This design comes from an exercise in tuning for small area on the open sky130 flow, not from production work.
Only simulation tests tie the RTL to the original design; equivalence was not proved.
Some runs may be left out. An edit can pass the tests and still lose a function that they never use.

run_1/cts.png
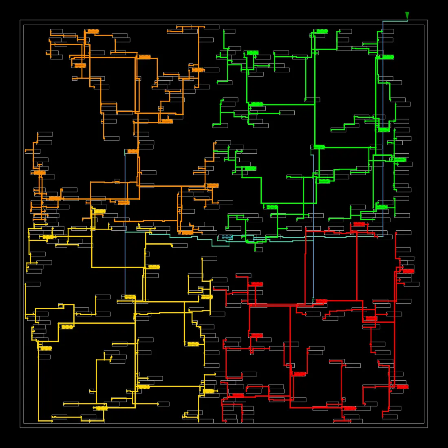
run_1/ff_map.png
Other sequential cells in the stronger grey, the rest of the logic in the fainter grey.
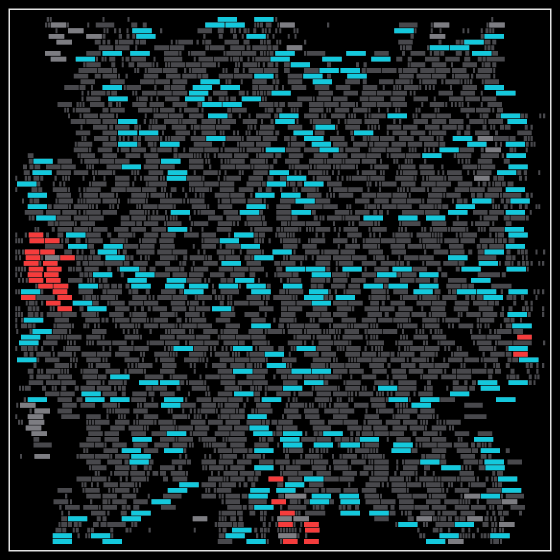
run_1/gates.png
Bar = 100 um.
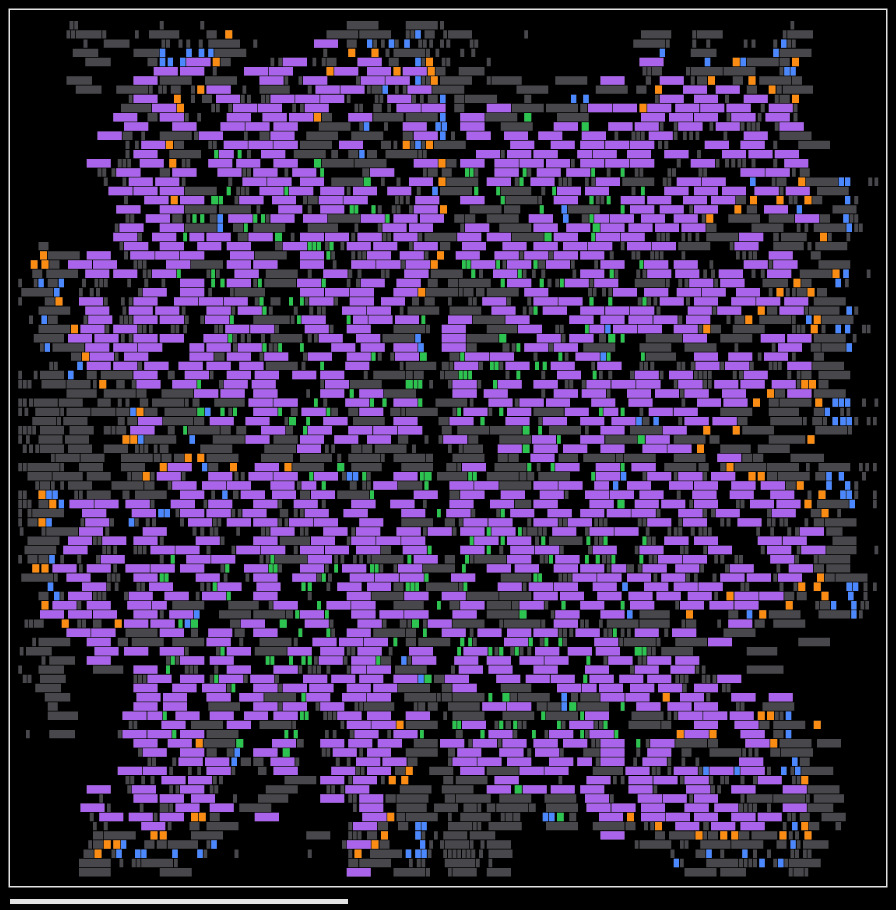
<file path="flow/flow/gen.py">
#!/usr/bin/env python3
"""Gate-level generator for the 4x4 int8 MAC array.

One gate list describes every multiply-accumulate cell: Baugh-Wooley partial
products fused with the 16-bit accumulator into a single column-compression
tree of full and half adders.  The beat is registered first (a_q, b_q, pv),
so the tree runs register to register.  The accumulator is stored inverted
(nacc = ~acc, reset to all ones), so every partial product is a NAND/NOR and
the whole tree runs on inverted bits without inverters (a full adder is
self-dual).

  gen.py rtl DIR              write DIR/rtl/*.v (plain Verilog, same gates)
  gen.py net STD.v OUT.v      write a sky130hd netlist for the layout, taking
                              the flip-flop instances verbatim from the
                              standard synthesis netlist STD.v
"""
import re
import sys

W = 16
T_IN, T_Q = 0.9, 0.45          # arrival of gated a / b and of flop outputs
D = {"fa_s": 0.50, "fa_c": 0.40, "ha_s": 0.30, "ha_c": 0.20, "x2": 0.22,
     "g": 0.12}


class Mac:
    """Gate list of one MAC cell with local net names."""

    def __init__(self):
        self.g = []            # (cell, {pin: net}) ; outputs included
        self.n = 0
        self.inv = {}          # net -> inverted net (shared inverters)

    def new(self, p="n"):
        self.n += 1
        return "%s%d" % (p, self.n)

    def add(self, cell, **pins):
        self.g.append((cell, pins))

    def invert(self, net):
        if net not in self.inv:
            o = self.new("i")
            self.add("inv_1", A=net, Y=o)
            self.inv[net] = o
        return self.inv[net]


def build_mac():
    m = Mac()
    # columns hold signals (net, pol, t): true value = net ^ pol
    cols = [[] for _ in range(W)]
    const = 0
    for i in range(8):
        for j in range(8):
            k = i + j
            if k >= W:
                continue
            o = m.new("p")
            if i == 7 and j < 7:
                # true term ~(a7 b_j); its inverse a7 b_j = nor(~a7, ~b_j)
                m.add("nor2_1", A="agn[7]", B="bn[%d]" % j, Y=o)
            elif j == 7 and i < 7:
                m.add("nor2_1", A="agn[%d]" % i, B="bn[7]", Y=o)
            else:
                m.add("nand2_1", A="ag[%d]" % i, B="b[%d]" % j, Y=o)
            cols[k].append((o, 1, T_IN + D["g"]))
    const = ((1 << 15) + (1 << 8)) % (1 << W)
    for k in range(W):
        cols[k].append(("nacc[%d]" % k, 1, T_Q))
    consts = [(const >> k) & 1 for k in range(W)]

    nxt = [None] * W
    stats = {"fa": 0, "ha": 0, "inv": 0, "x": 0}

    def same_pol(col, n):
        """pick n earliest signals, preferring one polarity"""
        col.sort(key=lambda s: s[2])
        best = None
        for pol in (1, 0):
            cand = [s for s in col if s[1] == pol][:n]
            if len(cand) == n:
                t = max(s[2] for s in cand)
                if best is None or t < best[0]:
                    best = (t, cand)
        if best is None:
            cand = col[:n]
        else:
            cand = best[1]
        for s in cand:
            col.remove(s)
        return cand

    def to_pol(s, pol):
        if s[1] == pol:
            return s
        stats["inv"] += 1
        return (m.invert(s[0]), pol, s[2] + 0.1)

    for k in range(W):
        col = cols[k]
        if k == W - 1:
            # only the sum bit: xor chain, parity of polarities and constant
            col.sort(key=lambda s: s[2])
            par = consts[k]
            nets = []
            for s in col:
                par ^= s[1]
                nets.append((s[0], s[2]))
            while len(nets) > 1:
                nets.sort(key=lambda s: s[1])
                (x, tx), (y, ty) = nets[0], nets[1]
                del nets[0:2]
                o = m.new("x")
                if len(nets) == 0 and par == 0:
                    # result must be stored inverted: ~(x ^ y)
                    m.add("xnor2_1", A=x, B=y, Y=o)
                    par = 1
                else:
                    m.add("xor2_1", A=x, B=y, X=o)
                stats["x"] += 1
                nets.append((o, max(tx, ty) + D["x2"]))
            if par == 0:
                nxt[k] = m.invert(nets[0][0])
            else:
                nxt[k] = nets[0][0]
            continue
        while True:
            q = consts[k]
            n = len(col)
            if n + q <= 1 and n == 1:
                break
            if q and n >= 2 and (n + q) % 2 == 1 or (q and n == 2):
                # full adder with constant 1: on inverted inputs this is a
                # half adder cell with inverted outputs
                x, y = same_pol(col, 2)
                if x[1] != y[1]:
                    y = to_pol(y, x[1])
                s, c = m.new("s"), m.new("c")
                t = max(x[2], y[2])
                if x[1] == 1:
                    m.add("ha_1", A=x[0], B=y[0], SUM=s, COUT=c)
                    col.append((s, 1, t + D["ha_s"]))
                    cols[k + 1].append((c, 1, t + D["ha_c"]))
                else:
                    m.add("xnor2_1", A=x[0], B=y[0], Y=s)
                    m.add("or2_1", A=x[0], B=y[0], X=c)
                    col.append((s, 0, t + D["ha_s"]))
                    cols[k + 1].append((c, 0, t + D["ha_c"]))
                consts[k] = 0
                stats["ha"] += 1
                continue
            if q and n == 1:
                # add constant 1 to a single bit: sum = ~x, carry = x
                x = col.pop()
                col.append((x[0], x[1] ^ 1, x[2]))
                cols[k + 1].append(x)
                consts[k] = 0
                continue
            if n >= 3:
                x, y, z = same_pol(col, 3)
                pol = 1 if (x[1] + y[1] + z[1]) >= 2 else 0
                x, y, z = to_pol(x, pol), to_pol(y, pol), to_pol(z, pol)
                s, c = m.new("s"), m.new("c")
                m.add("fa_1", A=x[0], B=y[0], CIN=z[0], SUM=s, COUT=c)
                t = max(x[2], y[2], z[2])
                col.append((s, pol, t + D["fa_s"]))
                cols[k + 1].append((c, pol, t + D["fa_c"]))
                stats["fa"] += 1
                continue
            # two bits: half adder
            x, y = same_pol(col, 2)
            if x[1] != y[1]:
                y = to_pol(y, x[1])
            s, c = m.new("s"), m.new("c")
            t = max(x[2], y[2])
            if x[1] == 0:
                m.add("ha_1", A=x[0], B=y[0], SUM=s, COUT=c)
                col.append((s, 0, t + D["ha_s"]))
                cols[k + 1].append((c, 0, t + D["ha_c"]))
            else:
                # true sum x^y = ~x ^ ~y, inverted: xnor ; true carry x&y,
                # inverted: ~x | ~y
                m.add("xnor2_1", A=x[0], B=y[0], Y=s)
                m.add("or2_1", A=x[0], B=y[0], X=c)
                col.append((s, 1, t + D["ha_s"]))
                cols[k + 1].append((c, 1, t + D["ha_c"]))
            stats["ha"] += 1
        s = col[0]
        if s[1] == 0:
            nxt[k] = m.invert(s[0])
        else:
            nxt[k] = s[0]
    # name each column's final bit after the register input it drives
    assert len(set(nxt)) == W
    ren = {}
    for k in range(W):
        assert not nxt[k].startswith("nacc") and "[" not in nxt[k]
        ren[nxt[k]] = "nxt[%d]" % k
    m.g = [(cell, dict((p, ren.get(v, v)) for p, v in pins.items()))
           for cell, pins in m.g]

    # saturation of acc = ~nacc to signed 8 bits
    x1, x2, y1, y2, A, B = (m.new("q") for _ in range(6))
    m.add("nand4_1", A="nacc[14]", B="nacc[13]", C="nacc[12]", D="nacc[11]", Y=x1)
    m.add("nand4_1", A="nacc[10]", B="nacc[9]", C="nacc[8]", D="nacc[7]", Y=x2)
    m.add("nor4_1", A="nacc[14]", B="nacc[13]", C="nacc[12]", D="nacc[11]", Y=y1)
    m.add("nor4_1", A="nacc[10]", B="nacc[9]", C="nacc[8]", D="nacc[7]", Y=y2)
    m.add("o21ai_0", A1=x1, A2=x2, B1="nacc[15]", Y=A)
    m.add("a21oi_1", A1=y1, A2=y2, B1="nacc[15]", Y=B)
    for i in range(7):
        m.add("a21oi_1", A1="nacc[%d]" % i, A2=A, B1=B, Y="result[%d]" % i)
    m.add("inv_1", A="nacc[15]", Y="result[7]")
    m.stats = stats
    return m


OUTS = {"Y", "X", "SUM", "COUT", "HI", "LO"}

EXPR = {
    "inv_1": lambda p: "~%s" % p["A"],
    "nand2_1": lambda p: "~(%s & %s)" % (p["A"], p["B"]),
    "nor2_1": lambda p: "~(%s | %s)" % (p["A"], p["B"]),
    "or2_1": lambda p: "%s | %s" % (p["A"], p["B"]),
    "xor2_1": lambda p: "%s ^ %s" % (p["A"], p["B"]),
    "xnor2_1": lambda p: "~(%s ^ %s)" % (p["A"], p["B"]),
    "nand4_1": lambda p: "~(%s & %s & %s & %s)" % (p["A"], p["B"], p["C"], p["D"]),
    "nor4_1": lambda p: "~(%s | %s | %s | %s)" % (p["A"], p["B"], p["C"], p["D"]),
    "o21ai_0": lambda p: "~((%s | %s) & %s)" % (p["A1"], p["A2"], p["B1"]),
    "a21oi_1": lambda p: "~((%s & %s) | %s)" % (p["A1"], p["A2"], p["B1"]),
    "buf_alias": lambda p: p["A"],
}


def rtl_lines(m):
    out = []
    for cell, p in m.g:
        if cell == "fa_1":
            a, b, c = p["A"], p["B"], p["CIN"]
            out.append("    assign %s = %s ^ %s ^ %s;" % (p["SUM"], a, b, c))
            out.append("    assign %s = (%s & %s) | (%s & %s) | (%s & %s);"
                       % (p["COUT"], a, b, a, c, b, c))
        elif cell == "ha_1":
            out.append("    assign %s = %s ^ %s;" % (p["SUM"], p["A"], p["B"]))
            out.append("    assign %s = %s & %s;" % (p["COUT"], p["A"], p["B"]))
        else:
            o = [v for k, v in p.items() if k in OUTS][0]
            out.append("    assign %s = %s;" % (o, EXPR[cell](p)))
    return out


def local_wires(m):
    ws = set()
    for cell, p in m.g:
        for k, v in p.items():
            if k in OUTS and "[" not in v:
                ws.add(v)
    return sorted(ws, key=lambda s: (s[0], int(s[1:])))


def write_rtl(d):
    m = build_mac()
    mac = ["// Generated by flow/gen.py (see gen/README.md). Do not edit.",
           "// One multiply-accumulate cell: nacc holds the inverted 16-bit",
           "// accumulator; each step adds ag*b to acc = ~nacc, and result is",
           "// acc saturated to signed 8 bits.",
           "module int8mac (",
           "    input  [7:0] ag,     // gated A[c]",
           "    input  [7:0] agn,    // ~ag",
           "    input  [7:0] b,      // B[r]",
           "    input  [7:0] bn,     // ~b",
           "    input        clk, reset,",
           "    output [7:0] result",
           ");",
           "    reg  [15:0] nacc;",
           "    wire [15:0] nxt;",
           "    wire " + ", ".join(local_wires(m)) + ";"]
    mac += rtl_lines(m)
    mac += ["",
            "    always @(posedge clk or negedge reset) begin",
            "        if (!reset) nacc <= 16'hffff;",
            "        else        nacc <= nxt;",
            "    end",
            "endmodule", ""]
    open(d + "/rtl/int8mac.v", "w").write("\n".join(mac))
    open(d + "/rtl/normalizer.v", "w").write(
        "// The saturation to signed 8 bits is part of int8mac (rtl/int8mac.v),\n"
        "// computed from the inverted accumulator.\n")
    sa = """// 4x4 array of multiply-accumulate cells.  A beat is registered in the
// cycle it is accepted (a_q, b_q, pv) and added in the next: cell (r, c)
// accumulates A[c] * B[r].
module systolic_array (
    input          clk,
    input          reset,
    input  [31:0]  matrixA,
    input  [31:0]  matrixB,
    input          valid_in,
    output [127:0] result,
    output         busy      // a registered beat is not yet accumulated
);
    reg  [31:0] a_q, b_q;
    reg         pv;

    always @(posedge clk) begin
        a_q <= matrixA;
        b_q <= matrixB;
    end

    always @(posedge clk or negedge reset) begin
        if (!reset) pv <= 1'b0;
        else        pv <= valid_in;
    end

    assign busy = pv;

    wire [31:0] agn = ~(a_q & {32{pv}});
    wire [31:0] ag  = ~agn;
    wire [31:0] bn  = ~b_q;

    genvar r, c;
    generate
        for (r = 0; r < 4; r = r + 1) begin : row
            for (c = 0; c < 4; c = c + 1) begin : col
                int8mac mac (
                    .ag(ag[31-8*c -: 8]),
                    .agn(agn[31-8*c -: 8]),
                    .b(b_q[31-8*r -: 8]),
                    .bn(bn[31-8*r -: 8]),
                    .clk(clk), .reset(reset),
                    .result(result[127-8*(4*r+c) -: 8])
                );
            end
        end
    endgenerate
endmodule
"""
    open(d + "/rtl/systolic_array.v", "w").write(sa)
    top = """module top (
    input axi_clk,axi_rst_n,
    //AXI4-S Master
    output reg m_axis_valid,
    output [127:0] m_axis_data,
    input m_axis_ready,
    //AXI4-S Slave
    input s_axis_valid,
    input [63:0] s_axis_data,
    output s_axis_ready
);
    wire busy;

    systolic_array uut (
        .clk(axi_clk),
        .reset(axi_rst_n),
        .matrixA(s_axis_data[63:32]),
        .matrixB(s_axis_data[31:0]),
        .valid_in(s_axis_valid),
        .result(m_axis_data),
        .busy(busy)
    );

    assign s_axis_ready = 1'b1;

    // a beat accepted at an edge is in the accumulators one edge later, so
    // the results are valid after every edge at which no beat is accepted
    always @(posedge axi_clk or negedge axi_rst_n) begin
        if (!axi_rst_n) m_axis_valid <= 1'b0;
        else            m_axis_valid <= !s_axis_valid;
    end
endmodule
"""
    open(d + "/rtl/AXI4_Stream_wrapper.v", "w").write(top)
    sys.stderr.write("mac: %s, gates %d\n" % (m.stats, len(m.g)))


def esc(n):
    if re.match(r"^(s_axis_data|m_axis_data)\[\d+\]$", n):
        return n
    return n if re.match(r"^[A-Za-z_][A-Za-z0-9_]*$", n) else "\\" + n + " "


def unesc(n):
    n = n.strip()
    return n[1:].strip() if n.startswith("\\") else n


def write_net(std, outp):
    txt = open(std).read()
    cells = re.findall(r"^\s*(sky130_fd_sc_hd__\w+)\s+(\\\S+|\S+)\s*\((.*?)\);",
                       txt, re.S | re.M)
    regs = {}
    keep = []
    for typ, name, body in cells:
        if not re.match(r"sky130_fd_sc_hd__(df|sdf|edf)", typ):
            continue
        pins = dict((p, unesc(v)) for p, v in re.findall(r"\.(\w+)\(([^()]*)\)", body))
        nm = unesc(name)
        base = nm.split("$")[0]
        regs[base] = (typ, pins)
        keep.append("  %s %s (%s);" % (typ, name.strip() + (" " if name.startswith("\\") else ""),
                                        body.strip()))
    expect = {"m_axis_valid": "dfrtp", "uut.pv": "dfrtp"}
    for i in range(32):
        expect["uut.a_q[%d]" % i] = "dfxtp"
        expect["uut.b_q[%d]" % i] = "dfxtp"
    for r in range(4):
        for c in range(4):
            for k in range(W):
                expect["uut.row[%d].col[%d].mac.nacc[%d]" % (r, c, k)] = "dfstp"
    if set(regs) != set(expect):
        raise SystemExit("register set differs: %s" % sorted(set(regs) ^ set(expect))[:10])
    for k, t in expect.items():
        if not regs[k][0].startswith("sky130_fd_sc_hd__" + t):
            raise SystemExit("register %s is %s" % (k, regs[k][0]))

    def Q(b):
        return regs[b][1]["Q"]

    def Dn(b):
        return regs[b][1]["D"]

    m = build_mac()
    lines = []
    wires = set()
    cnt = [0]

    def inst(cell, pins):
        cnt[0] += 1
        lines.append("  sky130_fd_sc_hd__%s g%d (%s);" % (
            cell, cnt[0], ", ".join(".%s(%s)" % (k, esc(v)) for k, v in pins.items())))
        for k, v in pins.items():
            if k in OUTS:
                wires.add(v)

    # registers loaded straight from ports
    direct = {"uut.pv": "s_axis_valid"}
    for i in range(32):
        direct["uut.a_q[%d]" % i] = "s_axis_data[%d]" % (32 + i)
        direct["uut.b_q[%d]" % i] = "s_axis_data[%d]" % i
    for b, p in direct.items():
        if Dn(b) != p:
            inst("buf_1", {"A": p, "X": Dn(b)})
    inst("inv_1", {"A": "s_axis_valid", "Y": Dn("m_axis_valid")})
    inst("conb_1", {"HI": "s_axis_ready"})
    # shared signals
    for c in range(4):
        for i in range(8):
            a = Q("uut.a_q[%d]" % (24 - 8 * c + i))
            inst("nand2_1", {"A": a, "B": Q("uut.pv"), "Y": "agn_%d_%d" % (c, i)})
            inst("inv_1", {"A": "agn_%d_%d" % (c, i), "Y": "ag_%d_%d" % (c, i)})
    for r in range(4):
        for j in range(8):
            inst("inv_1", {"A": Q("uut.b_q[%d]" % (24 - 8 * r + j)), "Y": "bn_%d_%d" % (r, j)})
    for r in range(4):
        for c in range(4):
            pre = "m%d%d_" % (r, c)
            mac = "uut.row[%d].col[%d].mac." % (r, c)

            def mp(v):
                mm = re.match(r"^(\w+)\[(\d+)\]$", v)
                if mm:
                    s, i = mm.group(1), int(mm.group(2))
                    if s == "ag":
                        return "ag_%d_%d" % (c, i)
                    if s == "agn":
                        return "agn_%d_%d" % (c, i)
                    if s == "b":
                        return Q("uut.b_q[%d]" % (24 - 8 * r + i))
                    if s == "bn":
                        return "bn_%d_%d" % (r, i)
                    if s == "nacc":
                        return Q(mac + "nacc[%d]" % i)
                    if s == "nxt":
                        return Dn(mac + "nacc[%d]" % i)
                    if s == "result":
                        return "m_axis_data[%d]" % (127 - 8 * (4 * r + c) - 7 + i)
                    raise SystemExit(v)
                return pre + v
            for cell, p in m.g:
                inst(cell, dict((k, mp(v)) for k, v in p.items()))
    ports = """module top(axi_clk, axi_rst_n, m_axis_valid, m_axis_data, m_axis_ready, s_axis_valid, s_axis_data, s_axis_ready);
  input axi_clk;
  input axi_rst_n;
  output m_axis_valid;
  output [127:0] m_axis_data;
  input m_axis_ready;
  input s_axis_valid;
  input [63:0] s_axis_data;
  output s_axis_ready;
"""
    portnames = {"m_axis_valid", "s_axis_ready", "s_axis_valid", "axi_clk", "axi_rst_n"}
    allw = set(wires)
    for typ, pins in regs.values():
        allw.add(pins["Q"])
        allw.add(pins["D"])
    decl = []
    for w in sorted(allw):
        if re.match(r"^(m_axis_data|s_axis_data)\[\d+\]$", w) or w in portnames:
            continue
        decl.append("  wire %s;" % esc(w))
    body = ports + "\n".join(decl) + "\n" + "\n".join(keep) + "\n" + "\n".join(lines) + "\nendmodule\n"
    open(outp, "w").write(body)


if __name__ == "__main__":
    if sys.argv[1] == "rtl":
        write_rtl(sys.argv[2])
    else:
        write_net(sys.argv[2], sys.argv[3])
</file>
<file path="flow/standard.sh">
#!/bin/bash
# synth_recipe.tcl (not shown) runs the flow's synth.tcl, then flattens the netlist and writes it again
# the make line also repeats each setting of config.mk as NAME=value (left out here)
make -C /OpenROAD-flow-scripts/flow DESIGN_CONFIG=/design/flow/config.mk WORK_HOME=/design/flow/orfs CLKGATE_MAP_FILE= SYNTH_SCRIPT=/design/flow/synth_recipe.tcl "${@:-finish}"
</file>
<file path="flow/config.mk">
export PLATFORM = sky130hd
export DESIGN_NAME = top
export DESIGN_NICKNAME = top
export VERILOG_FILES = /design/flow/design.v
export SDC_FILE = /design/flow/constraint.sdc
export NUM_CORES = 4
export LEC_CHECK = 0
export CAP_MARGIN = 20
export CORE_MARGIN = 2
export CORE_UTILIZATION = 55
export GPL_TIMING_DRIVEN = 0
export PLACE_DENSITY = 0.7
export SLEW_MARGIN = 20
</file>
<file path="flow/design.v">
module int8mac (
    input  [7:0] ag,      
    input  [7:0] agn,     
    input  [7:0] b,       
    input  [7:0] bn,      
    input        clk, reset,
    output [7:0] result
);
    reg  [15:0] nacc;
    wire [15:0] nxt;
    wire c66, c68, c70, c72, c74, c76, c78, c80, c82, c84, c86, c88, c90, c92, c94, c96, c98, c100, c102, c104, c106, c108, c110, c112, c114, c116, c118, c120, c122, c124, c126, c128, c130, c132, c134, c136, c138, c140, c142, c144, c146, c148, c150, c152, c154, c156, c158, c160, c162, c164, c166, c168, c170, c172, c174, c176, c178, c180, c182, c184, c186, c188, c190, c192, c194, c196, c198, c200, c202, c204, c206, p1, p2, p3, p4, p5, p6, p7, p8, p9, p10, p11, p12, p13, p14, p15, p16, p17, p18, p19, p20, p21, p22, p23, p24, p25, p26, p27, p28, p29, p30, p31, p32, p33, p34, p35, p36, p37, p38, p39, p40, p41, p42, p43, p44, p45, p46, p47, p48, p49, p50, p51, p52, p53, p54, p55, p56, p57, p58, p59, p60, p61, p62, p63, p64, q209, q210, q211, q212, q213, q214, s67, s71, s73, s77, s79, s81, s85, s87, s89, s91, s95, s97, s99, s101, s103, s107, s109, s111, s113, s115, s117, s121, s123, s125, s127, s129, s131, s133, s137, s139, s141, s143, s145, s147, s149, s153, s155, s157, s159, s161, s163, s167, s169, s171, s173, s175, s179, s181, s183, s185, s189, s191, s193, s197, s199, s203, x207;
    assign p1 = ~(ag[0] & b[0]);
    assign p2 = ~(ag[0] & b[1]);
    assign p3 = ~(ag[0] & b[2]);
    assign p4 = ~(ag[0] & b[3]);
    assign p5 = ~(ag[0] & b[4]);
    assign p6 = ~(ag[0] & b[5]);
    assign p7 = ~(ag[0] & b[6]);
    assign p8 = ~(agn[0] | bn[7]);
    assign p9 = ~(ag[1] & b[0]);
    assign p10 = ~(ag[1] & b[1]);
    assign p11 = ~(ag[1] & b[2]);
    assign p12 = ~(ag[1] & b[3]);
    assign p13 = ~(ag[1] & b[4]);
    assign p14 = ~(ag[1] & b[5]);
    assign p15 = ~(ag[1] & b[6]);
    assign p16 = ~(agn[1] | bn[7]);
    assign p17 = ~(ag[2] & b[0]);
    assign p18 = ~(ag[2] & b[1]);
    assign p19 = ~(ag[2] & b[2]);
    assign p20 = ~(ag[2] & b[3]);
    assign p21 = ~(ag[2] & b[4]);
    assign p22 = ~(ag[2] & b[5]);
    assign p23 = ~(ag[2] & b[6]);
    assign p24 = ~(agn[2] | bn[7]);
    assign p25 = ~(ag[3] & b[0]);
    assign p26 = ~(ag[3] & b[1]);
    assign p27 = ~(ag[3] & b[2]);
    assign p28 = ~(ag[3] & b[3]);
    assign p29 = ~(ag[3] & b[4]);
    assign p30 = ~(ag[3] & b[5]);
    assign p31 = ~(ag[3] & b[6]);
    assign p32 = ~(agn[3] | bn[7]);
    assign p33 = ~(ag[4] & b[0]);
    assign p34 = ~(ag[4] & b[1]);
    assign p35 = ~(ag[4] & b[2]);
    assign p36 = ~(ag[4] & b[3]);
    assign p37 = ~(ag[4] & b[4]);
    assign p38 = ~(ag[4] & b[5]);
    assign p39 = ~(ag[4] & b[6]);
    assign p40 = ~(agn[4] | bn[7]);
    assign p41 = ~(ag[5] & b[0]);
    assign p42 = ~(ag[5] & b[1]);
    assign p43 = ~(ag[5] & b[2]);
    assign p44 = ~(ag[5] & b[3]);
    assign p45 = ~(ag[5] & b[4]);
    assign p46 = ~(ag[5] & b[5]);
    assign p47 = ~(ag[5] & b[6]);
    assign p48 = ~(agn[5] | bn[7]);
    assign p49 = ~(ag[6] & b[0]);
    assign p50 = ~(ag[6] & b[1]);
    assign p51 = ~(ag[6] & b[2]);
    assign p52 = ~(ag[6] & b[3]);
    assign p53 = ~(ag[6] & b[4]);
    assign p54 = ~(ag[6] & b[5]);
    assign p55 = ~(ag[6] & b[6]);
    assign p56 = ~(agn[6] | bn[7]);
    assign p57 = ~(agn[7] | bn[0]);
    assign p58 = ~(agn[7] | bn[1]);
    assign p59 = ~(agn[7] | bn[2]);
    assign p60 = ~(agn[7] | bn[3]);
    assign p61 = ~(agn[7] | bn[4]);
    assign p62 = ~(agn[7] | bn[5]);
    assign p63 = ~(agn[7] | bn[6]);
    assign p64 = ~(ag[7] & b[7]);
    assign nxt[0] = ~(nacc[0] ^ p1);
    assign c66 = nacc[0] | p1;
    assign s67 = nacc[1] ^ p2 ^ p9;
    assign c68 = (nacc[1] & p2) | (nacc[1] & p9) | (p2 & p9);
    assign nxt[1] = ~(c66 ^ s67);
    assign c70 = c66 | s67;
    assign s71 = nacc[2] ^ p3 ^ p10;
    assign c72 = (nacc[2] & p3) | (nacc[2] & p10) | (p3 & p10);
    assign s73 = p17 ^ c68 ^ s71;
    assign c74 = (p17 & c68) | (p17 & s71) | (c68 & s71);
    assign nxt[2] = ~(c70 ^ s73);
    assign c76 = c70 | s73;
    assign s77 = nacc[3] ^ p4 ^ p11;
    assign c78 = (nacc[3] & p4) | (nacc[3] & p11) | (p4 & p11);
    assign s79 = p18 ^ p25 ^ c72;
    assign c80 = (p18 & p25) | (p18 & c72) | (p25 & c72);
    assign s81 = s77 ^ c74 ^ s79;
    assign c82 = (s77 & c74) | (s77 & s79) | (c74 & s79);
    assign nxt[3] = ~(c76 ^ s81);
    assign c84 = c76 | s81;
    assign s85 = nacc[4] ^ p5 ^ p12;
    assign c86 = (nacc[4] & p5) | (nacc[4] & p12) | (p5 & p12);
    assign s87 = p19 ^ p26 ^ p33;
    assign c88 = (p19 & p26) | (p19 & p33) | (p26 & p33);
    assign s89 = c78 ^ s85 ^ s87;
    assign c90 = (c78 & s85) | (c78 & s87) | (s85 & s87);
    assign s91 = c80 ^ s89 ^ c82;
    assign c92 = (c80 & s89) | (c80 & c82) | (s89 & c82);
    assign nxt[4] = ~(c84 ^ s91);
    assign c94 = c84 | s91;
    assign s95 = nacc[5] ^ p6 ^ p13;
    assign c96 = (nacc[5] & p6) | (nacc[5] & p13) | (p6 & p13);
    assign s97 = p20 ^ p27 ^ p34;
    assign c98 = (p20 & p27) | (p20 & p34) | (p27 & p34);
    assign s99 = p41 ^ c86 ^ c88;
    assign c100 = (p41 & c86) | (p41 & c88) | (c86 & c88);
    assign s101 = s95 ^ s97 ^ c90;
    assign c102 = (s95 & s97) | (s95 & c90) | (s97 & c90);
    assign s103 = s99 ^ s101 ^ c92;
    assign c104 = (s99 & s101) | (s99 & c92) | (s101 & c92);
    assign nxt[5] = ~(c94 ^ s103);
    assign c106 = c94 | s103;
    assign s107 = nacc[6] ^ p7 ^ p14;
    assign c108 = (nacc[6] & p7) | (nacc[6] & p14) | (p7 & p14);
    assign s109 = p21 ^ p28 ^ p35;
    assign c110 = (p21 & p28) | (p21 & p35) | (p28 & p35);
    assign s111 = p42 ^ p49 ^ c96;
    assign c112 = (p42 & p49) | (p42 & c96) | (p49 & c96);
    assign s113 = c98 ^ s107 ^ s109;
    assign c114 = (c98 & s107) | (c98 & s109) | (s107 & s109);
    assign s115 = c100 ^ s111 ^ s113;
    assign c116 = (c100 & s111) | (c100 & s113) | (s111 & s113);
    assign s117 = c102 ^ s115 ^ c104;
    assign c118 = (c102 & s115) | (c102 & c104) | (s115 & c104);
    assign nxt[6] = ~(c106 ^ s117);
    assign c120 = c106 | s117;
    assign s121 = nacc[7] ^ p8 ^ p15;
    assign c122 = (nacc[7] & p8) | (nacc[7] & p15) | (p8 & p15);
    assign s123 = p22 ^ p29 ^ p36;
    assign c124 = (p22 & p29) | (p22 & p36) | (p29 & p36);
    assign s125 = p43 ^ p50 ^ p57;
    assign c126 = (p43 & p50) | (p43 & p57) | (p50 & p57);
    assign s127 = c108 ^ c110 ^ s121;
    assign c128 = (c108 & c110) | (c108 & s121) | (c110 & s121);
    assign s129 = s123 ^ s125 ^ c112;
    assign c130 = (s123 & s125) | (s123 & c112) | (s125 & c112);
    assign s131 = c114 ^ s127 ^ s129;
    assign c132 = (c114 & s127) | (c114 & s129) | (s127 & s129);
    assign s133 = c116 ^ s131 ^ c118;
    assign c134 = (c116 & s131) | (c116 & c118) | (s131 & c118);
    assign nxt[7] = ~(c120 ^ s133);
    assign c136 = c120 | s133;
    assign s137 = nacc[8] ^ p16;
    assign c138 = nacc[8] & p16;
    assign s139 = p23 ^ p30 ^ p37;
    assign c140 = (p23 & p30) | (p23 & p37) | (p30 & p37);
    assign s141 = p44 ^ p51 ^ p58;
    assign c142 = (p44 & p51) | (p44 & p58) | (p51 & p58);
    assign s143 = s137 ^ c122 ^ c124;
    assign c144 = (s137 & c122) | (s137 & c124) | (c122 & c124);
    assign s145 = c126 ^ s139 ^ s141;
    assign c146 = (c126 & s139) | (c126 & s141) | (s139 & s141);
    assign s147 = c128 ^ s143 ^ s145;
    assign c148 = (c128 & s143) | (c128 & s145) | (s143 & s145);
    assign s149 = c130 ^ s147 ^ c132;
    assign c150 = (c130 & s147) | (c130 & c132) | (s147 & c132);
    assign nxt[8] = s149 ^ c134 ^ c136;
    assign c152 = (s149 & c134) | (s149 & c136) | (c134 & c136);
    assign s153 = nacc[9] ^ p24 ^ p31;
    assign c154 = (nacc[9] & p24) | (nacc[9] & p31) | (p24 & p31);
    assign s155 = p38 ^ p45 ^ p52;
    assign c156 = (p38 & p45) | (p38 & p52) | (p45 & p52);
    assign s157 = p59 ^ c138 ^ c140;
    assign c158 = (p59 & c138) | (p59 & c140) | (c138 & c140);
    assign s159 = c142 ^ s153 ^ s155;
    assign c160 = (c142 & s153) | (c142 & s155) | (s153 & s155);
    assign s161 = c144 ^ c146 ^ s157;
    assign c162 = (c144 & c146) | (c144 & s157) | (c146 & s157);
    assign s163 = s159 ^ c148 ^ s161;
    assign c164 = (s159 & c148) | (s159 & s161) | (c148 & s161);
    assign nxt[9] = s163 ^ c150 ^ c152;
    assign c166 = (s163 & c150) | (s163 & c152) | (c150 & c152);
    assign s167 = nacc[10] ^ p32 ^ p39;
    assign c168 = (nacc[10] & p32) | (nacc[10] & p39) | (p32 & p39);
    assign s169 = p46 ^ p53 ^ p60;
    assign c170 = (p46 & p53) | (p46 & p60) | (p53 & p60);
    assign s171 = c154 ^ c156 ^ s167;
    assign c172 = (c154 & c156) | (c154 & s167) | (c156 & s167);
    assign s173 = s169 ^ c158 ^ c160;
    assign c174 = (s169 & c158) | (s169 & c160) | (c158 & c160);
    assign s175 = s171 ^ c162 ^ s173;
    assign c176 = (s171 & c162) | (s171 & s173) | (c162 & s173);
    assign nxt[10] = c164 ^ s175 ^ c166;
    assign c178 = (c164 & s175) | (c164 & c166) | (s175 & c166);
    assign s179 = nacc[11] ^ p40 ^ p47;
    assign c180 = (nacc[11] & p40) | (nacc[11] & p47) | (p40 & p47);
    assign s181 = p54 ^ p61 ^ c168;
    assign c182 = (p54 & p61) | (p54 & c168) | (p61 & c168);
    assign s183 = c170 ^ s179 ^ c172;
    assign c184 = (c170 & s179) | (c170 & c172) | (s179 & c172);
    assign s185 = s181 ^ c174 ^ s183;
    assign c186 = (s181 & c174) | (s181 & s183) | (c174 & s183);
    assign nxt[11] = c176 ^ s185 ^ c178;
    assign c188 = (c176 & s185) | (c176 & c178) | (s185 & c178);
    assign s189 = nacc[12] ^ p48 ^ p55;
    assign c190 = (nacc[12] & p48) | (nacc[12] & p55) | (p48 & p55);
    assign s191 = p62 ^ c180 ^ s189;
    assign c192 = (p62 & c180) | (p62 & s189) | (c180 & s189);
    assign s193 = c182 ^ s191 ^ c184;
    assign c194 = (c182 & s191) | (c182 & c184) | (s191 & c184);
    assign nxt[12] = c186 ^ s193 ^ c188;
    assign c196 = (c186 & s193) | (c186 & c188) | (s193 & c188);
    assign s197 = nacc[13] ^ p56 ^ p63;
    assign c198 = (nacc[13] & p56) | (nacc[13] & p63) | (p56 & p63);
    assign s199 = c190 ^ s197 ^ c192;
    assign c200 = (c190 & s197) | (c190 & c192) | (s197 & c192);
    assign nxt[13] = s199 ^ c194 ^ c196;
    assign c202 = (s199 & c194) | (s199 & c196) | (c194 & c196);
    assign s203 = nacc[14] ^ p64 ^ c198;
    assign c204 = (nacc[14] & p64) | (nacc[14] & c198) | (p64 & c198);
    assign nxt[14] = s203 ^ c200 ^ c202;
    assign c206 = (s203 & c200) | (s203 & c202) | (c200 & c202);
    assign x207 = nacc[15] ^ c204;
    assign nxt[15] = ~(x207 ^ c206);
    assign q209 = ~(nacc[14] & nacc[13] & nacc[12] & nacc[11]);
    assign q210 = ~(nacc[10] & nacc[9] & nacc[8] & nacc[7]);
    assign q211 = ~(nacc[14] | nacc[13] | nacc[12] | nacc[11]);
    assign q212 = ~(nacc[10] | nacc[9] | nacc[8] | nacc[7]);
    assign q213 = ~((q209 | q210) & nacc[15]);
    assign q214 = ~((q211 & q212) | nacc[15]);
    assign result[0] = ~((nacc[0] & q213) | q214);
    assign result[1] = ~((nacc[1] & q213) | q214);
    assign result[2] = ~((nacc[2] & q213) | q214);
    assign result[3] = ~((nacc[3] & q213) | q214);
    assign result[4] = ~((nacc[4] & q213) | q214);
    assign result[5] = ~((nacc[5] & q213) | q214);
    assign result[6] = ~((nacc[6] & q213) | q214);
    assign result[7] = ~nacc[15];
    always @(posedge clk or negedge reset) begin
        if (!reset) nacc <= 16'hffff;
        else        nacc <= nxt;
    end
endmodule
module systolic_array (
    input          clk,
    input          reset,
    input  [31:0]  matrixA,
    input  [31:0]  matrixB,
    input          valid_in,
    output [127:0] result,
    output         busy       
);
    reg  [31:0] a_q, b_q;
    reg         pv;
    always @(posedge clk) begin
        a_q <= matrixA;
        b_q <= matrixB;
    end
    always @(posedge clk or negedge reset) begin
        if (!reset) pv <= 1'b0;
        else        pv <= valid_in;
    end
    assign busy = pv;
    wire [31:0] agn = ~(a_q & {32{pv}});
    wire [31:0] ag  = ~agn;
    wire [31:0] bn  = ~b_q;
    genvar r, c;
    generate
        for (r = 0; r < 4; r = r + 1) begin : row
            for (c = 0; c < 4; c = c + 1) begin : col
                int8mac mac (
                    .ag(ag[31-8*c -: 8]),
                    .agn(agn[31-8*c -: 8]),
                    .b(b_q[31-8*r -: 8]),
                    .bn(bn[31-8*r -: 8]),
                    .clk(clk), .reset(reset),
                    .result(result[127-8*(4*r+c) -: 8])
                );
            end
        end
    endgenerate
endmodule
module top (
    input axi_clk,axi_rst_n,
    output reg m_axis_valid,
    output [127:0] m_axis_data,
    input m_axis_ready,
    input s_axis_valid,
    input [63:0] s_axis_data,
    output s_axis_ready
);
    wire busy;
    systolic_array uut (
        .clk(axi_clk),
        .reset(axi_rst_n),
        .matrixA(s_axis_data[63:32]),
        .matrixB(s_axis_data[31:0]),
        .valid_in(s_axis_valid),
        .result(m_axis_data),
        .busy(busy)
    );
    assign s_axis_ready = 1'b1;
    always @(posedge axi_clk or negedge axi_rst_n) begin
        if (!axi_rst_n) m_axis_valid <= 1'b0;
        else            m_axis_valid <= !s_axis_valid;
    end
endmodule
</file>
<file path="flow/flow/run.sh">
#!/bin/bash
# Layout flow: the standard synthesis (for the register set and names), then
# the combinational logic is replaced by the gate-level netlist that
# flow/gen.py builds (the same gates as rtl/), then the standard layout.
set -euo pipefail
R=orfs/results/sky130hd/top/base
bash standard.sh synth > synth.log 2>&1
cp $R/1_2_yosys.v $R/1_2_yosys_std.v
python3 flow/gen.py net $R/1_2_yosys_std.v $R/1_2_yosys.v > gen.log 2>&1
rm -f $R/1_synth.odb $R/1_synth.sdc
bash standard.sh "BUFFER_PORTS_ARGS=-buffer_cell sky130_fd_sc_hd__buf_1" finish > layout.log 2>&1
</file>
<file path="flow/constraint.sdc">
create_clock -name core_clock -period 8.0 [get_ports {axi_clk}]
set_input_delay 1.6000 -clock core_clock [delete_from_list [all_inputs] [get_ports {axi_clk}]]
set_output_delay 1.6000 -clock core_clock [all_outputs]
set_load 0.01 [all_outputs]
</file>
==> summary.txt, run 1 <==
maximum clock path buffer count - 3
Sequential Area - 8100 um2
Area Growth Syn to Fin - 10.8%
crit path to - uut.row[2].col[2].mac.nacc[15]$_DFF_PN1_
initial drt markers - 2007
vias - 24.2k
Clk pin slew, worst setup/hold paths - 70 ps
GPL Wtd Cong - 0.917
core area - 64300 um2
FF-to-FF path depth - 18
share of cells above drive strength 1 - 13.1%
Max FO, Critical Path - 28
first-pass GRT wire length - 159 mm
Ports - 198
TritonCTS sink count - 322
most used cell, CP - fa_1
layout net count - 4297
f_max - 0.127 GHz
PortBufs - 195
aggregate global routing overflow - 0
status - timing/DRC/antenna clean
final cell count without fillers - 4110
ANT cells - 0
syn_area_per_cell - 12.0 um2
drc violations - 0
routed len/inst - 24.3 um
placed insts - 4024
Critical Path AT - 8410 ps
CP cell instances - nand2_1 > inv_6 > nand2_1 > fa_1 > fa_1 > fa_1 > fa_1 > fa_1 > fa_1 > or2_1 > fa_1 > fa_1 > fa_1 > fa_1 > fa_1 > fa_1 > fa_1 > xnor2_1
placed inst area - 37800 um2
Initial Util - 55.5%
FILL cells - 5067
worst rel slew slack - 23.5%
Max-Cap Viols - 0
synth warn - 3
CP max stage cell - dfrtp_4
hold buffer count at cts - 0
mapped cell area - 35700 um2
ANT nets after route - 0
clk_skew - 15.5 ps
vias per cell - 5.90
largest net degree at the start of global routing - 33
Die ar. - 67000 um2
initial antenna violation count - 0
Setup crit end kind - flip-flop
HP Start - uut.row[2].col[2].mac.nacc[0]$_DFF_PN1_
final setup fails - 0
min cycle time layout - 7890 ps
Critical Path Start - uut.pv$_DFF_PN0_
RR Startpoint - uut.pv$_DFF_PN0_
worst reg2reg path endpoint - uut.row[2].col[2].mac.nacc[15]$_DFF_PN1_
Die Ht - 259 um
worst hold path type - reg -> reg
hold path endpoint - uut.row[2].col[2].mac.nacc[0]$_DFF_PN1_
Setup CP Type - reg -> reg
startpoint types - flip-flop
total negative setup slack - 0 ps
RSZ-0062 raised after global routing - yes
final number of hold-violating endpoints - 0
worst reg-to-reg setup slack - 110 ps
Crit path required time - 8520 ps
Worst-Margin Slew - 1150 ps
vias in the first global route - 27.8k
DPL Wire Length - 71.3 mm
clock latency on the worst-skew pair - 600 ps
DIE WIDTH - 259 um
CTS tree - done
syn nets - 4040
footprint of the multi-input gates - 27400 um2
DR pass1 iterations - 5
fin area - 39600 um2
hold path depth - 1
DRT Wirelength - 99.7 mm
Core Rows - 93
Mapped Cells - 2964
Tcrit/Tclk final - 98.6%
fin. max-slew vios - 0
GR Util All Layers - 31.7%
peak per-stage delay on the critical path - 640 ps
Notes on cts.png above:
TritonCTS Buffers: 44
Seq Cell Count: 322
H-tree levels: 2
Root Driver: clkbuf_16

Notes on ff_map.png above:
cyan -> uut.row.col.mac.nacc  # placed flops 256, where widely spread
red -> uut.a_q  # placed flops 32

Notes on gates.png above:
blue -> aoi and oai cells  # cells 144, most used a21oi_1, where widely spread
purple -> fa/ha/maj cells  # cells 1008, most used fa_1, where widely spread
orange -> and/or cells  # cells 128, most used or2_1, where widely spread
green -> nor cells  # cells 256, most used nor2_1

==> run 1: cell type report <==
| type | instances | area share (%) |
|---|---|---|
| multi-input cells | 2561 | 69.4 |
| well taps | 855 | 2.70 |
| clock buffers | 51 | 3.00 |
| clock inverters | 29 | 0.778 |
| flip-flops and latches | 322 | 20.5 |
| repair buffers | 211 | 2.56 |
| inverters | 81 | 1.13 |
==> run 1: layer usage <==
metal  routed length (um)  up-vias  GRT usage, %
li1                     -     9721             -
met1                38400    13000          43.4
met2                45900     1297          47.8
met3                10600      247          9.23
met4                 4880        0          13.6
met5                    0        -             0
==> run 1: registers in the layout, indices dropped and copies added, names as in the netlist <==
register              count
uut.row.col.mac.nacc    256
uut.a_q                  32
uut.b_q                  32
m_axis_valid              1
uut.pv                    1
==> run 1: cells in the final DEF, fill, tap and decap left out, types with 4 or more instances in the layout <==
cell	count
nand2_2	12
dfstp_2	256
nand2_1	814
fa_1	992
clkbuf_8	4
or2_1	128
buf_12	8
nand2_4	4
dfxtp_2	28
a21oi_1	128
bufinv_16	4
dfxtp_1	36
nor4_1	32
o21ai_0	14
buf_1	194
clkinv_2	6
nor2_1	224
buf_4	4
nand4_1	32
xor2_1	16
xnor2_1	144
inv_2	9
clkinv_4	7
ha_1	16
clkbuf_16	45
clkinvlp_4	7
inv_1	53
inv_6	17
==> run 1: through the flow <==
step	hold slack (ps)	utilization, %	worst slack [ps]
after floorplan	475	-	447
after global placement	482	58.3	-7820
after detailed placement	486	58.7	-820
after CTS	496	61.2	-49.5
after global routing	503	61.5	-27.9
final	495	61.5	110
==> run 1: repair_timing <==
| item | CTS | global route |
|---|---|---|
| gates cloned | 0 | 0 |
| gates resized for setup | 39 | 34 |
| buffers inserted | 0 | 5 |
| pin swaps | 0 | 0 |
| setup endpoints to repair | 49 | 30 |
==> run 1: critical path, delay by kind of cell, from the launching register on <==
family        cells  cell delay (ps)
buf+inv           1              500
simple gates      3              900
xor+xnor          1              190
fa+ha+maj        13             5550
flops             1              640
run_1/class_map.png
Fill, decap, tap and diode cells in grey.
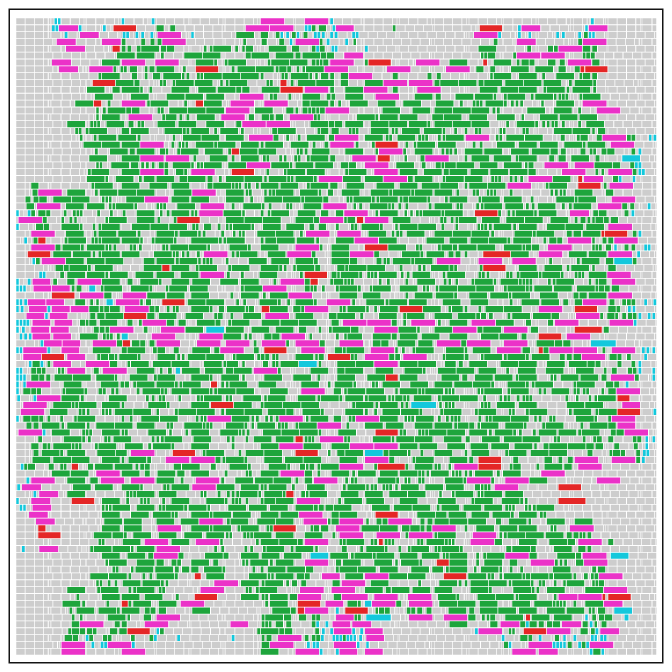

==> inputs of run 2 (changes only) <==
--- a/flow/config.mk
+++ b/flow/config.mk
@@ -8,6 +8,8 @@
 export CAP_MARGIN = 20
 export CORE_MARGIN = 2
 export CORE_UTILIZATION = 55
+export CTS_CLUSTER_DIAMETER = 80
+export CTS_CLUSTER_SIZE = 25
 export GPL_TIMING_DRIVEN = 0
 export PLACE_DENSITY = 0.7
 export SLEW_MARGIN = 20
run_2/class_map.png
Fill, decap, tap and diode cells in grey.
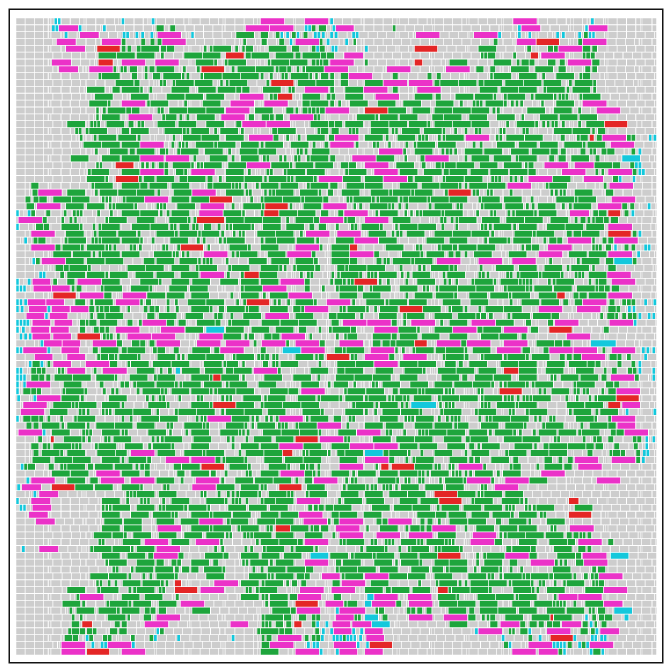
magenta -> registers  # cells 322, share of their area 21%
red -> clock drivers and dummy loads  # cells 64, share of their area 3.3%
green -> remaining logic cells  # cells 2642, share of their area 73%
cyan -> remaining buffers and delay cells  # cells 210, share of their area 2.6%

run_2/gates.png
Bar = 100 um.
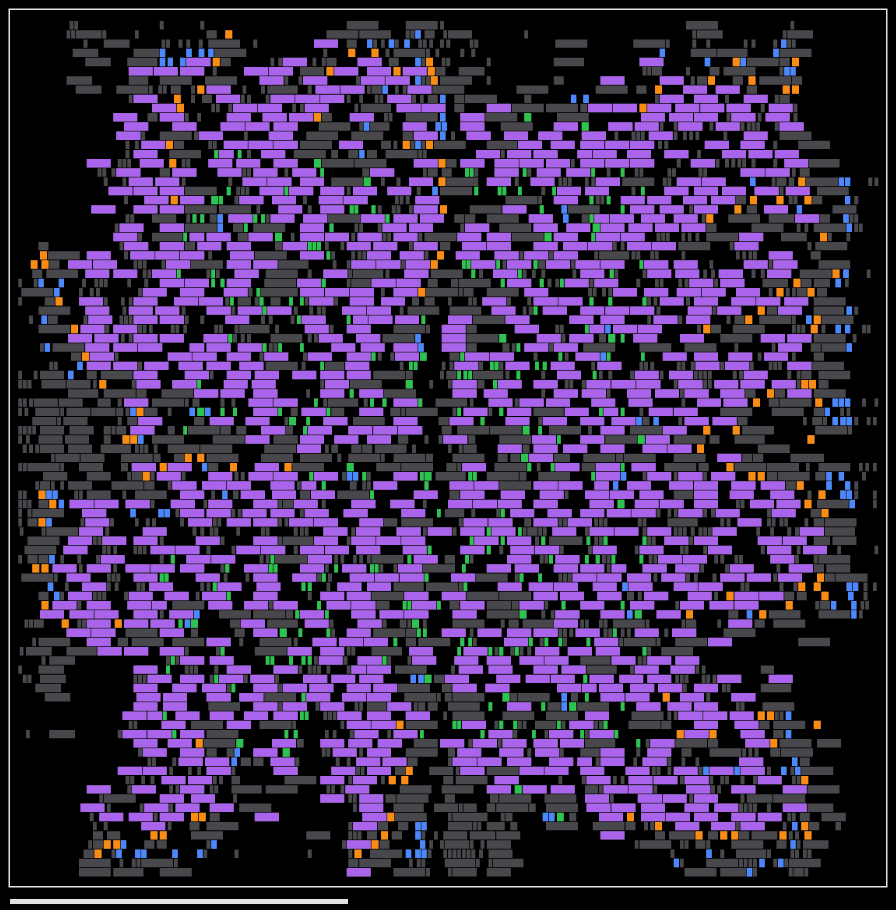
orange -> and/or cells  # cells 128, most used or2_1, where widely spread
purple -> fa/ha/maj cells  # cells 1008, most used fa_1, where widely spread
green -> nor cells  # cells 256, most used nor2_1
blue -> aoi and oai cells  # cells 144, most used a21oi_1, where widely spread

run_2/ff_map.png
Other sequential cells in the stronger grey, the rest of the logic in the fainter grey.
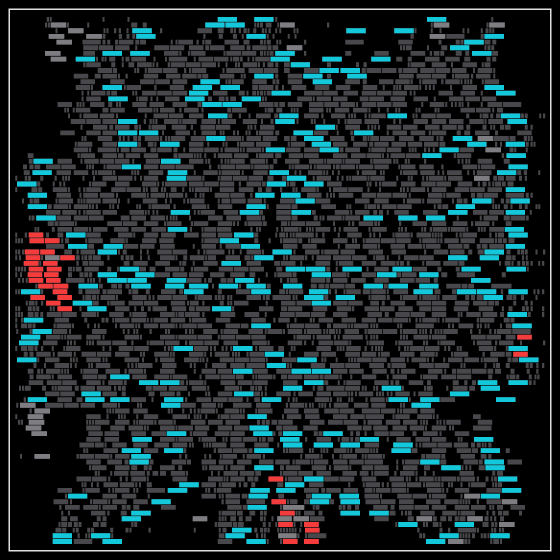
red -> uut.a_q  # placed flops 32
cyan -> uut.row.col.mac.nacc  # placed flops 256, where widely spread
not coloured = 34

==> run 2 against run 1 <==
Effect of this change:
- still clean on timing, DRC and antenna
- routed wire length fell by 0.21%
- clock-buffer cell count is 9 lower
- die area stayed put
- final area down 0.74%
- flip-flop and latch count did not move
- register-to-register slack better by 20 ps
- critical path type unchanged
- critical endpoint is now uut.row[1].col[3].mac.nacc[15]$_DFF_PN1_
==> summary.txt, run 2 <==
status - timing/DRC/antenna clean
max reg flops - 256
vias in the first global route - 27.7k
Clk pin slew, worst setup/hold paths - 80 ps
GPL Wtd Cong - 0.917
DPL Wire Length - 71.3 mm
PortBufs - 195
clk_skew - 34.4 ps
initial drt markers - 1877
Tcrit/Tclk final - 98.4%
CTS tree - done
startpoint types - flip-flop
footprint of the multi-input gates - 27400 um2
vias - 24.0k
HP Start - uut.row[3].col[0].mac.nacc[0]$_DFF_PN1_
final number of hold-violating endpoints - 0
final worst setup slack - 128 ps
syn_area_per_cell - 12.0 um2
register bank with the most flops - uut.row.col.mac.nacc
Setup CP Type - reg -> reg
aggregate global routing overflow - 0
FF-to-FF path depth - 20
TritonCTS sink count - 322
GR Util All Layers - 31.7%
share of cells above drive strength 1 - 12.6%
RR Startpoint - uut.pv$_DFF_PN0_
initial antenna violation count - 1
Critical Path AT - 8390 ps
vias per cell - 5.85
hold path depth - 1
Die ar. - 67000 um2
Setup crit end kind - flip-flop
Max-Cap Viols - 0
Sequential Area - 8100 um2
Worst-Margin Slew - 1150 ps
maximum clock path buffer count - 3
clock latency on the worst-skew pair - 590 ps
post-layout util - 61.0%
Critical Path Start - uut.pv$_DFF_PN0_
total negative setup slack - 0 ps
Root Driver - clkbuf_16
core area - 64300 um2
run 2: cell type report:
cell class,instances,share of cell area [%]
repair buffers,210,2.56
well taps,855,2.72
inverters,81,1.08
clock buffers,42,2.48
multi-input cells,2561,69.8
diodes,1,0.00637
flip-flops and latches,322,20.6
clock inverters,22,0.730
run 2: per-layer routing:
layer  routed length [um]  part of all wire [%]  vias up  global-route usage, %
met5                    0                     0        -                      0
met4                 5100                   5.1        0                   14.2
met3                10800                    11      238                   10.4
met2                45500                    46     1252                   47.4
met1                38100                    38    12800                   42.7
li1                     -                     -     9687                      -
run 2: final timing paths:
check,to,slack [ps]
worst max-delay path,uut.row[1].col[3].mac.nacc[15]$_DFF_PN1_,130
worst min-delay path,uut.row[3].col[0].mac.nacc[0]$_DFF_PN1_,500
worst max register to register,uut.row[1].col[3].mac.nacc[15]$_DFF_PN1_,130
worst min register to register,uut.row[3].col[0].mac.nacc[0]$_DFF_PN1_,500
max in group asynchronous,uut.row[2].col[3].mac.nacc[5]$_DFF_PN1_,5600
min in group asynchronous,uut.pv$_DFF_PN0_,1070
run 2: metrics by stage:
stage          hold slack [ps]  std cells  cell area, um2
6_report                   498       4094           39300
5_1_grt                    506       4093           39300
3_3_place_gp               482       4014           37500
3_5_place_dp               486       4024           37800
4_1_cts                    498       4089           39100
2_1_floorplan              475       2964           35700
run 2: critical path, stage by stage (launching register included):
cell	delay, ps
dfrtp_4	440
buf_12	170
nand2_2	300
inv_8	340
nand2_1	120
fa_1	520
fa_1	430
fa_1	430
fa_1	430
fa_1	410
fa_1	420
fa_1	490
or2_1	240
fa_1	400
fa_1	420
fa_1	430
fa_1	410
fa_1	400
fa_1	420
fa_1	400
xnor2_1	160
run 2: timing repair:
action,4_1_cts,5_1_grt
resized for setup,29,39
endpoints found under the setup margin,49,24
setup buffers,1,3
run_2/cts.png
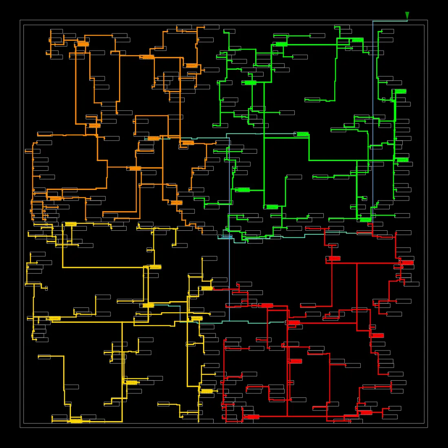

==> inputs of run 3 (changes only) <==
--- a/flow/config.mk
+++ b/flow/config.mk
@@ -8,8 +8,8 @@
 export CAP_MARGIN = 20
 export CORE_MARGIN = 2
 export CORE_UTILIZATION = 55
-export CTS_CLUSTER_DIAMETER = 80
-export CTS_CLUSTER_SIZE = 25
+export CTS_CLUSTER_DIAMETER = 100
+export CTS_CLUSTER_SIZE = 30
 export GPL_TIMING_DRIVEN = 0
 export PLACE_DENSITY = 0.7
 export SLEW_MARGIN = 20
run_3/cts.png
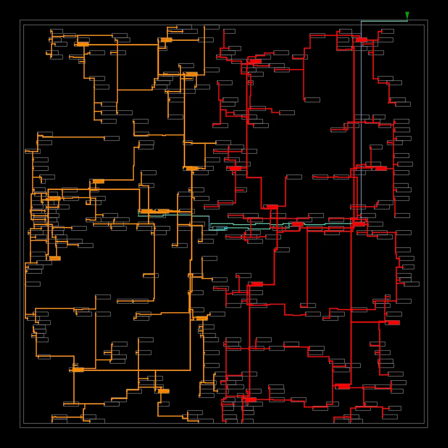
TritonCTS Buffers: 24
TritonCTS sink count: 322

run_3/gates.png
Bar = 100 um.
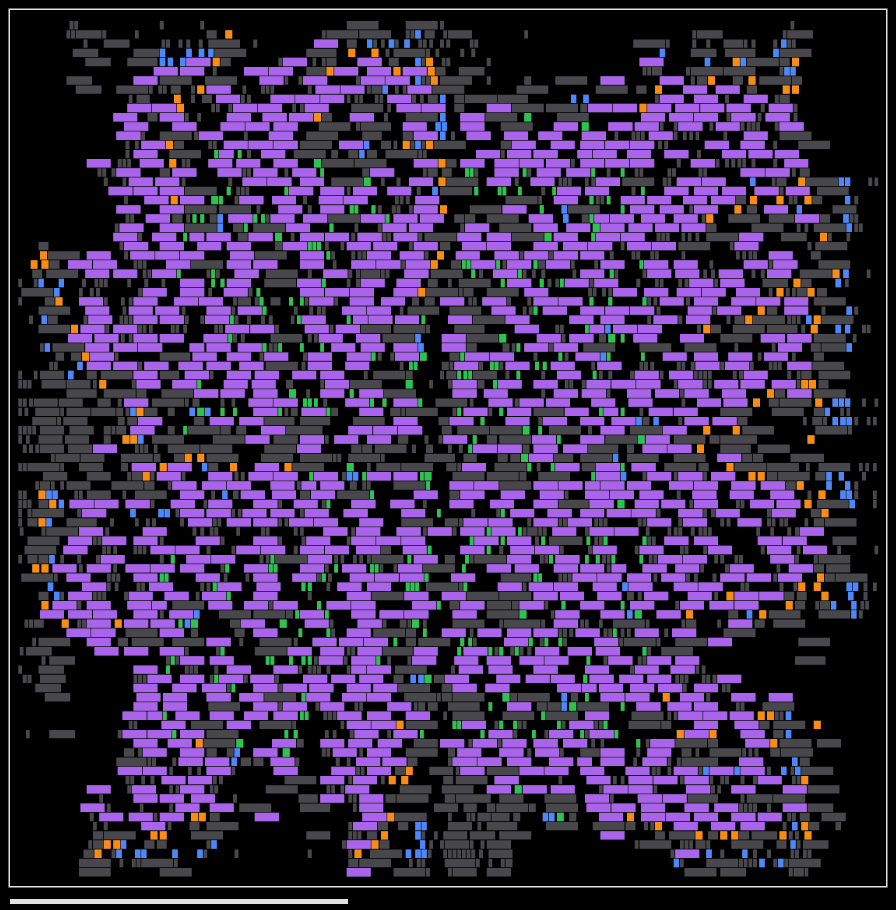
orange -> and/or cells  # cells 128, most used or2_1, where widely spread
green -> nor cells  # cells 256, most used nor2_1
blue -> aoi and oai cells  # cells 144, most used a21oi_1, where widely spread
purple -> fa/ha/maj cells  # cells 1008, most used fa_1, where widely spread

==> run 3 against run 2 <==
Effect of this change:
- hold slack improved by 1.6 ps
- maximum frequency decreased by 0.67%
- critical endpoint unchanged
- sequential share of layout area increased by 0.18 points
- still clean
==> summary.txt, run 3 <==
status - timing/DRC/antenna clean
Ports - 198
Clk pin slew, worst setup/hold paths - 100 ps
DIE WIDTH - 259 um
Die ar. - 67000 um2
vias in the first global route - 27.5k
RSZ-0062 raised after global routing - yes
pre-CTS setup slack - -820 ps
startpoint types - flip-flop
share of cells above drive strength 1 - 12.1%
syn nets - 4040
Setup crit end kind - flip-flop
routed len/inst - 24.2 um
most frequent cells in the layout - fa_1 (992), nand2_1 (816), dfstp_2 (256)
DRT Wirelength - 98.4 mm
initial antenna violation count - 2
Critical Path Start - uut.pv$_DFF_PN0_
most common cell after layout, fill and taps aside - fa_1
Core Rows - 93
Root Driver - clkbuf_16
final number of hold-violating endpoints - 0
Die Ht - 259 um
vias per cell - 5.85
final setup fails - 0
Mapped Cells - 2964
mapped cell area - 35700 um2
clk_skew - 33.0 ps
worst hold path type - reg -> reg
aggregate global routing overflow - 0
max reg flops - 256
DR pass1 iterations - 6
FILL cells - 5141
GR Util All Layers - 31.3%
footprint of the multi-input gates - 27400 um2
layout net count - 4275
largest registers - uut.row.col.mac.nacc (256), uut.a_q (32), uut.b_q (32)
first-pass GRT wire length - 157 mm
global route hottest layer - met2
register bank with the most flops - uut.row.col.mac.nacc
worst rel slew slack - 24.0%
maximum clock path buffer count - 3
fin. max-slew vios - 0
final worst setup slack - 74.3 ps
Sequential Area - 8100 um2
hold buffer count at cts - 0
min cycle time layout - 7930 ps
PortBufs - 195
Final Hold Slack - 499 ps
RR Startpoint - uut.pv$_DFF_PN0_
Max FO, Critical Path - 28
H-tree levels - 1
core area - 64300 um2
f_max - 0.126 GHz
Tcrit/Tclk final - 99.1%
Critical Path AT - 8450 ps
met2 Track Usage GR - 47.0%
ANT nets after route - 0
drc violations - 0
total negative setup slack - 0 ps
routing usage on met3 - 9.85%
Initial Util - 55.5%
clock latency on the worst-skew pair - 610 ps
largest net degree at the start of global routing - 33
DPL Wire Length - 71.3 mm
syn_area_per_cell - 12.0 um2
Setup CP Type - reg -> reg
HP Start - uut.row[2].col[2].mac.nacc[0]$_DFF_PN1_
Area Growth Syn to Fin - 9.02%
Worst-Margin Slew - 1140 ps
initial drt markers - 1946
Crit path required time - 8520 ps
Max-Cap Viols - 0
met1 Usage GRT - 42.5%
vias - 23.8k
synth warn - 3
GPL Wtd Cong - 0.917
CTS tree - done
run_3/ff_map.png
Other sequential cells in the stronger grey, the rest of the logic in the fainter grey.
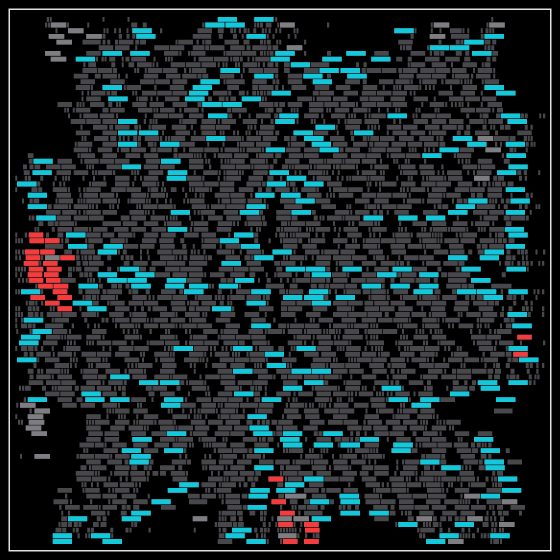
post-layout util: 60.5%

-- run 3: final timing paths --
check,to,slack (ps),cells past startpoint
min in group asynchronous,uut.pv$_DFF_PN0_,1030,1
worst max register to register,uut.row[1].col[3].mac.nacc[15]$_DFF_PN1_,70,20
worst min register to register,uut.row[2].col[2].mac.nacc[0]$_DFF_PN1_,500,1
worst min-delay path,uut.row[2].col[2].mac.nacc[0]$_DFF_PN1_,500,1
max in group asynchronous,uut.row[2].col[3].mac.nacc[0]$_DFF_PN1_,5610,5
worst max-delay path,uut.row[1].col[3].mac.nacc[15]$_DFF_PN1_,70,20
-- run 3: layer usage --
metal | vias up | routed length (um) | part of all wire, %
li1 | 9664 | - | -
met1 | 12700 | 37700 | 38
met2 | 1227 | 45200 | 46
met3 | 223 | 10500 | 11
met4 | 2 | 5040 | 5.1
met5 | - | 11 | 0.011
-- run 3: timing repair --
action                     in CTS  in global routing
setup endpoints to repair      50                 26
gates resized for setup        34                 33
pin swaps                       0                  0
setup buffers                   1                  2
gates cloned                    0                  0
-- run 3: per-stage QoR --
| stage | utilization (%) | instances | cell area [um2] |
|---|---|---|---|
| 4_1_cts | 60.3 | 4069 | 38800 |
| 5_1_grt | 60.5 | 4072 | 38900 |
| 3_3_place_gp | 58.3 | 4014 | 37500 |
| 3_5_place_dp | 58.7 | 4024 | 37800 |
| 6_report | 60.5 | 4073 | 38900 |
| 2_1_floorplan | - | 2964 | 35700 |
-- run 3: final cells by class --
type	count	share of cell area, %
diodes	1	0.00643
clock buffers	25	1.61
clock inverters	19	0.819
inverters	81	1.08
multi-input cells	2561	70.4
flip-flops and latches	322	20.8
well taps	855	2.75
repair buffers	209	2.56
-- run 3: worst max-delay path, cell delays in order, from the launching register on --
cell	delay [ps]
dfrtp_4	450
buf_12	180
nand2_2	310
inv_8	340
nand2_1	120
fa_1	510
fa_1	430
fa_1	430
fa_1	420
fa_1	400
fa_1	420
fa_1	490
or2_1	240
fa_1	400
fa_1	420
fa_1	430
fa_1	410
fa_1	400
fa_1	420
fa_1	400
xnor2_1	180
run_3/route_heat.png
Bar = 100 um. The die is cut into 26 by 26 equal tiles; dark purple is low, yellow is high, scaled to the fullest tile. Values are wire area over tile area, all layers added.
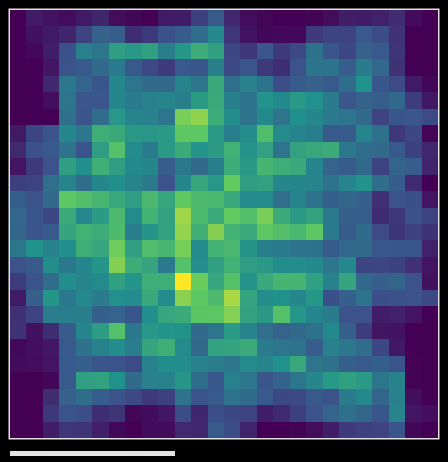

==> inputs of run 4 (changes only) <==
--- a/flow/config.mk
+++ b/flow/config.mk
@@ -7,9 +7,9 @@
 export LEC_CHECK = 0
 export CAP_MARGIN = 20
 export CORE_MARGIN = 2
-export CORE_UTILIZATION = 55
+export CORE_UTILIZATION = 65
 export CTS_CLUSTER_DIAMETER = 100
 export CTS_CLUSTER_SIZE = 30
 export GPL_TIMING_DRIVEN = 0
-export PLACE_DENSITY = 0.7
+export PLACE_DENSITY = 0.8
 export SLEW_MARGIN = 20
run_4/route_heat.png
Bar = 50 um. The die is cut into 24 by 24 equal tiles; dark purple is low, yellow is high, scaled to the fullest tile. Values are wire area over tile area, all layers added.
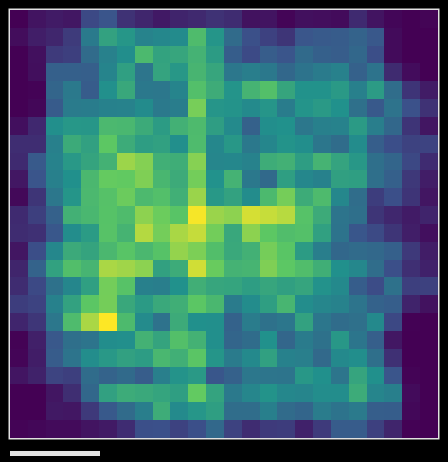
nearly empty tiles = 6.1%
mean over tiles = 0.32
fullest tile = 0.80
tiles over half the peak = 36%
densest ninth of the die = centre

run_4/class_map.png
Fill, decap, tap and diode cells in grey.
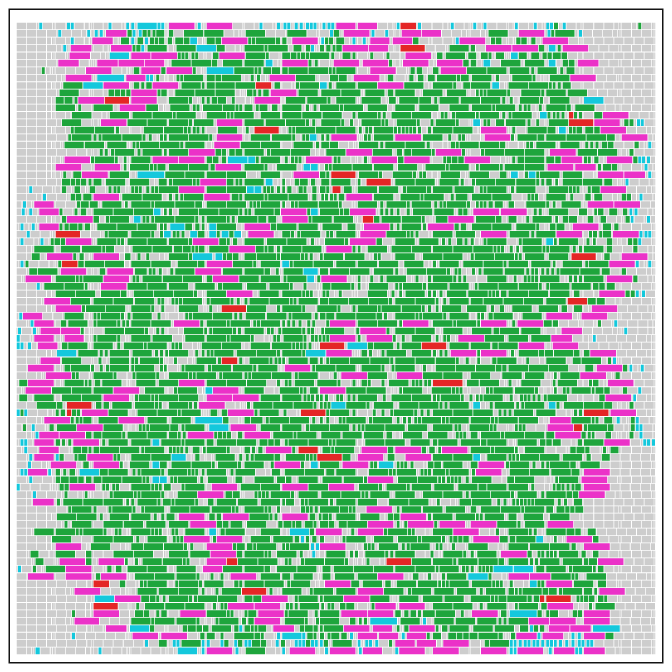
magenta -> registers  # cells 322, share of their area 21%
cyan -> remaining buffers and delay cells  # cells 272, share of their area 4.5%
red -> clock drivers and dummy loads  # cells 34, share of their area 1.8%
green -> remaining logic cells  # cells 2659, share of their area 73%

run_4/cts.png
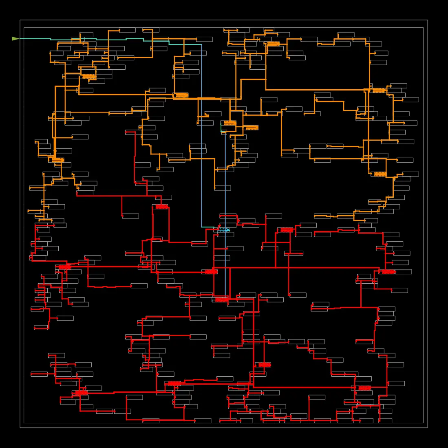
TritonCTS Buffers: 19
H-tree levels: 1

==> run 4 against run 3 <==
Effect of this change:
- non-clock buffer count increased by 63
- clock-buffer cell count decreased by 6
- final area grew 0.81%
- highest routed layer unchanged
- die area is 15% lower
==> summary.txt, run 4 <==
status - timing/DRC/antenna clean
# resized after CTS - 20
Critical Path AT - 8380 ps
startpoint types - flip-flop
initial antenna violation count - 2
Setup Buffers After CTS - 12
core area - 54000 um2
final number of hold-violating endpoints - 0
Initial Util - 66.1%
hold buffer count at cts - 0
register bank with the most flops - uut.row.col.mac.nacc
largest net degree at the start of global routing - 34
PortBufs - 195
aggregate global routing overflow - 0
Die ar. - 56800 um2
worst rel slew slack - 22.7%
syn_area_per_cell - 12.0 um2
first-pass GRT wire length - 160 mm
maximum clock path buffer count - 3
fin. max-slew vios - 0
share of cells above drive strength 1 - 13.5%
GPL Wtd Cong - 0.918
most frequent cells in the layout - fa_1 (992), nand2_1 (824), dfstp_2 (256)
DR pass1 iterations - 6
synth warn - 3
Core Rows - 85
ANT nets after route - 0
CTS tree - done
DIE WIDTH - 238 um
initial drt markers - 2764
CP cell instances - buf_12 > nand2_1 > clkinvlp_2 > nand2_1 > fa_1 > fa_1 > fa_1 > fa_1 > fa_1 > or2_1 > fa_1 > fa_1 > fa_1 > fa_1 > fa_1 > fa_1 > fa_1 > xnor2_1
final setup fails - 0
Worst-Margin Slew - 1160 ps
Clk pin slew, worst setup/hold paths - 120 ps
Tcrit/Tclk final - 98.4%
routed len/inst - 25.8 um
worst hold path type - reg -> reg
min cycle time layout - 7880 ps
most used cell, CP - fa_1
Die Ht - 238 um
clk_skew - 51.0 ps
vias - 25.4k
mapped cell area - 35700 um2
Root Driver - clkbuf_16
vias per cell - 6.38
Max FO, Critical Path - 23
Mapped Cells - 2964
drc violations - 0
Ports - 198
Max-Cap Viols - 0
Setup crit end kind - flip-flop
GR Util All Layers - 37.8%
largest registers - uut.row.col.mac.nacc (256), uut.a_q (32), uut.b_q (32)
Area Growth Syn to Fin - 9.90%
clock latency on the worst-skew pair - 600 ps
vias in the first global route - 29.0k
syn nets - 4040
f_max - 0.127 GHz
CP max stage cell - clkinvlp_2
TritonCTS sink count - 322
Crit path required time - 8500 ps
peak per-stage delay on the critical path - 830 ps
most common cell after layout, fill and taps aside - fa_1
DRT Wirelength - 103 mm
total negative setup slack - 0 ps
max reg flops - 256
-- run 4: final cells by class --
type	instances	area (um2)
repair buffers	272	1740
clock inverters	15	206
clock buffers	19	475
inverters	81	375
fillers	3566	14800
well taps	696	871
diodes	2	5.00
multi-input cells	2561	27400
repair inverters	17	113
flip-flops and latches	322	8090
-- run 4: critical path: cells and delay by family (launching register included) --
family / cells / cell delay [ps]
adder cells (fa/ha/maj): 12 / 5050
buffers and inverters: 2 / 1060
AND/OR/NAND/NOR: 3 / 990
flip-flops: 1 / 540
XOR/XNOR: 1 / 150
-- run 4: worst paths after layout --
kind | end | slack, ps | depth (start not counted) | from
min in group asynchronous | m_axis_valid$_DFF_PN0_ | 1000 | 1 | axi_rst_n
worst max register to register | uut.row[2].col[3].mac.nacc[15]$_DFF_PN1_ | 120 | 18 | uut.pv$_DFF_PN0_
max in group asynchronous | uut.row[3].col[0].mac.nacc[1]$_DFF_PN1_ | 5720 | 5 | axi_rst_n
worst min register to register | uut.row[1].col[0].mac.nacc[0]$_DFF_PN1_ | 500 | 1 | uut.row[1].col[0].mac.nacc[0]$_DFF_PN1_
worst max-delay path | uut.row[2].col[3].mac.nacc[15]$_DFF_PN1_ | 120 | 18 | uut.pv$_DFF_PN0_
worst min-delay path | uut.row[1].col[0].mac.nacc[0]$_DFF_PN1_ | 500 | 1 | uut.row[1].col[0].mac.nacc[0]$_DFF_PN1_
-- run 4: per-layer routing --
| metal | global-route usage (%) | routed length (um) | up-vias |
|---|---|---|---|
| met5 | 0 | 9 | - |
| met4 | 23.9 | 7870 | 2 |
| met3 | 11.2 | 12700 | 480 |
| met2 | 57.3 | 47800 | 1838 |
| met1 | 48.5 | 34600 | 13300 |
| li1 | - | - | 9809 |
-- run 4: stage by stage --
stage,area [um2],util [%],cells,setup WS (ps),hold slack [ps]
final,39200,72.6,3985,125,502
after global routing,39200,72.6,3983,-5.04,509
after CTS,38800,71.8,3931,2.24,503
after detailed placement,37900,70.2,3880,-461,486
after global placement,37300,69.1,3855,-7670,481
after floorplan,35700,-,2964,447,475
run_4/ff_map.png
Other sequential cells in the stronger grey, the rest of the logic in the fainter grey.
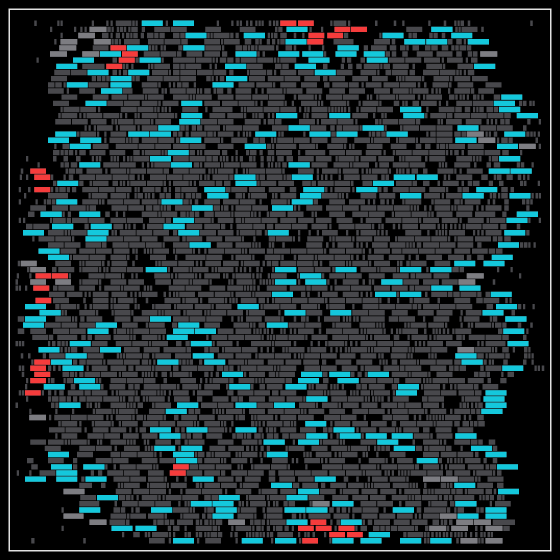

--- run 5: outline of the changes from run 4 ---
flow/design.v: 302 -> 429 lines; modules unchanged: 0
  int8mac: edited, 238 -> 198 lines
  systolic_array: edited, 39 -> 206 lines
  top: edited, 25 -> 25 lines
==> module int8mac as of run 5 <==
module int8mac (
    input  [7:0] ag,      
    input  [7:0] agn,     
    input  [7:0] b,       
    input  [7:0] bn,      
    input  [8:1] t,       
    input  [2:0] s1, s2, s3, s12, nzn,   
    input        clk, reset,
    output [7:0] result
);
    reg  [15:0] nacc;
    wire [15:0] nxt;
    reg  [2:0] cq;       
    wire [2:0] cqd;
    wire c48, c50, c52, c54, c56, c58, c60, c62, c64, c72, c74, c76, c78, c80, c82, c84, c86, c88, c90, c92, c94, c96, c98, c100, c102, c104, c106, c108, c111, c113, c115, c117, c119, c122, c124, c126, c128, c130, c132, c134, c136, c138, c141, c143, c145, c147, c150, c152, c154, p1, p2, p3, p4, p5, p6, p7, p8, p9, p10, p11, p12, p13, p14, p15, p16, p17, p18, p19, p20, p21, p22, p23, p24, p25, p26, p27, p28, p29, p30, p31, p32, p33, p34, p35, p36, p37, p38, p39, p40, p41, p42, p43, p44, p45, p46, q160, q161, q162, q163, q164, q165, s51, s55, s59, s61, s65, s67, s71, s73, s75, s79, s81, s83, s85, s89, s91, s93, s95, s99, s101, s103, s105, s107, s110, s112, s114, s116, s118, s121, s123, s125, s127, s131, s133, s135, s137, s140, s142, s144, s146, s149, s151, s153, x156, x157, x158;
    assign p1 = ~(ag[0] & b[0]);
    assign p2 = ~((s1[0] & ag[1]) | (s2[0] & ag[0]) | (s3[0] & t[1]));
    assign p3 = ~((s1[0] & ag[2]) | (s2[0] & ag[1]) | (s3[0] & t[2]));
    assign p4 = ~((s1[0] & ag[3]) | (s2[0] & ag[2]) | (s3[0] & t[3]));
    assign p5 = ~((s1[0] & ag[4]) | (s2[0] & ag[3]) | (s3[0] & t[4]));
    assign p6 = ~((s1[0] & ag[5]) | (s2[0] & ag[4]) | (s3[0] & t[5]));
    assign p7 = ~((s1[0] & ag[6]) | (s2[0] & ag[5]) | (s3[0] & t[6]));
    assign p8 = ~((s1[0] & ag[7]) | (s2[0] & ag[6]) | (s3[0] & t[7]));
    assign p9 = ~((s12[0] & ag[7]) | (s3[0] & t[8]));
    assign p10 = ~(nzn[0] | agn[7]);
    assign p11 = ~(ag[0] & b[2]);
    assign p12 = ~((s1[1] & ag[1]) | (s2[1] & ag[0]) | (s3[1] & t[1]));
    assign p13 = ~((s1[1] & ag[2]) | (s2[1] & ag[1]) | (s3[1] & t[2]));
    assign p14 = ~((s1[1] & ag[3]) | (s2[1] & ag[2]) | (s3[1] & t[3]));
    assign p15 = ~((s1[1] & ag[4]) | (s2[1] & ag[3]) | (s3[1] & t[4]));
    assign p16 = ~((s1[1] & ag[5]) | (s2[1] & ag[4]) | (s3[1] & t[5]));
    assign p17 = ~((s1[1] & ag[6]) | (s2[1] & ag[5]) | (s3[1] & t[6]));
    assign p18 = ~((s1[1] & ag[7]) | (s2[1] & ag[6]) | (s3[1] & t[7]));
    assign p19 = ~((s12[1] & ag[7]) | (s3[1] & t[8]));
    assign p20 = ~(nzn[1] | agn[7]);
    assign p21 = ~(ag[0] & b[4]);
    assign p22 = ~((s1[2] & ag[1]) | (s2[2] & ag[0]) | (s3[2] & t[1]));
    assign p23 = ~((s1[2] & ag[2]) | (s2[2] & ag[1]) | (s3[2] & t[2]));
    assign p24 = ~((s1[2] & ag[3]) | (s2[2] & ag[2]) | (s3[2] & t[3]));
    assign p25 = ~((s1[2] & ag[4]) | (s2[2] & ag[3]) | (s3[2] & t[4]));
    assign p26 = ~((s1[2] & ag[5]) | (s2[2] & ag[4]) | (s3[2] & t[5]));
    assign p27 = ~((s1[2] & ag[6]) | (s2[2] & ag[5]) | (s3[2] & t[6]));
    assign p28 = ~((s1[2] & ag[7]) | (s2[2] & ag[6]) | (s3[2] & t[7]));
    assign p29 = ~((s12[2] & ag[7]) | (s3[2] & t[8]));
    assign p30 = ~(nzn[2] | agn[7]);
    assign p31 = ~(ag[0] & b[6]);
    assign p32 = ~(ag[1] & b[6]);
    assign p33 = ~(ag[2] & b[6]);
    assign p34 = ~(ag[3] & b[6]);
    assign p35 = ~(ag[4] & b[6]);
    assign p36 = ~(ag[5] & b[6]);
    assign p37 = ~(ag[6] & b[6]);
    assign p38 = ~(agn[7] | bn[6]);
    assign p39 = ~(agn[0] | bn[7]);
    assign p40 = ~(agn[1] | bn[7]);
    assign p41 = ~(agn[2] | bn[7]);
    assign p42 = ~(agn[3] | bn[7]);
    assign p43 = ~(agn[4] | bn[7]);
    assign p44 = ~(agn[5] | bn[7]);
    assign p45 = ~(agn[6] | bn[7]);
    assign p46 = ~(ag[7] & b[7]);
    assign nxt[0] = ~(nacc[0] ^ p1);
    assign c48 = nacc[0] | p1;
    assign nxt[1] = nacc[1] ^ p2 ^ c48;
    assign c50 = (nacc[1] & p2) | (nacc[1] & c48) | (p2 & c48);
    assign s51 = nacc[2] ^ p11 ^ p3;
    assign c52 = (nacc[2] & p11) | (nacc[2] & p3) | (p11 & p3);
    assign nxt[2] = ~(s51 ^ c50);
    assign c54 = s51 | c50;
    assign s55 = nacc[3] ^ p12 ^ p4;
    assign c56 = (nacc[3] & p12) | (nacc[3] & p4) | (p12 & p4);
    assign nxt[3] = c52 ^ s55 ^ c54;
    assign c58 = (c52 & s55) | (c52 & c54) | (s55 & c54);
    assign s59 = nacc[4] ^ p21 ^ p5;
    assign c60 = (nacc[4] & p21) | (nacc[4] & p5) | (p21 & p5);
    assign s61 = p13 ^ c56 ^ s59;
    assign c62 = (p13 & c56) | (p13 & s59) | (c56 & s59);
    assign nxt[4] = ~(s61 ^ c58);
    assign c64 = s61 | c58;
    assign s65 = nacc[5] ^ p22 ^ p6;
    assign cqd[0] = (nacc[5] & p22) | (nacc[5] & p6) | (p22 & p6);
    assign s67 = p14 ^ c60 ^ s65;
    assign cqd[1] = (p14 & c60) | (p14 & s65) | (c60 & s65);
    assign nxt[5] = c62 ^ s67 ^ c64;
    assign cqd[2] = (c62 & s67) | (c62 & c64) | (s67 & c64);
    assign s71 = nacc[6] ^ cq[0] ^ cq[1];
    assign c72 = (nacc[6] & cq[0]) | (nacc[6] & cq[1]) | (cq[0] & cq[1]);
    assign s73 = cq[2] ^ s71 ^ p31;
    assign c74 = (cq[2] & s71) | (cq[2] & p31) | (s71 & p31);
    assign s75 = p7 ^ p15 ^ p23;
    assign c76 = (p7 & p15) | (p7 & p23) | (p15 & p23);
    assign nxt[6] = ~(s73 ^ s75);
    assign c78 = s73 | s75;
    assign s79 = nacc[7] ^ c72;
    assign c80 = nacc[7] & c72;
    assign s81 = s79 ^ p32 ^ p39;
    assign c82 = (s79 & p32) | (s79 & p39) | (p32 & p39);
    assign s83 = p8 ^ p16 ^ p24;
    assign c84 = (p8 & p16) | (p8 & p24) | (p16 & p24);
    assign s85 = c74 ^ s81 ^ c76;
    assign c86 = (c74 & s81) | (c74 & c76) | (s81 & c76);
    assign nxt[7] = s83 ^ c78 ^ s85;
    assign c88 = (s83 & c78) | (s83 & s85) | (c78 & s85);
    assign s89 = nacc[8] ^ c80 ^ p33;
    assign c90 = (nacc[8] & c80) | (nacc[8] & p33) | (c80 & p33);
    assign s91 = p40 ^ p9 ^ p17;
    assign c92 = (p40 & p9) | (p40 & p17) | (p9 & p17);
    assign s93 = p25 ^ c82 ^ s89;
    assign c94 = (p25 & c82) | (p25 & s89) | (c82 & s89);
    assign s95 = c84 ^ s91 ^ c86;
    assign c96 = (c84 & s91) | (c84 & c86) | (s91 & c86);
    assign nxt[8] = s93 ^ c88 ^ s95;
    assign c98 = (s93 & c88) | (s93 & s95) | (c88 & s95);
    assign s99 = nacc[9] ^ p10 ^ p34;
    assign c100 = (nacc[9] & p10) | (nacc[9] & p34) | (p10 & p34);
    assign s101 = p41 ^ p18 ^ p26;
    assign c102 = (p41 & p18) | (p41 & p26) | (p18 & p26);
    assign s103 = c90 ^ s99 ^ c92;
    assign c104 = (c90 & s99) | (c90 & c92) | (s99 & c92);
    assign s105 = s101 ^ c94 ^ s103;
    assign c106 = (s101 & c94) | (s101 & s103) | (c94 & s103);
    assign s107 = c96 ^ s105 ^ c98;
    assign c108 = (c96 & s105) | (c96 & c98) | (s105 & c98);
    assign nxt[9] = ~s107;
    assign s110 = nacc[10] ^ p35 ^ p42;
    assign c111 = (nacc[10] & p35) | (nacc[10] & p42) | (p35 & p42);
    assign s112 = p19 ^ p27 ^ c100;
    assign c113 = (p19 & p27) | (p19 & c100) | (p27 & c100);
    assign s114 = s110 ^ c102 ^ s112;
    assign c115 = (s110 & c102) | (s110 & s112) | (c102 & s112);
    assign s116 = c104 ^ s114 ^ c106;
    assign c117 = (c104 & s114) | (c104 & c106) | (s114 & c106);
    assign s118 = s116 ^ c108 ^ s107;
    assign c119 = (s116 & c108) | (s116 & s107) | (c108 & s107);
    assign nxt[10] = ~s118;
    assign s121 = nacc[11] ^ p20 ^ p36;
    assign c122 = (nacc[11] & p20) | (nacc[11] & p36) | (p20 & p36);
    assign s123 = p43 ^ p28 ^ c111;
    assign c124 = (p43 & p28) | (p43 & c111) | (p28 & c111);
    assign s125 = s121 ^ c113 ^ s123;
    assign c126 = (s121 & c113) | (s121 & s123) | (c113 & s123);
    assign s127 = c115 ^ s125 ^ c117;
    assign c128 = (c115 & s125) | (c115 & c117) | (s125 & c117);
    assign nxt[11] = s127 ^ c119 ^ s118;
    assign c130 = (s127 & c119) | (s127 & s118) | (c119 & s118);
    assign s131 = nacc[12] ^ p37 ^ p44;
    assign c132 = (nacc[12] & p37) | (nacc[12] & p44) | (p37 & p44);
    assign s133 = p29 ^ c122 ^ s131;
    assign c134 = (p29 & c122) | (p29 & s131) | (c122 & s131);
    assign s135 = c124 ^ s133 ^ c126;
    assign c136 = (c124 & s133) | (c124 & c126) | (s133 & c126);
    assign s137 = s135 ^ c128 ^ c130;
    assign c138 = (s135 & c128) | (s135 & c130) | (c128 & c130);
    assign nxt[12] = ~s137;
    assign s140 = nacc[13] ^ p30 ^ p38;
    assign c141 = (nacc[13] & p30) | (nacc[13] & p38) | (p30 & p38);
    assign s142 = p45 ^ c132 ^ s140;
    assign c143 = (p45 & c132) | (p45 & s140) | (c132 & s140);
    assign s144 = c134 ^ s142 ^ c136;
    assign c145 = (c134 & s142) | (c134 & c136) | (s142 & c136);
    assign s146 = s144 ^ c138 ^ s137;
    assign c147 = (s144 & c138) | (s144 & s137) | (c138 & s137);
    assign nxt[13] = ~s146;
    assign s149 = nacc[14] ^ p46 ^ c141;
    assign c150 = (nacc[14] & p46) | (nacc[14] & c141) | (p46 & c141);
    assign s151 = c143 ^ s149 ^ c145;
    assign c152 = (c143 & s149) | (c143 & c145) | (s149 & c145);
    assign s153 = s151 ^ c147 ^ s146;
    assign c154 = (s151 & c147) | (s151 & s146) | (c147 & s146);
    assign nxt[14] = ~s153;
    assign x156 = nacc[15] ^ c150;
    assign x157 = x156 ^ c152;
    assign x158 = x157 ^ c154;
    assign nxt[15] = s153 ^ x158;
    assign q160 = ~(nacc[14] & nacc[13] & nacc[12] & nacc[11]);
    assign q161 = ~(nacc[10] & nacc[9] & nacc[8] & nacc[7]);
    assign q162 = ~(nacc[14] | nacc[13] | nacc[12] | nacc[11]);
    assign q163 = ~(nacc[10] | nacc[9] | nacc[8] | nacc[7]);
    assign q164 = ~((q160 | q161) & nacc[15]);
    assign q165 = ~((q162 & q163) | nacc[15]);
    assign result[0] = ~((nacc[0] & q164) | q165);
    assign result[1] = ~((nacc[1] & q164) | q165);
    assign result[2] = ~((nacc[2] & q164) | q165);
    assign result[3] = ~((nacc[3] & q164) | q165);
    assign result[4] = ~((nacc[4] & q164) | q165);
    assign result[5] = ~((nacc[5] & q164) | q165);
    assign result[6] = ~((nacc[6] & q164) | q165);
    assign result[7] = ~nacc[15];
    always @(posedge clk or negedge reset) begin
        if (!reset) begin
            nacc <= 16'hffff;
            cq   <= 3'b111;
        end else begin
            nacc <= nxt;
            cq   <= cqd;
        end
    end
endmodule
changed, not shown: flow/flow/gen.py
--- a/flow/config.mk
+++ b/flow/config.mk
@@ -7,9 +7,9 @@
 export LEC_CHECK = 0
 export CAP_MARGIN = 20
+export CELL_PAD_IN_SITES_DETAIL_PLACEMENT = 1
+export CELL_PAD_IN_SITES_GLOBAL_PLACEMENT = 1
 export CORE_MARGIN = 2
-export CORE_UTILIZATION = 65
-export CTS_CLUSTER_DIAMETER = 100
-export CTS_CLUSTER_SIZE = 30
+export CORE_UTILIZATION = 45
 export GPL_TIMING_DRIVEN = 0
-export PLACE_DENSITY = 0.8
+export PLACE_DENSITY = 0.6
 export SLEW_MARGIN = 20
run_5/ff_map.png
Other sequential cells in the stronger grey, the rest of the logic in the fainter grey.
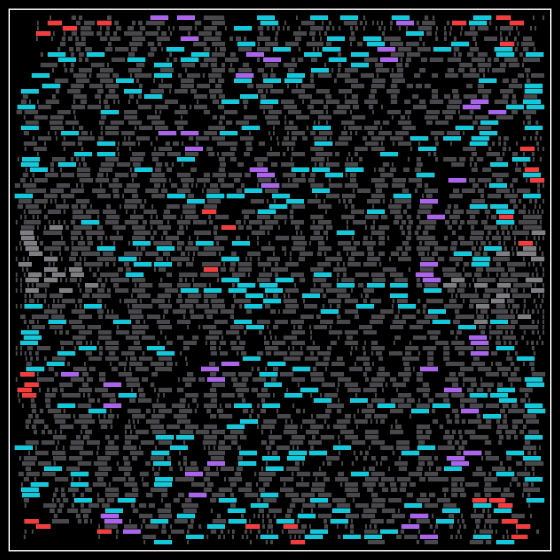
Seq area share: 23.2%
post-layout util: 53.3%

run_5/route_heat.png
Bar = 100 um. The die is cut into 28 by 28 equal tiles; dark purple is low, yellow is high, scaled to the fullest tile. Values are wire area over tile area, all layers added.
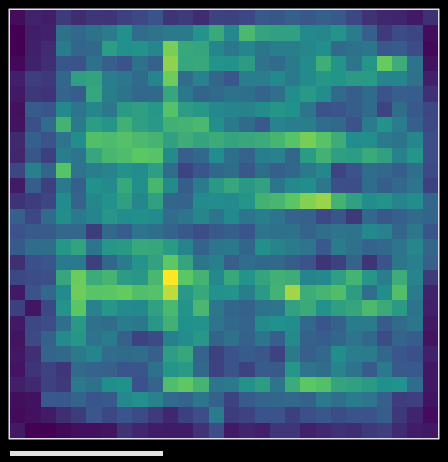
tiles over half the peak = 24%
nearly empty tiles = 0.50%
emptiest ninth of the die = south-west
mean over tiles = 0.30
fullest tile = 0.80

run_5/class_map.png
Fill, decap, tap and diode cells in grey.
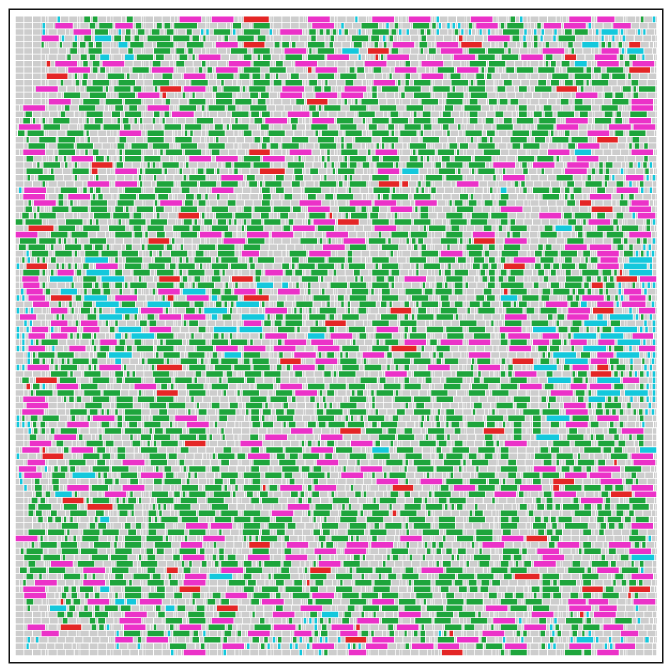
red -> clock drivers and dummy loads  # cells 86, share of their area 4.3%
magenta -> registers  # cells 370, share of their area 24%
cyan -> remaining buffers and delay cells  # cells 274, share of their area 6.3%
green -> remaining logic cells  # cells 2294, share of their area 66%

==> run 5 against run 4 <==
Effect of this change:
- clock skew is 32 ps lower
- flip-flop and latch count is 48 higher
- register-to-register slack better by 120 ps
- global-route usage is 1.3 points lower
- sequential share of layout area is 2.6 points higher
- final area is 2.8% higher
- routed wire length is 35% higher
- setup slack better by 120 ps
- synthesized cell count is 10% lower
- final cell count is 0.55% higher
- critical path type unchanged
==> summary.txt, run 5 <==
status - timing/DRC/antenna clean
layout net count - 3824
ANT nets after route - 0
final number of hold-violating endpoints - 0
Initial Util - 45.3%
most common cell after layout, fill and taps aside - fa_1
worst rel slew slack - 20.2%
final worst setup slack - 249 ps
most used cell, CP - fa_1
most frequent cells in the layout - fa_1 (752), a222oi_1 (336), dfstp_2 (304)
initial antenna violation count - 5
Max-Cap Viols - 0
Die ar. - 78500 um2
worst reg-to-reg setup slack - 250 ps
worst hold path type - reg -> reg
Final Hold Slack - 494 ps
Clk pin slew, worst setup/hold paths - 60 ps
Root Driver - clkbuf_16
Critical Path AT - 8270 ps
TritonCTS sink count - 370
clk_skew - 18.5 ps
Core Rows - 101
Setup CP Type - reg -> reg
maximum clock path buffer count - 3
DPL Wire Length - 101 mm
first-pass GRT wire length - 208 mm
TritonCTS Buffers - 48
Worst-Margin Slew - 1190 ps
DR pass1 iterations - 12
register bank with the most flops - uut.row.col.mac.nacc
fin area - 40400 um2
drc violations - 0
min cycle time layout - 7750 ps
CP Buf/Inv Count - 2
Tcrit/Tclk final - 96.9%
CTS tree - done
GR Util All Layers - 36.5%
share of cells above drive strength 1 - 19.4%
clock latency on the worst-skew pair - 610 ps
final setup fails - 0
Max FO, Critical Path - 27
Area Growth Syn to Fin - 17.6%
routed len/inst - 34.8 um
syn nets - 3500
pre-CTS setup slack - 1.08 ps
Crit path required time - 8520 ps
core area - 75700 um2
Die Ht - 280 um
H-tree levels - 2
initial drt markers - 4614
max reg flops - 256
startpoint types - flip-flop
vias per cell - 6.75
f_max - 0.129 GHz
peak per-stage delay on the critical path - 550 ps
vias in the first global route - 30.6k
CP max stage cell - fa_1
largest net degree at the start of global routing - 34
syn_area_per_cell - 12.9 um2
placed inst area - 38500 um2
fin. max-slew vios - 0
mapped cell area - 34300 um2
CP cell instances - buf_12 > xor2_1 > a21o_1 > a21o_1 > a21o_1 > xor2_2 > buf_6 > a222oi_1 > fa_1 > fa_1 > fa_1 > fa_1 > fa_1 > fa_1 > fa_1 > fa_1 > fa_1 > fa_1 > xor2_1 > xor2_1
PortBufs - 195
largest registers - uut.row.col.mac.nacc (256), uut.row.col.mac.cq (48)
Ports - 198
aggregate global routing overflow - 0
vias - 27.1k
Setup crit end kind - flip-flop
DIE WIDTH - 280 um
Largest delay share family, worst path - adder cells
Mapped Cells - 2664
hold buffer count at cts - 0
GPL Wtd Cong - 0.886
DRT Wirelength - 139 mm
synth warn - 3
==> run 5: layer usage <==
metal  vias up  part of all wire, %  global-route usage [%]
li1      10300                    -                       -
met1     14600                   40                    51.8
met2      1864                   44                    53.4
met3       249                   12                    10.6
met4         6                  3.6                    13.3
met5         -                0.032                       0
==> run 5: worst paths after layout <==
path	from	endpoint	depth (start not counted)
min	uut.row[0].col[0].mac.nacc[0]$_DFF_PN1_	uut.row[0].col[0].mac.nacc[0]$_DFF_PN1_	1
min in group asynchronous	axi_rst_n	uut.row[2].col[0].mac.nacc[0]$_DFF_PN1_	1
max in group asynchronous	axi_rst_n	uut.row[3].col[1].mac.nacc[9]$_DFF_PN1_	6
max reg2reg	uut.a_q[17]$_DFF_P_	uut.row[2].col[1].mac.nacc[15]$_DFF_PN1_	20
max	uut.a_q[17]$_DFF_P_	uut.row[2].col[1].mac.nacc[15]$_DFF_PN1_	20
min reg2reg	uut.row[0].col[0].mac.nacc[0]$_DFF_PN1_	uut.row[0].col[0].mac.nacc[0]$_DFF_PN1_	1
==> run 5: repair_timing <==
| action | in CTS | in global routing |
|---|---|---|
| endpoints found under the setup margin | 1 | 21 |
| pin swaps | 0 | 4 |
| gates resized for setup | 1 | 16 |
| setup buffers | 0 | 9 |
==> run 5: layout make-up <==
type	count	area, um2
fill	7561	35300
antenna	5	12.5
clock buffer	64	1340
clock inverter	22	320
timing repair buffer	274	2450
inverter	160	636
multi-input combinational	2134	25000
tap	978	1220
sequential	370	9370
==> run 5: metrics by stage <==
stage / util [%] / setup TNS (ps) / std cells
after detailed placement: 50.8 / 0 / 3906
after floorplan: - / 0 / 2664
after global routing: 53.3 / -18.1 / 4002
final: 53.3 / 0 / 4007
after global placement: 47.9 / -1884740 / 3837
after CTS: 53.0 / 0 / 3992
==> run 5: worst register-to-register path: cells and delay by family, from the launching register on <==
kind / cells / cell delay, ps
xor gates and xnor gates: 4 / 1300
DFF: 1 / 450
buffers and inverters: 2 / 480
AOI/OAI and AO/OA: 4 / 860
adders and majority gates: 10 / 4590

-- what the ideal ports hide --
The flow's constraints put no driver on any port. The routed layouts listed below were extracted and timed again, unchanged, in two steps. Step 1 sets driving cells, clkbuf_16 on the clock port and buf_2 on the other inputs (assumed; they add their load-dependent delay and slew). Step 2 moves the port delays by t, midway between the first and last clock arrival at a register: inputs arrive t later, outputs are due t later. That takes back most of the time a late clock gives input paths. a / b / c = no drivers / after step 1 / after step 2; a / b = the first two.
| run | t (ns) | setup slack, ns | hold slack, ns | latest minus earliest clock arrival (ns) | pins driven straight from the clock port |
|---|---|---|---|---|---|
| run 1 | 0.663 | 0.110 / 0.110 / 0.110 | 0.495 / 0.495 / 0.495 | 0.017 / 0.017 | 1 |
| run 2 | 0.647 | 0.128 / 0.128 / 0.128 | 0.498 / 0.498 / 0.498 | 0.035 / 0.035 | 1 |
| run 3 | 0.663 | 0.074 / 0.074 / 0.074 | 0.499 / 0.499 / 0.499 | 0.036 / 0.036 | 1 |
| run 4 | 0.637 | 0.125 / 0.125 / 0.125 | 0.502 / 0.502 / 0.502 | 0.062 / 0.063 | 1 |
| run 5 | 0.673 | 0.249 / 0.249 / 0.249 | 0.494 / 0.494 / 0.494 | 0.019 / 0.020 | 1 |
After both steps every run listed still meets setup and hold.
